This is an optimization exercise on Yosys and OpenROAD, whose aim is small area and a short achievable clock period, not a production implementation. RTL that was checked went through simulation tests only; none was proved equivalent to the original. The series may have gaps, and a smaller design here may also do less where the tests do not look. The RTL of run 5 was laid out without a check of its function. No run shown here takes its clock network from TritonCTS; it comes from the design's own scripts or RTL. The clock port is modelled as an ideal driver, which makes a skipped or thinned clock tree look cheaper than it is; a real chip needs a root buffer or a tree. Power figures rest on the tool's default switching activity, not on a simulated workload.

### The metal 4 layer, run 1

(3 px per µm)
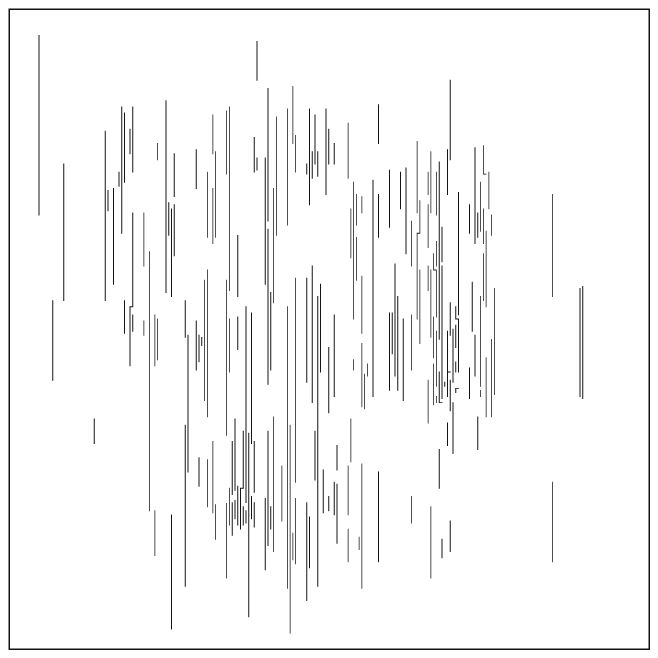
### Signal routing as the flow saved it, run 1

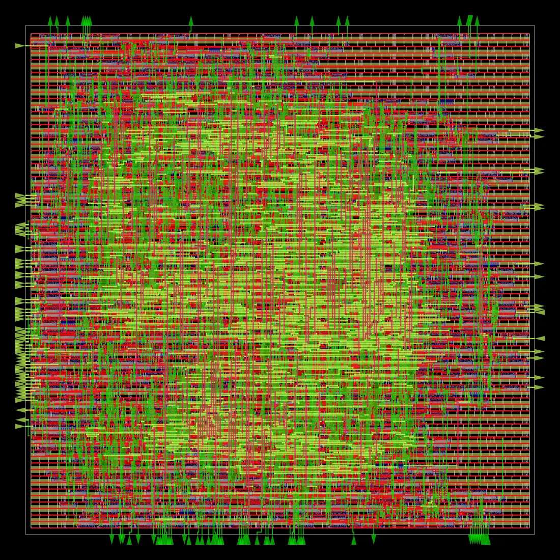
### M2 wires, run 1

(3 px per µm)
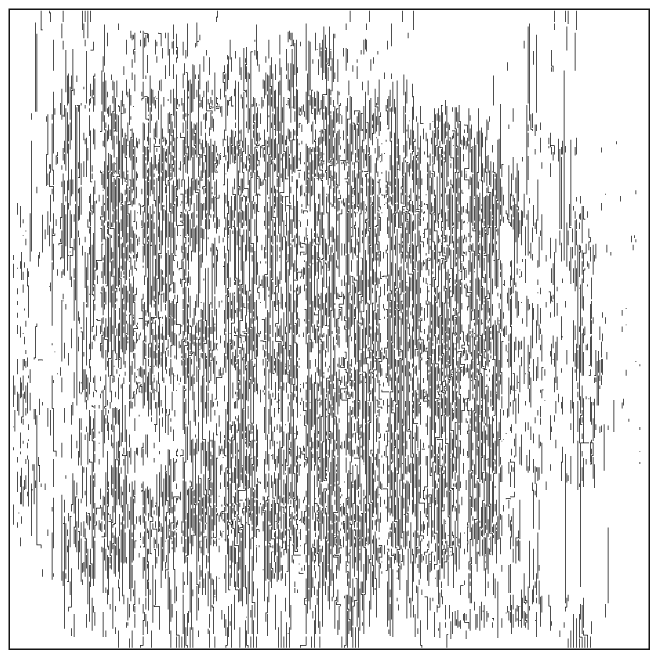
==> flow/design.v, too long to show whole: its modules and the start of the top module <==
// module FullAdd: 10 lines
// module HalfAdd: 9 lines
// module Sel3: 11 lines
// module Multiplier_32bit: 2128 lines
module Multiplier_32bit(
    input  logic        clk,
    input  logic        rst,
    input  logic [31:0] in0,   
    input  logic [31:0] in1,   
    output logic        done,
    output logic [63:0] result
);
  // ...
==> flow/flow/run.sh <==
#!/bin/bash
# The standard layout with two changes:
#  - the port buffers are plain buf_2 cells (BUFFER_PORTS_ARGS);
#  - after CTS, flow/clock_tree.tcl (ORFS's POST_CTS_TCL hook) replaces the
#    clock tree with a shallow two-level tree of inv_16 cells, and makes
#    the input ports' buffers buf_1.
# ORFS writes each step's log under orfs/logs; make's own output goes to
# standard_flow.log here.
set -euo pipefail
export BUFFER_PORTS_ARGS="-buffer_cell sky130_fd_sc_hd__buf_2"
export POST_CTS_TCL="$PWD/flow/clock_tree.tcl"
bash standard.sh > standard_flow.log 2>&1
==> flow/flow/clock_tree.tcl <==

proc ct_cluster {pts NX NY} {
  set n [llength $pts]
  set byx [lsort -real -index 1 $pts]
  set groups {}
  for {set cx 0} {$cx < $NX} {incr cx} {
    set a [expr {int(round(double($cx)*$n/$NX))}]
    set b [expr {int(round(double($cx+1)*$n/$NX))-1}]
    set col [lsort -real -index 2 [lrange $byx $a $b]]
    set m [llength $col]
    for {set cy 0} {$cy < $NY} {incr cy} {
      set a2 [expr {int(round(double($cy)*$m/$NY))}]
      set b2 [expr {int(round(double($cy+1)*$m/$NY))-1}]
      set g [lrange $col $a2 $b2]
      if {[llength $g]} { lappend groups $g }
    }
  }
  return $groups
}

proc ct_centroid {g} {
  set sx 0.0; set sy 0.0
  foreach p $g { set sx [expr {$sx + [lindex $p 1]}]; set sy [expr {$sy + [lindex $p 2]}] }
  return [list [expr {$sx/[llength $g]}] [expr {$sy/[llength $g]}]]
}

proc ct_out {inst} {
  set m [$inst getMaster]
  foreach mt [$m getMTerms] {
    if {[$mt getIoType] eq "OUTPUT"} { return [$mt getName] }
  }
}

proc ct_rebuild {NX NY MX MY leafcell rootcell} {
  set block [ord::get_db_block]
  set db [ord::get_db]
  set dbu [$block getDbUnitsPerMicron]
  set clknet [$block findNet clk]

  # collect the clock tree cells and the flip-flop clock pins below the port
  set tree_insts {}
  set tree_nets {}
  set sinks {}
  set todo [list $clknet]
  while {[llength $todo]} {
    set net [lindex $todo 0]
    set todo [lrange $todo 1 end]
    foreach it [$net getITerms] {
      if {![$it isInputSignal]} continue
      set inst [$it getInst]
      set master [$inst getMaster]
      if {[$master isSequential]} {
        lappend sinks $it
      } else {
        lappend tree_insts $inst
        foreach ot [$inst getITerms] {
          if {[$ot isOutputSignal] && [$ot getNet] ne "NULL"} {
            lappend tree_nets [$ot getNet]
            lappend todo [$ot getNet]
          }
        }
      }
    }
  }
  puts "clock tree: removing [llength $tree_insts] cells, [llength $tree_nets] nets; [llength $sinks] flip-flops"
  foreach it $sinks { $it disconnect }
  foreach inst $tree_insts { odb::dbInst_destroy $inst }
  foreach net $tree_nets { odb::dbNet_destroy $net }

  set pts {}
  foreach it $sinks {
    set b [[$it getInst] getBBox]
    lappend pts [list $it [expr {([$b xMin]+[$b xMax])/2.0/$dbu}] [expr {([$b yMin]+[$b yMax])/2.0/$dbu}]]
  }
  set leaves {}
  set i 0
  foreach g [ct_cluster $pts $NX $NY] {
    lassign [ct_centroid $g] cx cy
    set inst [odb::dbInst_create $block [$db findMaster $leafcell] "clktree_leaf_$i"]
    set net [odb::dbNet_create $block "clktree_leaf_net_$i"]
    $net setSigType CLOCK
    [$inst findITerm [ct_out $inst]] connect $net
    foreach p $g { [lindex $p 0] connect $net }
    $inst setLocation [expr {int($cx*$dbu)}] [expr {int($cy*$dbu)}]
    $inst setPlacementStatus PLACED
    lappend leaves [list $inst $cx $cy]
    puts "clock leaf $i: [llength $g] flip-flops at [format %.1f $cx] [format %.1f $cy]"
    incr i
  }
  set j 0
  foreach g [ct_cluster $leaves $MX $MY] {
    lassign [ct_centroid $g] cx cy
    set inst [odb::dbInst_create $block [$db findMaster $rootcell] "clktree_root_$j"]
    set net [odb::dbNet_create $block "clktree_root_net_$j"]
    $net setSigType CLOCK
    [$inst findITerm A] connect $clknet
    [$inst findITerm [ct_out $inst]] connect $net
    foreach p $g { [[lindex $p 0] findITerm A] connect $net }
    $inst setLocation [expr {int($cx*$dbu)}] [expr {int($cy*$dbu)}]
    $inst setPlacementStatus PLACED
    puts "clock root $j: [llength $g] leaves at [format %.1f $cx] [format %.1f $cy]"
    incr j
  }
}

ct_rebuild 3 4 2 2 sky130_fd_sc_hd__inv_16 sky130_fd_sc_hd__inv_16

# The input ports' buffers only feed flip-flops here, so the smallest buffer does.
set n_in 0
foreach bt [[ord::get_db_block] getBTerms] {
  if {[$bt getIoType] ne "INPUT" || [$bt getName] eq "clk"} continue
  foreach it [[$bt getNet] getITerms] {
    set inst [$it getInst]
    if {[[$inst getMaster] getName] eq "sky130_fd_sc_hd__buf_2"} {
      replace_cell [get_cells [$inst getName]] sky130_fd_sc_hd__buf_1
      incr n_in
    }
  }
}
puts "input port buffers made buf_1: $n_in"
detailed_placement
check_placement -verbose
estimate_parasitics -placement
report_clock_latency
==> flow/standard.sh <==
#!/bin/bash
# synth_recipe.tcl (not shown) runs the flow's synth.tcl, then flattens the netlist and writes it again
# the make line also repeats each setting of config.mk as NAME=value (left out here)
make -C /OpenROAD-flow-scripts/flow DESIGN_CONFIG=/design/flow/config.mk WORK_HOME=/design/flow/orfs CLKGATE_MAP_FILE= SYNTH_SCRIPT=/design/flow/synth_recipe.tcl "${@:-finish}"
==> flow/config.mk <==
export PLATFORM = sky130hd
export DESIGN_NAME = Multiplier_32bit
export DESIGN_NICKNAME = Multiplier_32bit
export VERILOG_FILES = /design/flow/design.v
export SDC_FILE = /design/flow/constraint.sdc
export NUM_CORES = 4
export LEC_CHECK = 0
export ABC_AREA = 1
export CAP_MARGIN = 20
export CORE_MARGIN = 2
export CORE_UTILIZATION = 60
export CTS_CLUSTER_DIAMETER = 80
export CTS_CLUSTER_SIZE = 25
export PLACE_DENSITY = 0.75
export SLEW_MARGIN = 20
export SYNTH_HIERARCHICAL = 1
==> flow/constraint.sdc <==
create_clock -name core_clock -period 28.0 [get_ports {clk}]
set_input_delay 5.6000 -clock core_clock [delete_from_list [all_inputs] [get_ports {clk}]]
set_output_delay 5.6000 -clock core_clock [all_outputs]
set_load 0.01 [all_outputs]
==> metrics.log, run 1 <==
INFO  metric run_status = complete, no violations
INFO  metric drv_cap = 0
INFO  metric die-width = 212.8 µm
INFO  metric postSynthAreaPerCell = 10.11 µm²
INFO  metric area_growth_syn_to_layout = 4.691%
INFO  metric drv_slew = 0
INFO  metric synth-adder-area-share = 0.3941
INFO  metric gr-usage-met2 = 0.5313
INFO  metric worstHoldPathType = reg2reg
INFO  metric clk_pin_slew = about 70 ps
INFO  metric place_hpwl = 52370 µm
INFO  metric vias = 21110
INFO  metric dpl.cell_count = 3120
INFO  metric path_cells = buf_2
INFO  metric layout_commonest_cell = xor2_1
INFO  metric fin_skew = 27.34 ps
INFO  metric met2_wirelength = between 30000 and 40000 µm
INFO  metric grt_overflow = 0
INFO  metric worst_setup_path_start_kind = register
INFO  metric sequential_cell_total = ~250
INFO  metric slew_headroom = 0.2296
INFO  metric placement.io_buffers = 130
INFO  metric synth-simple-area-share = 0.04266
INFO  metric initial_core_util = 0.6074
INFO  metric critical-path-slowest-cell = dfrtp_1
INFO  metric internal_power = 1.827 mW
INFO  metric synthDominantCellAreaShare = 0.3305
INFO  metric synth_top_cells_by_area = fa_1 (33%), dfxtp_1 (19%), xor2_1 (16%)
INFO  metric ios = 131
INFO  metric final-seq-area = 5022 µm²
INFO  metric first_pass_grt_wire_length = 122800 µm
INFO  metric grt_max_degree = 65
INFO  metric timing.final.crit_period = roughly 6200 ps
INFO  metric non_clock_inverter_instance_count_of_the_final_layout = 141
INFO  metric top_flip_flop_cell_by_instance_count_after_synthesis = dfxtp_1
INFO  metric place.gp.congestion = 0.9711
INFO  metric dominant_combinational_cell_family_by_area_after_synthesis = adder cells
INFO  metric synthMostInstantiatedCell = xor2_1
INFO  metric avgRoutedWirePerCell = 24.98 µm
INFO  metric worst_skew_pair.late_latency = 160 ps
INFO  metric post-route-util = 0.6359
INFO  metric tap-cell-count = 585
INFO  metric postPlaceCellArea = 27150 µm²
INFO  metric rsz_0062_raised_after_global_routing = no
INFO  metric powerClk = 0.186 mW
INFO  metric multi_input_area_share = 0.7195
INFO  metric timing.critical_path.max_delay_family = flip-flops
INFO  metric synthArstFlopShare = 0.01205
INFO  metric fraction_of_the_mapped_netlist_area_in_compound_gates = 0.1421
INFO  metric leakagePower = ~12 nW
INFO  metric ir_drop = 0.09009 mV
INFO  metric detailedRoute.firstIterationViolations = 3261
INFO  metric path_depth = 1
INFO  metric first_global_vias = 22130
INFO  metric global_route.peak_usage_layer = met2
INFO  metric clock_sinks = roughly 250
INFO  metric cp-end-kind = output pin
INFO  metric diodes = 0
INFO  metric switching_share = 0.4754
INFO  metric antenna_found_initial = 0
INFO  metric synthMuxAreaShare = 0
INFO  metric synth_edf_count = 0
INFO  metric multi_input_comb_cells = slightly below 2000
INFO  metric finalInstanceArea = 27390 µm²
INFO  metric combinationalPower = 2.67 mW
INFO  metric final_critical_path_setup_slack = 21750 ps
INFO  metric post_layout_total_power = 3.483 mW
INFO  metric timing_worst_slew_pin_value = 1151 ps
INFO  metric layout.cells.non_filler = between 3000 and 4000
INFO  metric nFillCells = 3475
INFO  metric ys_types = 36
INFO  metric drive_gt1_frac = 0.08350
INFO  metric total_of_warnings_raised_by_yosys = 7
INFO  metric drt_pass1_iterations = 8
INFO  metric critical-path-max-stage-delay = 360 ps
INFO  metric post-synth-top-area-cell = fa_1
INFO  metric finalHoldViolations = 0
INFO  metric criticalPathCategory = reg2out
INFO  metric ys_seq_area_frac = 0.1911
INFO  metric seqPwrFrac = 0.181
INFO  metric grt_util_met3 = 0.1334
INFO  metric timing.critical_path.buf_inv = 1
INFO  metric p_switching = ~1.7 mW
INFO  metric die_height = 212.8 µm
INFO  metric worst_r2r_path_depth = 12
INFO  metric comb_power_share = 0.766
INFO  metric detail_route.drc_violations = 0
INFO  metric seqAreaFraction = 0.1834
INFO  metric flip_flop_and_latch_power = 0.629 mW
INFO  metric nets = approximately 3200
INFO  metric post_synth_xor_area_fraction = 0.1697
INFO  metric multi_input_comb_area = slightly below 20000 µm²
INFO  metric min_period_over_period = 0.2232
INFO  metric setup_viol_count_final = 0
INFO  metric commonest_cells_after_routing_fill_and_taps_aside = xor2_1 (482), o22ai_1 (465), fa_1 (432)
INFO  metric drt.antenna.violating_nets = 0
INFO  metric synth.cell_area = 26160 µm²
INFO  metric synth_fp_nets = 3220
INFO  metric largestPowerGroup = combinational cells
INFO  metric internal_reg_to_reg_setup_slack = 22120 ps
INFO  metric cellPowerDensity = 127.2 nW/µm²
INFO  metric viasPerCell = about 6.7
INFO  metric placeableCoreArea = 43080 µm²
INFO  metric dieArea = around 45000 µm²
INFO  metric met1_usage = 0.4496
INFO  metric worst_hold_check_slack = 327.4 ps
INFO  metric total_negative_slack_for_setup_checks = 0 ps
INFO  metric critPathRequiredTime = roughly 22000 ps
INFO  metric critPathMaxFanout = 1
INFO  metric largest_reg_flops = 64
INFO  metric yosys-top-cells-count = xor2_1 (482), o22ai_1 (465), fa_1 (432)
INFO  metric synthCells = 2589
INFO  metric preCtsSetupSlack = 21920 ps
INFO  metric min_path_cells = 0
INFO  metric power.share.clock = 0.053
INFO  metric worst-endpoint-arrival = 650 ps
INFO  metric biggestCellCategory = multi-input gates
INFO  metric std_cell_rows = 76
INFO  metric fmax = 0.1600 GHz
INFO  metric number_of_storage_elements_in_the_synthesis_netlist = 249
-- 'The metal 4 layer' (at the start) --
longest straight run = 96.6 µm
nets with wire on the layer = 124
main direction = vertical

-- 'Signal routing as the flow saved it' (at the start) --
GRT Resource Usage Total: 0.3555
highest metal layer with signal wires: met4
detailed-routed wire length on met3: 11690 µm
total routed wirelength: 78340 µm
wl on met1: 28350 µm

-- 'M2 wires' (at the start) --
wire length on this layer = 33.7 mm
share of all routed wire = 43%
main direction = vertical
nets with wire on the layer = 2727

--- run 2 (diff from run 1) ---
--- a/flow/config.mk
+++ b/flow/config.mk
@@ -10,6 +10,6 @@
 export CORE_MARGIN = 2
-export CORE_UTILIZATION = 60
+export CORE_UTILIZATION = 50
 export CTS_CLUSTER_DIAMETER = 80
 export CTS_CLUSTER_SIZE = 25
-export PLACE_DENSITY = 0.75
+export PLACE_DENSITY = 0.65
 export SLEW_MARGIN = 20
### Signal routing as the flow saved it, run 2

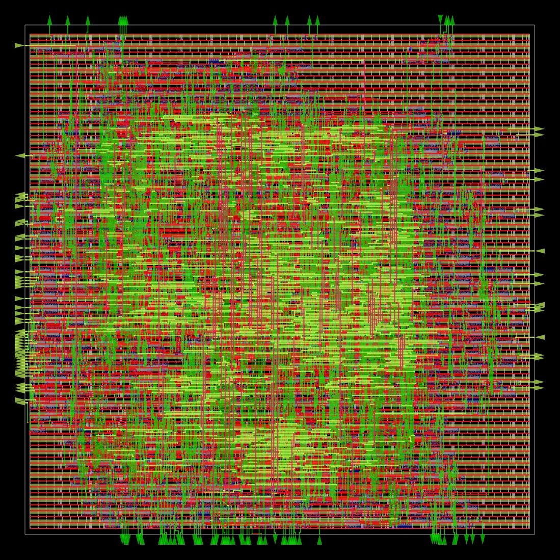
total routed wirelength: 80320 µm
Vias: 20690
wl on met1: 30600 µm
final routed wire length divided by cell count: 24.85 µm

==> run 2 against run 1 <==
Against the previous run:
- still clean on timing, DRC and antenna
- synthesized area unchanged
- first-iteration DRC count down 24%
- cell count up 3.1%
- core utilization down 10 points
- hold slack worse by 5.4 ps
- die area up 20%
- via count down 2.0%
- sequential share of layout area down 0.087 points
- largest cell class unchanged
- highest routed layer unchanged
==> metrics.log, run 2 <==
INFO  metric run_status = complete, no violations
INFO  metric clk_pin_slew = 70 ps (about the same)
INFO  metric dpl.cell_count = 3216 (+3.1%)
INFO  metric final-seq-area = 5020 µm² (about the same)
INFO  metric first_global_vias = 21500 (-2.9%)
INFO  metric viasPerCell = 6.401 (-4.9%)
INFO  metric clock_sinks = 249 (unchanged)
INFO  metric synth_fp_nets = 3220 (unchanged)
INFO  metric flip_flop_and_latch_power = 0.629 mW (about the same)
INFO  metric critical-path-max-stage-delay = 350 ps (about the same)
INFO  metric preCtsSetupSlack = 21940 ps (+17.30 ps)
INFO  metric dominant_combinational_cell_family_by_area_after_synthesis = adder cells
INFO  metric sequential_cell_total = 249 (unchanged)
INFO  metric largest_reg_flops = 64 (unchanged)
INFO  metric tap-cell-count = 680 (+16%)
INFO  metric internal_power = 1.832 mW (+0.28%)
INFO  metric path_cells = buf_2
INFO  metric worst_hold_check_slack = 322.0 ps (-5.380 ps)
INFO  metric detailedRoute.firstIterationViolations = 2477 (-24%)
INFO  metric fmax = 0.1606 GHz (+0.37%)
INFO  metric nFillCells = 4648 (+34%)
INFO  metric place_hpwl = 54520 µm (+4.1%)
INFO  metric postSynthAreaPerCell = 10.11 µm² (unchanged)
INFO  metric grt_util_met3 = 0.08480 (-0.04860)
INFO  metric yosys-top-cells-count = xor2_1 (482), o22ai_1 (465), fa_1 (432)
INFO  metric ios = 131 (unchanged)
INFO  metric worstHoldPathType = reg2reg
INFO  metric total_of_warnings_raised_by_yosys = 7 (unchanged)
INFO  metric synthCells = 2589 (unchanged)
INFO  metric number_of_storage_elements_in_the_synthesis_netlist = 249 (unchanged)
INFO  metric met2_wirelength = 35720 µm (+6.0%)
INFO  metric initial_core_util = 0.5079 (-0.09944)
INFO  metric synthMuxAreaShare = 0 (unchanged)
INFO  metric setup_viol_count_final = 0 (unchanged)
INFO  metric worst_setup_path_start_kind = register
INFO  metric largestPowerGroup = combinational cells
INFO  metric diodes = 0 (unchanged)
INFO  metric timing.critical_path.max_delay_family = flip-flops
INFO  metric antenna_found_initial = 0 (unchanged)
INFO  metric synthArstFlopShare = 0.01205 (unchanged)
INFO  metric switching_share = 0.4752 (about the same)
INFO  metric place.gp.congestion = 0.9296 (-4.3%)
INFO  metric total_negative_slack_for_setup_checks = 0 ps (unchanged)
INFO  metric critical-path-slowest-cell = dfrtp_1
INFO  metric final_critical_path_setup_slack = 21770 ps (+22.70 ps)
INFO  metric fin_skew = 20.32 ps (-7.020 ps)
INFO  metric drt_pass1_iterations = 9 (+1)
INFO  metric drive_gt1_frac = 0.08386 (+0.0003591)
INFO  metric comb_power_share = 0.767 (about the same)
INFO  metric postPlaceCellArea = 27270 µm² (+0.44%)
INFO  metric post_layout_total_power = 3.491 mW (+0.24%)
INFO  metric std_cell_rows = 83 (+9.2%)
INFO  metric power.share.clock = 0.053 (about the same)
INFO  metric timing.final.crit_period = 6227 ps (-22.70 ps)
INFO  metric commonest_cells_after_routing_fill_and_taps_aside = xor2_1 (482), o22ai_1 (465), fa_1 (432)
INFO  metric ir_drop = 0.06498 mV (-28%)
INFO  metric area_growth_syn_to_layout = 5.136%
INFO  metric synthMostInstantiatedCell = xor2_1
INFO  metric non_clock_inverter_instance_count_of_the_final_layout = 141 (unchanged)
INFO  metric dieArea = 54170 µm² (+20%)
INFO  metric timing_worst_slew_pin_value = 1119 ps (-31.97 ps)
INFO  metric highest_layer = met4
INFO  metric critPathMaxFanout = 1 (unchanged)
INFO  metric finalHoldViolations = 0 (unchanged)
INFO  metric worst_r2r_path_depth = 12 (unchanged)
INFO  metric groute.usage.overall = 0.3012 (-0.05430)
INFO  metric met1_usage = 0.3980 (-0.05167)
INFO  metric combinationalPower = 2.68 mW (about the same)
INFO  metric drv_cap = 0 (unchanged)
INFO  metric finalInstanceArea = 27510 µm² (+0.42%)
INFO  metric grt_overflow = 0 (unchanged)
INFO  metric leakagePower = 11.56 nW (about the same)
INFO  metric global_route.peak_usage_layer = met2
INFO  metric biggestCellCategory = multi-input gates
INFO  metric synth-adder-area-share = 0.3941 (unchanged)
INFO  metric worst_skew_pair.late_latency = 140 ps (-20 ps)
INFO  metric seqAreaFraction = 0.1825 (-0.0008665)
INFO  metric ys_types = 36 (unchanged)
INFO  metric placeableCoreArea = 51510 µm² (+20%)
INFO  metric cp-end-kind = output pin
INFO  metric grt_max_degree = 65 (unchanged)
### Wires at chosen ports, followed through buffers, run 2

(1.5 px per µm)
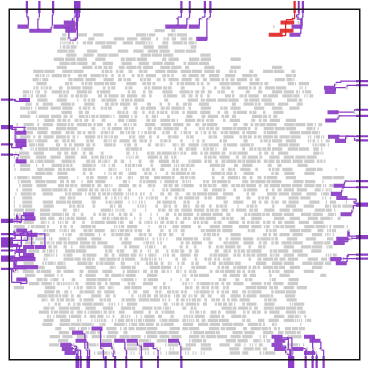
`result` -> purple  # bits 64, direction output, edge 19 south, 18 west, 14 east, 13 north, end cells 64, wire 996 µm
`rst` -> red  # bits 1, direction input, edge north, end cells 3, wire 26.7 µm

--- run 3 (diff from run 2) ---
--- a/flow/config.mk
+++ b/flow/config.mk
@@ -10,6 +10,6 @@
 export CORE_MARGIN = 2
-export CORE_UTILIZATION = 50
+export CORE_UTILIZATION = 70
 export CTS_CLUSTER_DIAMETER = 80
 export CTS_CLUSTER_SIZE = 25
-export PLACE_DENSITY = 0.65
+export PLACE_DENSITY = 0.85
 export SLEW_MARGIN = 20
### Where the registers sit, run 3

(3 px per µm) Other sequential cells in the stronger gray, the rest of the logic in the fainter gray.
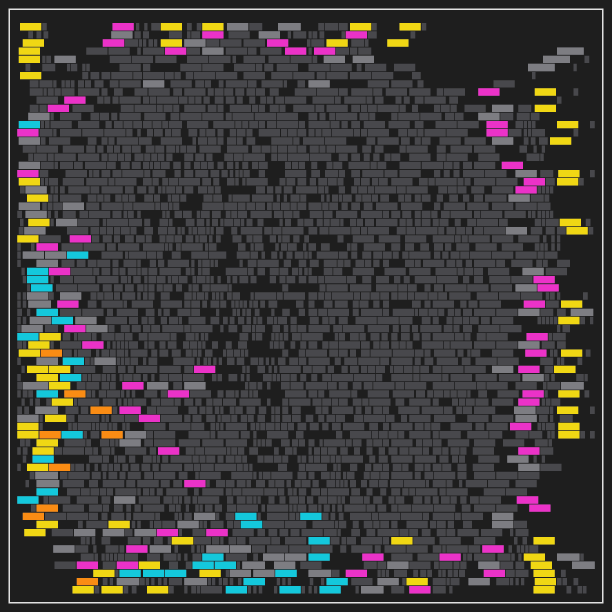
`rl_q` -> orange  # sequential cells 9
`a_q` -> cyan  # sequential cells 32
`ra_q` -> magenta  # sequential cells 54, where all over the die
`p_q` -> yellow  # sequential cells 64, where all over the die

### Placement view, run 3

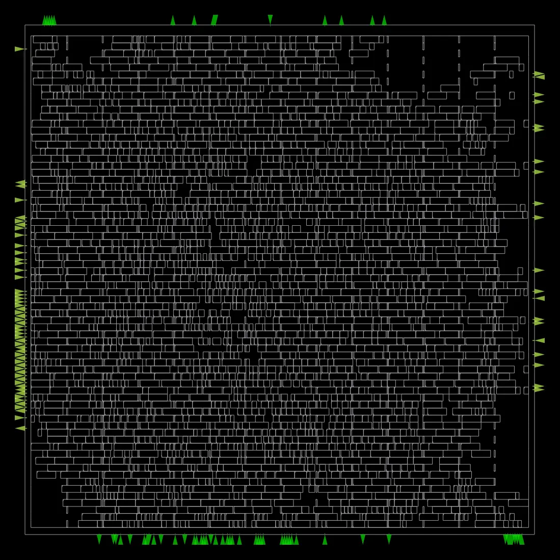
tap cell count: 468
sequential fraction of total cell area: 0.1845

==> run 3 against run 2 <==
Against the previous run:
- still clean
- combinational power is 2% higher
- clock power hardly changed
- sequential cell count stayed put
- cell count is 6.7% lower
- synthesized area stayed put
- global-route usage is 12 points higher
- synthesized cell count stayed put
==> metrics.log, run 3 <==
INFO  metric nFillCells = 2464 (-47%)
INFO  metric biggestCellCategory = multi-input gates
INFO  metric highest_layer = met5
INFO  metric switching_share = 0.4802 (+0.005080)
INFO  metric synth-adder-area-share = 0.3941 (unchanged)
INFO  metric timing.final.crit_period = 6227 ps (unchanged)
INFO  metric routedLengthMet1 = 26560 µm (-13%)
INFO  metric total_negative_slack_for_setup_checks = 0 ps (unchanged)
INFO  metric comb_power_share = 0.769 (+0.002)
INFO  metric global_route.peak_usage_layer = met2
INFO  metric worst_skew_pair.late_latency = 150 ps (about the same)
INFO  metric synth_fp_nets = 3220 (unchanged)
INFO  metric synthCells = 2589 (unchanged)
INFO  metric power.share.clock = 0.052 (about the same)
INFO  metric synthMuxAreaShare = 0 (unchanged)
INFO  metric viasPerCell = 7.339 (+15%)
INFO  metric yosys-top-cells-count = xor2_1 (482), o22ai_1 (465), fa_1 (432)
INFO  metric ios = 131 (unchanged)
INFO  metric fmax = 0.1606 GHz (about the same)
INFO  metric non_clock_inverter_instance_count_of_the_final_layout = 141 (unchanged)
INFO  metric std_cell_rows = 70 (-16%)
INFO  metric largestPowerGroup = combinational cells
INFO  metric commonest_cells_after_routing_fill_and_taps_aside = xor2_1 (482), o22ai_1 (465), fa_1 (432)
INFO  metric run_status = complete, no violations
INFO  metric cp-end-kind = output pin
INFO  metric placeableCoreArea = 36700 µm² (-29%)
INFO  metric path_cells = buf_2
INFO  metric clock_sinks = 249 (unchanged)
INFO  metric finalHoldViolations = 0 (unchanged)
INFO  metric synth_edf_count = 0
INFO  metric critPathRequiredTime = 22400 ps
INFO  metric postPlaceCellArea = 26980 µm² (-1.1%)
INFO  metric drt.antenna.violating_nets = 0
INFO  metric finalInstanceArea = 27220 µm² (-1.0%)
INFO  metric drv_cap = 0 (unchanged)
INFO  metric total_of_warnings_raised_by_yosys = 7 (unchanged)
INFO  metric synthArstFlopShare = 0.01205 (unchanged)
INFO  metric groute.usage.overall = 0.4212 (+0.1200)
INFO  metric avgRoutedWirePerCell = 26.74 µm (+7.6%)
INFO  metric powerClk = 0.187 mW
INFO  metric final_critical_path_setup_slack = 21770 ps (unchanged)
INFO  metric timing_worst_slew_pin_value = 1148 ps (+29.05 ps)
INFO  metric number_of_storage_elements_in_the_synthesis_netlist = 249 (unchanged)
INFO  metric critPathMaxFanout = 1 (unchanged)
INFO  metric timing.critical_path.max_delay_family = flip-flops
INFO  metric internal_power = 1.850 mW (+0.98%)
INFO  metric met2_wirelength = 34250 µm (-4.1%)
INFO  metric place_hpwl = 53070 µm (-2.7%)
INFO  metric vias = 22140 (+7.0%)
INFO  metric dpl.cell_count = 3001 (-6.7%)
INFO  metric grt_max_degree = 65 (unchanged)
INFO  metric critical-path-slowest-cell = dfrtp_1
INFO  metric ys_types = 36 (unchanged)
INFO  metric sequential_cell_total = 249 (unchanged)
INFO  metric setup_viol_count_final = 0 (unchanged)
INFO  metric antenna_found_initial = 0 (unchanged)
INFO  metric combinationalPower = 2.74 mW (+2%)
INFO  metric met1_usage = 0.5201 (+0.1221)
INFO  metric worst_r2r_path_depth = 12 (unchanged)
INFO  metric largest_reg_flops = 64 (unchanged)
INFO  metric leakagePower = 11.55 nW (-0.12%)
INFO  metric grt_overflow = 0 (unchanged)
INFO  metric synthMostInstantiatedCell = xor2_1
INFO  metric worst_hold_check_slack = 332.2 ps (+10.19 ps)
INFO  metric final-seq-area = 5022 µm² (about the same)
INFO  metric ir_drop = 0.09324 mV (+43%)
INFO  metric postSynthAreaPerCell = 10.11 µm² (unchanged)
INFO  metric detail_route.wirelength = 80690 µm (+0.45%)
INFO  metric dominant_combinational_cell_family_by_area_after_synthesis = adder cells
INFO  metric preCtsSetupSlack = 21940 ps (+0.1000 ps)
INFO  metric worstHoldPathType = reg2reg
INFO  metric drt_pass1_iterations = 9 (unchanged)
INFO  metric area_growth_syn_to_layout = 4.046%
INFO  metric initial_core_util = 0.7130 (+0.2050)
INFO  metric worst_setup_path_start_kind = register
INFO  metric first_global_vias = 23310 (+8.5%)
INFO  metric critical-path-max-stage-delay = 360 ps (about the same)
INFO  metric flip_flop_and_latch_power = 0.634 mW (+0.8%)
INFO  metric diodes = 0 (unchanged)
INFO  metric drive_gt1_frac = 0.08278 (-0.001078)
INFO  metric clk_pin_slew = 70 ps (about the same)
## Run 4: large edit since run 3, in outline
flow/design.v: 2158 -> 2109 lines; modules unchanged: 3
  Multiplier_32bit: edited, 2128 -> 2079 lines
--- a/flow/config.mk
+++ b/flow/config.mk
@@ -9,8 +9,8 @@
 export CAP_MARGIN = 20
 export CORE_MARGIN = 2
-export CORE_UTILIZATION = 70
+export CORE_UTILIZATION = 60
 export CTS_CLUSTER_DIAMETER = 80
 export CTS_CLUSTER_SIZE = 25
-export PLACE_DENSITY = 0.85
+export PLACE_DENSITY = 0.75
 export SLEW_MARGIN = 20
 export SYNTH_HIERARCHICAL = 1
### M2 wires, run 4

(3 px per µm)
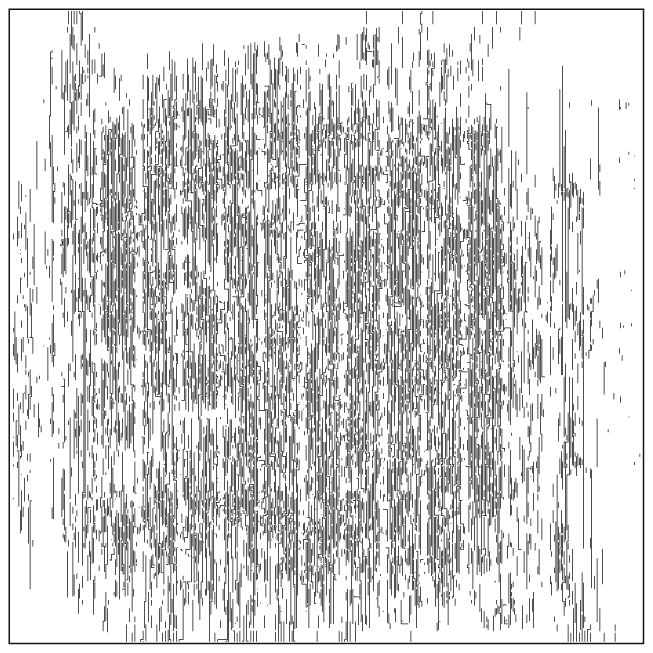
nets with wire on the layer = 2678
longest straight run = 78.5 µm

==> run 4 against run 3 <==
Against the previous run:
- fmax is 0.13% higher
- first-iteration DRC count is 23% lower
- global-route usage is 6.3 points lower
- sequential share of layout area is 0.85 points lower
- worst setup slack better by 7.9 ps
- largest cell class unchanged
- sequential cell count is 14 lower
- combinational power hardly changed
- design area is 1.0% lower
- synthesized area is 1.8% lower
- hold slack worse by 6.7 ps
- highest routed layer is now met4
==> metrics.log, run 4 <==
INFO  metric detailedRoute.firstIterationViolations = 2996
INFO  metric worstHoldPathType = reg2reg
INFO  metric run_status = complete, no violations
INFO  metric area_growth_syn_to_layout = 4.892%
INFO  metric layout_commonest_cell = xor2_1
INFO  metric met1_usage = 0.4574 (-0.06273)
INFO  metric initial_core_util = 0.6095 (-0.1035)
INFO  metric drive_gt1_frac = 0.08472 (+0.001941)
INFO  metric post_layout_total_power = 3.521 mW
INFO  metric clock_sinks = 235 (-5.6%)
INFO  metric multi_input_comb_cells = 1907
INFO  metric p_switching = 1.676 mW
INFO  metric final_critical_path_setup_slack = 21780 ps (+7.900 ps)
INFO  metric timing_worst_slew_pin_value = 1198 ps (+49.25 ps)
INFO  metric tap-cell-count = 539 (+15%)
INFO  metric detail_route.drc_violations = 0
INFO  metric clk_pin_slew = 60 ps (about the same)
INFO  metric antenna_found_initial = 0 (unchanged)
INFO  metric timing.final.crit_period = 6219 ps (-7.900 ps)
INFO  metric critical-path-max-stage-delay = 350 ps (about the same)
INFO  metric timing.critical_path.max_delay_family = flip-flops
INFO  metric critPathRequiredTime = 22400 ps (about the same)
INFO  metric fin_skew = 32.80 ps
INFO  metric multi_input_area_share = 0.7308
INFO  metric leakagePower = 11.27 nW (-2.4%)
INFO  metric finalInstanceArea = 26940 µm² (-1.0%)
INFO  metric highest_layer = met4
INFO  metric worst_setup_path_start_kind = register
INFO  metric synthCells = 2508 (-3.1%)
INFO  metric placeableCoreArea = 42130 µm² (+15%)
INFO  metric global_route.peak_usage_layer = met2
INFO  metric synth_fp_nets = 3140 (-2.5%)
INFO  metric slew_headroom = 0.1986
INFO  metric preCtsSetupSlack = 21940 ps (-0.8000 ps)
INFO  metric drt.antenna.violating_nets = 0 (unchanged)
INFO  metric total_of_warnings_raised_by_yosys = 7 (unchanged)
INFO  metric synthArstFlopShare = 0.01277 (+0.0007178)
INFO  metric dpl.cell_count = 2990 (-0.37%)
INFO  metric total_negative_slack_for_setup_checks = 0 ps (unchanged)
INFO  metric powerClk = 0.183 mW (-2%)
INFO  metric worst_r2r_path_depth = 12 (unchanged)
INFO  metric non_clock_inverter_instance_count_of_the_final_layout = 122 (-13%)
INFO  metric setup_viol_count_final = 0 (unchanged)
INFO  metric postSynthAreaPerCell = 10.24 µm² (+1.3%)
INFO  metric largestPowerGroup = combinational cells
INFO  metric detailed_routed_wire_length_on_met3 = 12040 µm
INFO  metric worst_skew_pair.late_latency = 150 ps (about the same)
INFO  metric detail_route.wirelength = 77980 µm (-3.4%)
INFO  metric drv_cap = 0 (unchanged)
INFO  metric path_cells = buf_2
INFO  metric grt_overflow = 0 (unchanged)
INFO  metric critical-path-slowest-cell = dfrtp_1
INFO  metric diodes = 1 (+1)
INFO  metric power.share.clock = 0.052 (about the same)
INFO  metric ios = 131 (unchanged)
INFO  metric synth-adder-area-share = 0.4061 (+0.01199)
INFO  metric yosys-top-cells-count = xor2_1 (494), o22ai_1 (465), fa_1 (446)
INFO  metric nFillCells = 3331 (+35%)
INFO  metric seqPwrFrac = 0.173
INFO  metric grt_max_degree = 65 (unchanged)
INFO  metric synth-simple-area-share = 0.03737
INFO  metric first_global_vias = 22060 (-5.4%)
INFO  metric finalHoldViolations = 0 (unchanged)
INFO  metric combinationalPower = 2.73 mW (about the same)
INFO  metric internal_power = 1.845 mW (-0.29%)
INFO  metric met2_wirelength = 33450 µm (-2.3%)
INFO  metric commonest_cells_after_routing_fill_and_taps_aside = xor2_1 (494), o22ai_1 (465), fa_1 (446)
INFO  metric biggestCellCategory = multi-input gates
INFO  metric viasPerCell = 6.915 (-5.8%)
INFO  metric number_of_storage_elements_in_the_synthesis_netlist = 235 (-5.6%)
INFO  metric ir_drop = 0.09065 mV (-2.8%)
INFO  metric synth_top_cells_by_area = fa_1 (35%), dfxtp_1 (18%), xor2_1 (17%)
INFO  metric synthMuxAreaShare = 0 (unchanged)
INFO  metric vias = 20790 (-6.1%)
INFO  metric ys_types = 37 (+2.8%)
INFO  metric synth_edf_count = 0 (unchanged)
INFO  metric switching_share = 0.4761 (-0.004137)
INFO  metric dominant_combinational_cell_family_by_area_after_synthesis = adder cells
INFO  metric place_hpwl = 51730 µm (-2.5%)
INFO  metric avgRoutedWirePerCell = 25.93 µm (-3.0%)
INFO  metric routedLengthMet1 = 27640 µm (+4.1%)
INFO  metric fraction_of_the_mapped_netlist_area_in_compound_gates = 0.1454
INFO  metric synthMostInstantiatedCell = xor2_1
INFO  metric worst_hold_check_slack = 325.5 ps (-6.717 ps)
INFO  metric groute.usage.overall = 0.3582 (-0.06303)
INFO  metric comb_power_share = 0.775 (+0.006)
INFO  metric seqAreaFraction = 0.1759 (-0.008543)
INFO  metric flip_flop_and_latch_power = 0.610 mW (-3.8%)
INFO  metric std_cell_rows = 75 (+7.1%)
INFO  metric min_period_over_period = 0.2221
INFO  metric postPlaceCellArea = 26700 µm² (-1.1%)
INFO  metric cp-end-kind = output pin
INFO  metric fmax = 0.1608 GHz (+0.13%)
INFO  metric critPathMaxFanout = 1 (unchanged)
INFO  metric largest_reg_flops = 64 (unchanged)
INFO  metric sequential_cell_total = 235 (-5.6%)
INFO  metric drt_pass1_iterations = 9 (unchanged)
INFO  metric final-seq-area = 4740 µm² (-5.6%)
### Where the registers sit, run 4

(3 px per µm) Other sequential cells in the stronger gray, the rest of the logic in the fainter gray.
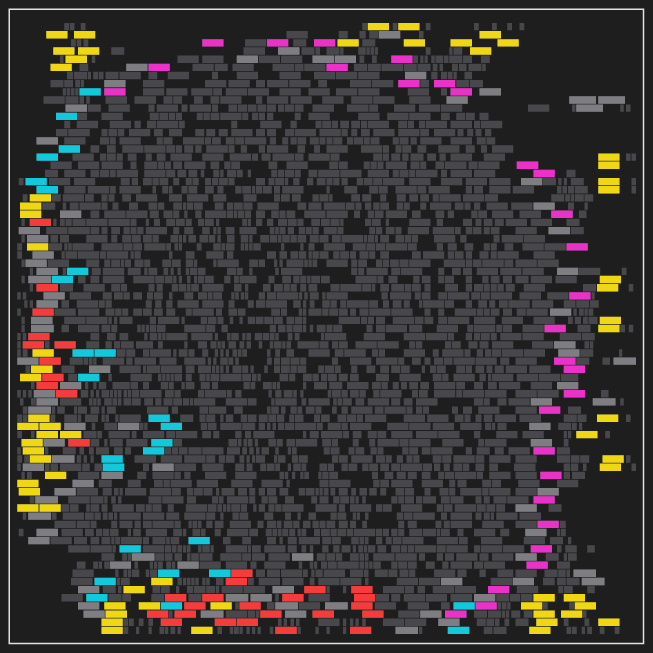
`a_q` -> red  # sequential cells 32
`rs_q` -> cyan  # sequential cells 26
`p_q` -> yellow  # sequential cells 64, where all over the die
`ra_q` -> magenta  # sequential cells 29

## Run 5: large edit since run 4, in outline
flow/design.v: 2109 -> 2056 lines; modules unchanged: 3
  Multiplier_32bit: edited, 2079 -> 2026 lines
--- a/flow/flow/run.sh
+++ b/flow/flow/run.sh
@@ -3,5 +3,6 @@
 #  - the port buffers are plain buf_2 cells (BUFFER_PORTS_ARGS);
 #  - after CTS, flow/clock_tree.tcl (ORFS's POST_CTS_TCL hook) replaces the
-#    clock tree with a shallow two-level tree of inv_16 cells, and makes
+#    clock tree with a shallow two-level tree of inv_16 cells (the rm_q/rn_q
+#    registers get a later clock through a delay chain), and makes
 #    the input ports' buffers buf_1.
 # ORFS writes each step's log under orfs/logs; make's own output goes to
--- a/flow/flow/clock_tree.tcl
+++ b/flow/flow/clock_tree.tcl
@@ -26,11 +26,43 @@
 
 proc ct_out {inst} {
-  set m [$inst getMaster]
-  foreach mt [$m getMTerms] {
+  foreach mt [[$inst getMaster] getMTerms] {
     if {[$mt getIoType] eq "OUTPUT"} { return [$mt getName] }
   }
 }
 
-proc ct_rebuild {NX NY MX MY leafcell rootcell} {
+proc ct_in {inst} {
+  foreach mt [[$inst getMaster] getMTerms] {
+    if {[$mt getIoType] eq "INPUT"} { return [$mt getName] }
+  }
+}
+
+proc ct_place {inst x y} {
+  set dbu [[ord::get_db_block] getDbUnitsPerMicron]
+  $inst setLocation [expr {int($x*$dbu)}] [expr {int($y*$dbu)}]
+  $inst setPlacementStatus PLACED
+}
+
+# make leaf inverters for the clusters of pts; returns {inst x y} per leaf
+proc ct_leaves {pts NX NY leafcell prefix} {
+  set block [ord::get_db_block]
+  set db [ord::get_db]
+  set leaves {}
+  set i 0
+  foreach g [ct_cluster $pts $NX $NY] {
+    lassign [ct_centroid $g] cx cy
+    set inst [odb::dbInst_create $block [$db findMaster $leafcell] "${prefix}_$i"]
+    set net [odb::dbNet_create $block "${prefix}_net_$i"]
+    $net setSigType CLOCK
+    [$inst findITerm [ct_out $inst]] connect $net
+    foreach p $g { [lindex $p 0] connect $net }
+    ct_place $inst $cx $cy
+    lappend leaves [list $inst $cx $cy]
+    puts "clock $prefix $i: [llength $g] flip-flops at [format %.1f $cx] [format %.1f $cy]"
+    incr i
+  }
+  return $leaves
+}
+
+proc ct_rebuild {NX NY MX MY LNX LNY leafcell rootcell dlycells} {
   set block [ord::get_db_block]
   set db [ord::get_db]
@@ -49,6 +81,5 @@
       if {![$it isInputSignal]} continue
       set inst [$it getInst]
-      set master [$inst getMaster]
-      if {[$master isSequential]} {
+      if {[[$inst getMaster] isSequential]} {
         lappend sinks $it
       } else {
@@ -69,23 +100,21 @@
 
   set pts {}
+  set late {}
   foreach it $sinks {
-    set b [[$it getInst] getBBox]
-    lappend pts [list $it [expr {([$b xMin]+[$b xMax])/2.0/$dbu}] [expr {([$b yMin]+[$b yMax])/2.0/$dbu}]]
+    set inst [$it getInst]
+    set b [$inst getBBox]
+    set p [list $it [expr {([$b xMin]+[$b xMax])/2.0/$dbu}] [expr {([$b yMin]+[$b yMax])/2.0/$dbu}]]
+    if {[string match {rm_q*} [$inst getName]] || [string match {rn_q*} [$inst getName]]} {
+      lappend late $p
+    } else {
+      lappend pts $p
+    }
   }
-  set leaves {}
-  set i 0
-  foreach g [ct_cluster $pts $NX $NY] {
-    lassign [ct_centroid $g] cx cy
-    set inst [odb::dbInst_create $block [$db findMaster $leafcell] "clktree_leaf_$i"]
-    set net [odb::dbNet_create $block "clktree_leaf_net_$i"]
-    $net setSigType CLOCK
-    [$inst findITerm [ct_out $inst]] connect $net
-    foreach p $g { [lindex $p 0] connect $net }
-    $inst setLocation [expr {int($cx*$dbu)}] [expr {int($cy*$dbu)}]
-    $inst setPlacementStatus PLACED
-    lappend leaves [list $inst $cx $cy]
-    puts "clock leaf $i: [llength $g] flip-flops at [format %.1f $cx] [format %.1f $cy]"
-    incr i
-  }
+  puts "clock tree: [llength $pts] flip-flops on time, [llength $late] late"
+  set leaves [ct_leaves $pts $NX $NY $leafcell clktree_leaf]
+  set lleaves {}
+  if {[llength $late]} { set lleaves [ct_leaves $late $LNX $LNY $leafcell clktree_late] }
+
+  set roots {}
   set j 0
   foreach g [ct_cluster $leaves $MX $MY] {
@@ -94,15 +123,42 @@
     set net [odb::dbNet_create $block "clktree_root_net_$j"]
     $net setSigType CLOCK
-    [$inst findITerm A] connect $clknet
+    [$inst findITerm [ct_in $inst]] connect $clknet
     [$inst findITerm [ct_out $inst]] connect $net
-    foreach p $g { [[lindex $p 0] findITerm A] connect $net }
-    $inst setLocation [expr {int($cx*$dbu)}] [expr {int($cy*$dbu)}]
-    $inst setPlacementStatus PLACED
+    foreach p $g { [[lindex $p 0] findITerm [ct_in [lindex $p 0]]] connect $net }
+    ct_place $inst $cx $cy
+    lappend roots [list $net $cx $cy]
     puts "clock root $j: [llength $g] leaves at [format %.1f $cx] [format %.1f $cy]"
     incr j
   }
+
+  # late leaves: nearest root -> delay chain -> leaf
+  set k 0
+  foreach lf $lleaves {
+    lassign $lf linst lx ly
+    set best ""; set bd 1e18
+    foreach r $roots {
+      lassign $r rnet rx ry
+      set d [expr {abs($rx-$lx) + abs($ry-$ly)}]
+      if {$d < $bd} { set bd $d; set best $r }
+    }
+    lassign $best rnet rx ry
+    set prev $rnet
+    set m 0
+    foreach dc $dlycells {
+      set dinst [odb::dbInst_create $block [$db findMaster $dc] "clktree_dly_${k}_$m"]
+      set dnet [odb::dbNet_create $block "clktree_dly_net_${k}_$m"]
+      $dnet setSigType CLOCK
+      [$dinst findITerm [ct_in $dinst]] connect $prev
+      [$dinst findITerm [ct_out $dinst]] connect $dnet
+      ct_place $dinst $lx $ly
+      set prev $dnet
+      incr m
+    }
+    [$linst findITerm [ct_in $linst]] connect $prev
+    incr k
+  }
 }
 
-ct_rebuild 3 4 2 2 sky130_fd_sc_hd__inv_16 sky130_fd_sc_hd__inv_16
+ct_rebuild 3 4 2 2 2 2 sky130_fd_sc_hd__inv_16 sky130_fd_sc_hd__inv_16 {sky130_fd_sc_hd__clkdlybuf4s50_1 sky130_fd_sc_hd__clkdlybuf4s50_1}
 
 # The input ports' buffers only feed flip-flops here, so the smallest buffer does.
### Wires at chosen ports, followed through buffers, run 5

(2 px per µm)
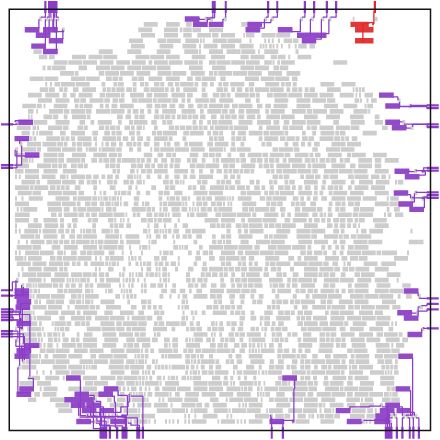
`rst` -> red  # bits 1, direction input, edge north, end cells 3, wire 22.3 µm
`result` -> purple  # bits 64, direction output, edge 23 south, 15 north, 13 east, 13 west, end cells 64, wire 1150 µm

### The metal 4 layer, run 5

(3 px per µm)
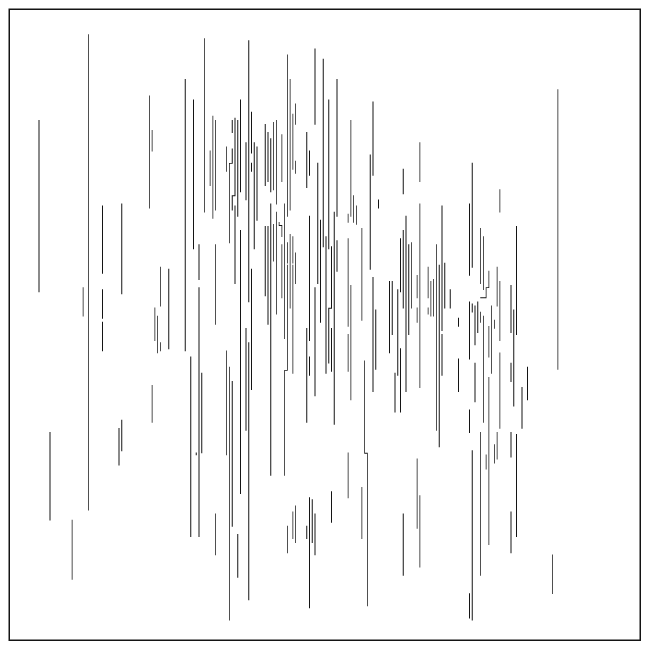
share of all routed wire = 6.3%
main direction = vertical
wire length on this layer = 4950 µm

==> run 5 against run 4 <==
Against the previous run:
- highest routed layer unchanged
- total power increased by 28%
- hold slack got worse by 35 ps
- die area decreased by 0.99%
- via count decreased by 1.8%
- cell count decreased by 0.80%
- core utilization decreased by 0.069 points
- synthesized area decreased by 1.0%
- global-route usage increased by 0.67 points
- sequential share of layout area decreased by 1.1 points
==> metrics.log, run 5 <==
INFO  metric tap-cell-count = 539 (unchanged)
INFO  metric worstHoldPathType = reg2reg
INFO  metric commonest_cells_after_routing_fill_and_taps_aside = xor2_1 (504), o22ai_1 (465), fa_1 (463)
INFO  metric drv_cap = 0 (unchanged)
INFO  metric avgRoutedWirePerCell = 26.53 µm (+2.3%)
INFO  metric gr-usage-met2 = 0.5592
INFO  metric drive_gt1_frac = 0.08592 (+0.001206)
INFO  metric seqAreaFraction = 0.1646 (-0.01136)
INFO  metric met2_wirelength = 35340 µm (+5.7%)
INFO  metric fin_skew = 1170 ps (+1138 ps)
INFO  metric layout.cells.non_filler = slightly below 3000
INFO  metric seqPwrFrac = 0.138 (-0.035)
INFO  metric worst_setup_path_start_kind = register
INFO  metric synth.cell_area = 25420 µm²
INFO  metric critical-path-max-stage-delay = 360 ps (about the same)
INFO  metric first_pass_grt_wire_length = 122800 µm
INFO  metric layout_commonest_cell = xor2_1
INFO  metric detailedRoute.firstIterationViolations = 2718 (-9.3%)
INFO  metric clock_sinks = 218 (-7.2%)
INFO  metric fraction_of_the_mapped_netlist_area_in_compound_gates = 0.1414 (-0.004073)
INFO  metric comb_power_share = 0.809 (+0.034)
INFO  metric diodes = 0 (-1)
INFO  metric synthCells = 2471 (-1.5%)
INFO  metric synth-adder-area-share = 0.4168 (+0.01065)
INFO  metric met1_usage = 0.4704 (+0.01302)
INFO  metric grt_overflow = 0 (unchanged)
INFO  metric dieArea = 44030 µm²
INFO  metric ios = 131 (unchanged)
INFO  metric area_growth_syn_to_layout = 5.143%
INFO  metric total_of_warnings_raised_by_yosys = 7 (unchanged)
INFO  metric placeableCoreArea = 41850 µm² (-0.67%)
INFO  metric sequential_cell_total = 218 (-7.2%)
INFO  metric detailed_routed_wire_length_on_met3 = 10620 µm (-12%)
INFO  metric detail_route.wirelength = 79140 µm (+1.5%)
INFO  metric drt.antenna.violating_nets = 0 (unchanged)
INFO  metric critPathMaxFanout = 1 (unchanged)
INFO  metric synthArstFlopShare = 0.01376 (+0.0009955)
INFO  metric routedLengthMet1 = 28230 µm (+2.1%)
INFO  metric finalInstanceArea = 26730 µm² (-0.78%)
INFO  metric multi_input_area_share = 0.7341 (+0.003327)
INFO  metric highest_layer = met4
INFO  metric critPathRequiredTime = 22400 ps (about the same)
INFO  metric number_of_storage_elements_in_the_synthesis_netlist = 218 (-7.2%)
INFO  metric multi_input_comb_cells = 1881 (-1.4%)
INFO  metric global_route.peak_usage_layer = met2
INFO  metric final_critical_path_setup_slack = 21750 ps (-27.60 ps)
INFO  metric antenna_found_initial = 1 (+1)
INFO  metric die-width = 209.8 µm
INFO  metric combinationalPower = 3.64 mW (+33%)
INFO  metric min_period_over_period = 0.2231 (+0.0009857)
INFO  metric worst_r2r_path_depth = 13 (+1)
INFO  metric synth_edf_count = 0 (unchanged)
INFO  metric place.gp.congestion = 1.018
INFO  metric postPlaceCellArea = 26330 µm² (-1.4%)
INFO  metric postSynthAreaPerCell = 10.29 µm² (+0.47%)
INFO  metric post-route-util = 0.6386
INFO  metric worst_skew_pair.late_latency = 1290 ps (+1140 ps)
INFO  metric powerClk = 0.240 mW (+31%)
INFO  metric vias = 20420 (-1.8%)
INFO  metric criticalPathCategory = reg2out
INFO  metric post_synth_xor_area_fraction = 0.1736
INFO  metric timing_worst_slew_pin_value = 1090 ps (-107.5 ps)
INFO  metric grt_util_met3 = 0.09906
INFO  metric largestPowerGroup = combinational cells
INFO  metric first_global_vias = 21370 (-3.1%)
INFO  metric clk_pin_slew = 60 ps (about the same)
INFO  metric largest_reg_flops = 64 (unchanged)
INFO  metric internal_power = 2.315 mW (+25%)
INFO  metric non_clock_inverter_instance_count_of_the_final_layout = 132 (+8.2%)
INFO  metric power.share.clock = 0.053 (about the same)
INFO  metric p_switching = 2.188 mW (+31%)
INFO  metric setup_viol_count_final = 0 (unchanged)
INFO  metric slew_headroom = 0.2715 (+0.07292)
INFO  metric synthMuxAreaShare = 0 (unchanged)
INFO  metric detail_route.drc_violations = 0 (unchanged)
INFO  metric ir_drop = 0.1328 mV (+46%)
INFO  metric synthMostInstantiatedCell = xor2_1
INFO  metric synth_top_cells_by_area = fa_1 (36%), xor2_1 (17%), dfxtp_1 (17%)
INFO  metric synth-simple-area-share = 0.03583 (-0.001537)
INFO  metric flip_flop_and_latch_power = 0.619 mW (+1%)
INFO  metric ys_types = 33 (-11%)
INFO  metric switching_share = 0.4860 (+0.009855)
INFO  metric post_layout_total_power = 4.503 mW (+28%)
INFO  metric grt_max_degree = 64 (-1.5%)
INFO  metric ys_seq_area_frac = 0.1723
INFO  metric timing.critical_path.max_delay_family = flip-flops
INFO  metric nFillCells = 3349 (+0.54%)
INFO  metric timing.critical_path.buf_inv = 1
INFO  metric cellPowerDensity = 168.5 nW/µm²
INFO  metric worst-endpoint-arrival = approximately 650 ps
INFO  metric path_cells = buf_2
INFO  metric cp-end-kind = output pin
INFO  metric initial_core_util = 0.6074 (-0.002118)
INFO  metric groute.usage.overall = 0.3649 (+0.006705)
INFO  metric yosys-top-cells-count = xor2_1 (504), o22ai_1 (465), fa_1 (463)
INFO  metric dominant_combinational_cell_family_by_area_after_synthesis = adder cells
INFO  metric biggestCellCategory = multi-input gates
INFO  metric final-seq-area = 4399 µm² (-7.2%)
INFO  metric drv_slew = 0
INFO  metric timing.final.crit_period = 6247 ps (+27.60 ps)
INFO  metric drt_pass1_iterations = 8 (-1)
INFO  metric synth_fp_nets = 3106 (-1.1%)
INFO  metric worst_hold_check_slack = 290.5 ps (-34.96 ps)
INFO  metric std_cell_rows = 75 (unchanged)
INFO  metric preCtsSetupSlack = 21480 ps (-454.6 ps)
INFO  metric finalHoldViolations = 0 (unchanged)
INFO  metric total_negative_slack_for_setup_checks = 0 ps (unchanged)
INFO  metric viasPerCell = 6.846 (-1.0%)
INFO  metric critical-path-slowest-cell = dfrtp_1
INFO  metric dpl.cell_count = 2955 (-1.2%)
INFO  metric fmax = 0.1601 GHz (-0.44%)
INFO  metric run_status = complete, no violations
INFO  metric place_hpwl = 55000 µm (+6.3%)
INFO  metric leakagePower = 11.16 nW (-0.97%)
==> run 6: too many edits to list; what changed since run 5 <==
flow/design.v: 2056 -> 2086 lines; modules unchanged: 3
  Multiplier_32bit: edited, 2026 -> 2056 lines
--- a/flow/flow/run.sh
+++ b/flow/flow/run.sh
@@ -3,6 +3,5 @@
 #  - the port buffers are plain buf_2 cells (BUFFER_PORTS_ARGS);
 #  - after CTS, flow/clock_tree.tcl (ORFS's POST_CTS_TCL hook) replaces the
-#    clock tree with a shallow two-level tree of inv_16 cells (the rm_q/rn_q
-#    registers get a later clock through a delay chain), and makes
+#    clock tree with a shallow two-level tree of inv_12 cells, and makes
 #    the input ports' buffers buf_1.
 # ORFS writes each step's log under orfs/logs; make's own output goes to
==> flow/flow/clock_tree.tcl (replaced) <==

proc ct_cluster {pts NX NY} {
  set n [llength $pts]
  set byx [lsort -real -index 1 $pts]
  set groups {}
  for {set cx 0} {$cx < $NX} {incr cx} {
    set a [expr {int(round(double($cx)*$n/$NX))}]
    set b [expr {int(round(double($cx+1)*$n/$NX))-1}]
    set col [lsort -real -index 2 [lrange $byx $a $b]]
    set m [llength $col]
    for {set cy 0} {$cy < $NY} {incr cy} {
      set a2 [expr {int(round(double($cy)*$m/$NY))}]
      set b2 [expr {int(round(double($cy+1)*$m/$NY))-1}]
      set g [lrange $col $a2 $b2]
      if {[llength $g]} { lappend groups $g }
    }
  }
  return $groups
}

proc ct_centroid {g} {
  set sx 0.0; set sy 0.0
  foreach p $g { set sx [expr {$sx + [lindex $p 1]}]; set sy [expr {$sy + [lindex $p 2]}] }
  return [list [expr {$sx/[llength $g]}] [expr {$sy/[llength $g]}]]
}

proc ct_out {inst} {
  set m [$inst getMaster]
  foreach mt [$m getMTerms] {
    if {[$mt getIoType] eq "OUTPUT"} { return [$mt getName] }
  }
}

proc ct_rebuild {NX NY MX MY leafcell rootcell} {
  set block [ord::get_db_block]
  set db [ord::get_db]
  set dbu [$block getDbUnitsPerMicron]
  set clknet [$block findNet clk]

  # collect the clock tree cells and the flip-flop clock pins below the port
  set tree_insts {}
  set tree_nets {}
  set sinks {}
  set todo [list $clknet]
  while {[llength $todo]} {
    set net [lindex $todo 0]
    set todo [lrange $todo 1 end]
    foreach it [$net getITerms] {
      if {![$it isInputSignal]} continue
      set inst [$it getInst]
      set master [$inst getMaster]
      if {[$master isSequential]} {
        lappend sinks $it
      } else {
        lappend tree_insts $inst
        foreach ot [$inst getITerms] {
          if {[$ot isOutputSignal] && [$ot getNet] ne "NULL"} {
            lappend tree_nets [$ot getNet]
            lappend todo [$ot getNet]
          }
        }
      }
    }
  }
  puts "clock tree: removing [llength $tree_insts] cells, [llength $tree_nets] nets; [llength $sinks] flip-flops"
  foreach it $sinks { $it disconnect }
  foreach inst $tree_insts { odb::dbInst_destroy $inst }
  foreach net $tree_nets { odb::dbNet_destroy $net }

  set pts {}
  foreach it $sinks {
    set b [[$it getInst] getBBox]
    lappend pts [list $it [expr {([$b xMin]+[$b xMax])/2.0/$dbu}] [expr {([$b yMin]+[$b yMax])/2.0/$dbu}]]
  }
  set leaves {}
  set i 0
  foreach g [ct_cluster $pts $NX $NY] {
    lassign [ct_centroid $g] cx cy
    set inst [odb::dbInst_create $block [$db findMaster $leafcell] "clktree_leaf_$i"]
    set net [odb::dbNet_create $block "clktree_leaf_net_$i"]
    $net setSigType CLOCK
    [$inst findITerm [ct_out $inst]] connect $net
    foreach p $g { [lindex $p 0] connect $net }
    $inst setLocation [expr {int($cx*$dbu)}] [expr {int($cy*$dbu)}]
    $inst setPlacementStatus PLACED
    lappend leaves [list $inst $cx $cy]
    puts "clock leaf $i: [llength $g] flip-flops at [format %.1f $cx] [format %.1f $cy]"
    incr i
  }
  set j 0
  foreach g [ct_cluster $leaves $MX $MY] {
    lassign [ct_centroid $g] cx cy
    set inst [odb::dbInst_create $block [$db findMaster $rootcell] "clktree_root_$j"]
    set net [odb::dbNet_create $block "clktree_root_net_$j"]
    $net setSigType CLOCK
    [$inst findITerm A] connect $clknet
    [$inst findITerm [ct_out $inst]] connect $net
    foreach p $g { [[lindex $p 0] findITerm A] connect $net }
    $inst setLocation [expr {int($cx*$dbu)}] [expr {int($cy*$dbu)}]
    $inst setPlacementStatus PLACED
    puts "clock root $j: [llength $g] leaves at [format %.1f $cx] [format %.1f $cy]"
    incr j
  }
}

ct_rebuild 3 4 2 2 sky130_fd_sc_hd__inv_12 sky130_fd_sc_hd__inv_12

# The input ports' buffers only feed flip-flops here, so the smallest buffer does.
set n_in 0
foreach bt [[ord::get_db_block] getBTerms] {
  if {[$bt getIoType] ne "INPUT" || [$bt getName] eq "clk"} continue
  foreach it [[$bt getNet] getITerms] {
    set inst [$it getInst]
    if {[[$inst getMaster] getName] eq "sky130_fd_sc_hd__buf_2"} {
      replace_cell [get_cells [$inst getName]] sky130_fd_sc_hd__buf_1
      incr n_in
    }
  }
}
puts "input port buffers made buf_1: $n_in"
detailed_placement
check_placement -verbose
estimate_parasitics -placement
report_clock_latency
### Where the registers sit, run 6

(3 px per µm) Other sequential cells in the stronger gray, the rest of the logic in the fainter gray.
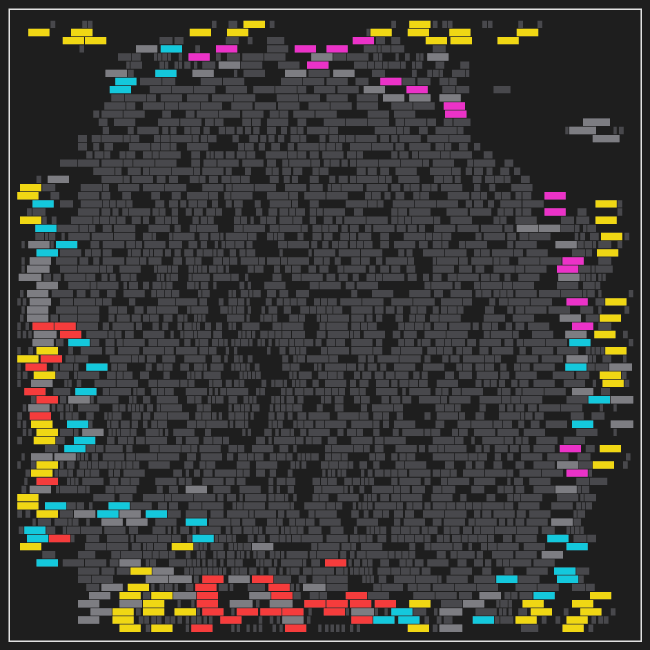
`ra_q` -> magenta  # sequential cells 18
`p_q` -> yellow  # sequential cells 64, where all over the die
`rs_q` -> cyan  # sequential cells 37, where all over the die
`a_q` -> red  # sequential cells 32
not colored = 77

### Placement view, run 6

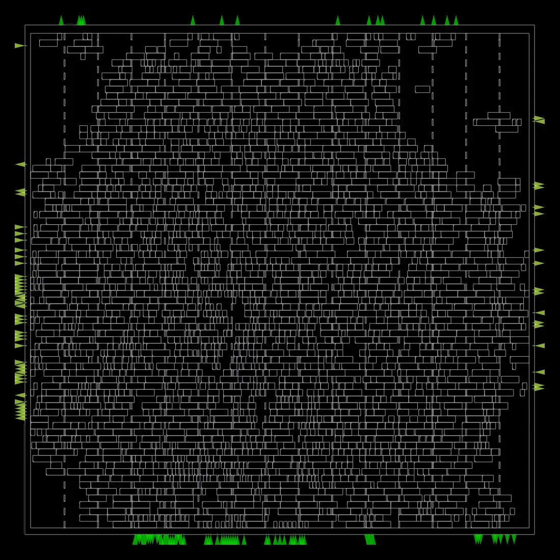
filler cell count: 3322
utilization after layout: 0.6360
tap cell count: 539
sequential fraction of total cell area: 0.1724
std cell rows: 75

==> run 6 against run 5 <==
Against the previous run:
- sequential power fell by 4.5%
- clock power fell by 32%
- total power fell by 26%
- critical path depth did not move
- core utilization fell by 0.26 points
- via count rose by 1.3%
- synthesized area rose by 0.31%
- register-to-register slack got worse by 230 ps
- synthesized cell count rose by 0.77%
- combinational power fell by 29%
- sequential cell count rose by 10
- design area fell by 0.18%
- critical endpoint is now result[11]
==> metrics.log, run 6 <==
INFO  metric run_status = complete, no violations
INFO  metric critPathMaxFanout = 1 (unchanged)
INFO  metric cp-end-kind = output pin
INFO  metric first_global_vias = 21920 (+2.5%)
INFO  metric placeableCoreArea = 41950 µm² (+0.22%)
INFO  metric criticalPathCategory = reg2out
INFO  metric largest_reg_flops = 64 (unchanged)
INFO  metric total_of_warnings_raised_by_yosys = 7 (unchanged)
INFO  metric drive_gt1_frac = 0.08344 (-0.002489)
INFO  metric setup_viol_count_final = 0 (unchanged)
INFO  metric fraction_of_the_mapped_netlist_area_in_compound_gates = 0.1437 (+0.002318)
INFO  metric synthDominantCellAreaShare = 0.3557
INFO  metric detailedRoute.firstIterationViolations = 3126 (+15%)
INFO  metric finalInstanceArea = 26680 µm² (-0.18%)
INFO  metric commonest_cells_after_routing_fill_and_taps_aside = xor2_1 (497), o22ai_1 (465), fa_1 (453)
INFO  metric p_switching = 1.592 mW (-27%)
INFO  metric post-synth-top-area-cell = fa_1
INFO  metric min_period_over_period = 0.2227 (-0.0004107)
INFO  metric synthMuxAreaShare = 0 (unchanged)
INFO  metric antenna_found_initial = 1 (unchanged)
INFO  metric first_pass_grt_wire_length = 120400 µm (-1.9%)
INFO  metric synth-adder-area-share = 0.4121 (-0.004703)
INFO  metric layout.cells.non_filler = 2984 (+0.034%)
INFO  metric placement.io_buffers = 130
INFO  metric non_clock_inverter_instance_count_of_the_final_layout = 129 (-2.3%)
INFO  metric synth.cell_area = 25500 µm² (+0.31%)
INFO  metric drv_cap = 0 (unchanged)
INFO  metric sequential_cell_total = 228 (+4.6%)
INFO  metric yosys-top-cells-count = xor2_1 (497), o22ai_1 (465), fa_1 (453)
INFO  metric comb_power_share = 0.775 (-0.034)
INFO  metric ios = 131 (unchanged)
INFO  metric drt.antenna.violating_nets = 0 (unchanged)
INFO  metric place.gp.congestion = 0.9411 (-7.5%)
INFO  metric worst_hold_check_slack = 314.9 ps (+24.35 ps)
INFO  metric synth-simple-area-share = 0.03538 (-0.0004525)
INFO  metric flip_flop_and_latch_power = 0.591 mW (-4.5%)
INFO  metric path_depth = 1
INFO  metric timing.critical_path.max_delay_family = flip-flops
INFO  metric drt_pass1_iterations = 8 (unchanged)
INFO  metric synthCells = 2490 (+0.77%)
INFO  metric grt_max_degree = 65 (+1.6%)
INFO  metric internal_reg_to_reg_setup_slack = 22160 ps
INFO  metric dpl.cell_count = 2968 (+0.44%)
INFO  metric viasPerCell = 6.930 (+1.2%)
INFO  metric timing_worst_slew_pin_value = 1229 ps (+138.5 ps)
INFO  metric critical-path-slowest-cell = dfxtp_1
INFO  metric postSynthAreaPerCell = 10.24 µm² (-0.46%)
INFO  metric timing.critical_path.buf_inv = 1 (unchanged)
INFO  metric synth_edf_count = 0 (unchanged)
INFO  metric post_synth_xor_area_fraction = 0.1735 (-0.0001848)
INFO  metric fmax = 0.1604 GHz (+0.18%)
INFO  metric vias = 20680 (+1.3%)
INFO  metric clock_sinks = 228 (+4.6%)
INFO  metric combinationalPower = 2.60 mW (-29%)
INFO  metric met2_wirelength = 33740 µm (-4.5%)
INFO  metric worst_r2r_path_depth = 13 (unchanged)
INFO  metric place_hpwl = 51450 µm (-6.4%)
INFO  metric timing.final.crit_period = 6235 ps (-11.50 ps)
INFO  metric slew_headroom = 0.1778 (-0.09369)
INFO  metric die_height = 210.2 µm
INFO  metric multi_input_comb_area = 19630 µm²
INFO  metric dieArea = 44160 µm² (+0.30%)
INFO  metric layout_commonest_cell = xor2_1
INFO  metric worst-endpoint-arrival = 640 ps (about the same)
INFO  metric biggestCellCategory = multi-input gates
INFO  metric groute.usage.overall = 0.3544 (-0.01048)
INFO  metric detail_route.wirelength = 76840 µm (-2.9%)
INFO  metric fin_skew = 37.82 ps (-1133 ps)
INFO  metric highest_layer = met5
INFO  metric top_flip_flop_cell_by_instance_count_after_synthesis = dfxtp_1
INFO  metric path_cells = buf_2
INFO  metric seqPwrFrac = 0.176 (+0.038)
INFO  metric internal_power = 1.759 mW (-24%)
INFO  metric grt_overflow = 0 (unchanged)
INFO  metric critPathRequiredTime = 22400 ps (about the same)
INFO  metric nets = 3081
INFO  metric finalHoldViolations = 0 (unchanged)
INFO  metric final-seq-area = 4599 µm² (+4.6%)
INFO  metric min_path_cells = 0
INFO  metric post_layout_total_power = 3.351 mW (-26%)
INFO  metric switching_share = 0.4750 (-0.01090)
INFO  metric dominant_combinational_cell_family_by_area_after_synthesis = adder cells
INFO  metric drv_slew = 0 (unchanged)
INFO  metric number_of_storage_elements_in_the_synthesis_netlist = 228 (+4.6%)
INFO  metric postPlaceCellArea = 26500 µm² (+0.65%)
INFO  metric ys_types = 34 (+3.0%)
INFO  metric synth_top_cells_by_area = fa_1 (36%), dfxtp_1 (18%), xor2_1 (17%)
INFO  metric total_negative_slack_for_setup_checks = 0 ps (unchanged)
INFO  metric clk_pin_slew = 110 ps (+50 ps)
INFO  metric grt_util_met3 = 0.1246 (+0.02550)
INFO  metric multi_input_comb_cells = 1889 (+0.43%)
INFO  metric worstHoldPathType = reg2reg
INFO  metric initial_core_util = 0.6079 (about the same)
INFO  metric power.share.clock = 0.049 (-0.004)
INFO  metric detailed_routed_wire_length_on_met3 = 11590 µm (+9.1%)
INFO  metric die-width = 210.2 µm (+0.15%)
INFO  metric leakagePower = 11.12 nW (-0.34%)
INFO  metric largestPowerGroup = combinational cells
INFO  metric synth_fp_nets = 3124 (+0.58%)
INFO  metric rsz_0062_raised_after_global_routing = no
INFO  metric routedLengthMet1 = 26480 µm (-6.2%)
INFO  metric synthArstFlopShare = 0.01316 (-0.0006036)
INFO  metric cellPowerDensity = 125.6 nW/µm² (-25%)
INFO  metric avgRoutedWirePerCell = 25.75 µm (-2.9%)
INFO  metric synthMostInstantiatedCell = xor2_1
INFO  metric global_route.peak_usage_layer = met2
INFO  metric preCtsSetupSlack = 21940 ps (+454.7 ps)
INFO  metric powerClk = 0.163 mW (-32%)
INFO  metric diodes = 0 (unchanged)
INFO  metric worst_skew_pair.late_latency = 160 ps (-1130 ps)
INFO  metric detail_route.drc_violations = 0 (unchanged)
INFO  metric multi_input_area_share = 0.7359 (+0.001811)
INFO  metric ys_seq_area_frac = 0.1796 (+0.007327)
INFO  metric gr-usage-met2 = 0.5370 (-0.02218)
INFO  metric met1_usage = 0.4431 (-0.02728)
INFO  metric worst_setup_path_start_kind = register
INFO  metric area_growth_syn_to_layout = 4.632%
INFO  metric ir_drop = 0.07772 mV (-41%)
INFO  metric final_critical_path_setup_slack = 21770 ps (+11.50 ps)
INFO  metric critical-path-max-stage-delay = 350 ps (about the same)

==> layout pictures side by side <==
Signal routing as the flow saved it.
panel A
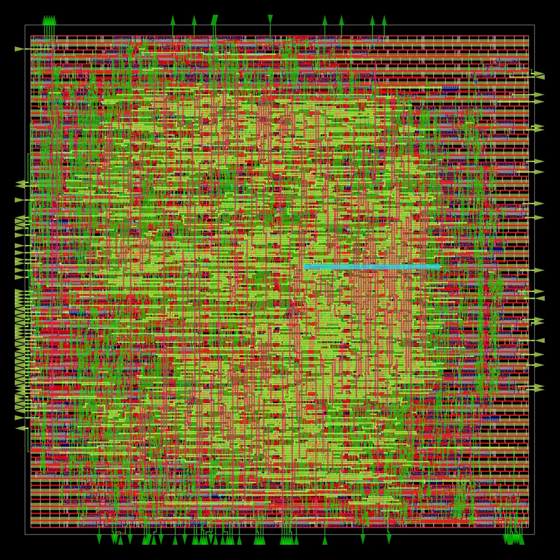
panel B
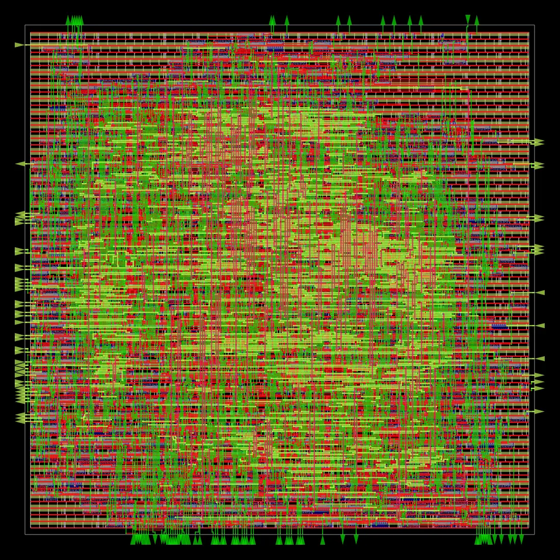
The one with the highest track usage is panel A.
Panel B is run 5.
Panel A is run 3.

-- afterwards: timing with drivers on the ports --
How much do the figures lean on ideal ports? The routed layouts below were timed once more, with nothing changed but the port constraints.
Step 1 assumes that a clkbuf_16 drives the clock port and a buf_2 every other input.
Step 2, shift: input delay + t, output delay - t, t = (earliest + latest rising clock arrival at the registers) / 2. This alone moves slack from input paths to output paths.
Three values: no drivers, after step 1, after step 2; two values: the first two.
run	t, ns	slack for setup (ns)	clock arrival spread, ns	worst register clock-pin slew, ns
run 1	0.366	21.750 / 21.525 / 21.891	0.028 / 0.028	0.08 / 0.08
run 2	0.369	21.773 / 21.536 / 21.905	0.022 / 0.024	0.07 / 0.08
run 3	0.362	21.773 / 21.545 / 21.907	0.028 / 0.030	0.08 / 0.08
run 4	0.372	21.781 / 21.546 / 21.918	0.033 / 0.034	0.08 / 0.09
run 5	0.923	21.753 / 21.529 / 21.558	1.172 / 1.174	0.11 / 0.11
run 6	0.347	21.765 / 21.558 / 21.905	0.038 / 0.040	0.11 / 0.11
Clock arrivals are far apart in run 5, so t is only a midpoint there and step 2 fits no single register. For run 5, which loses most, drivers alone change the setup slack by -0.224 ns; drivers and shift together by -0.195 ns.
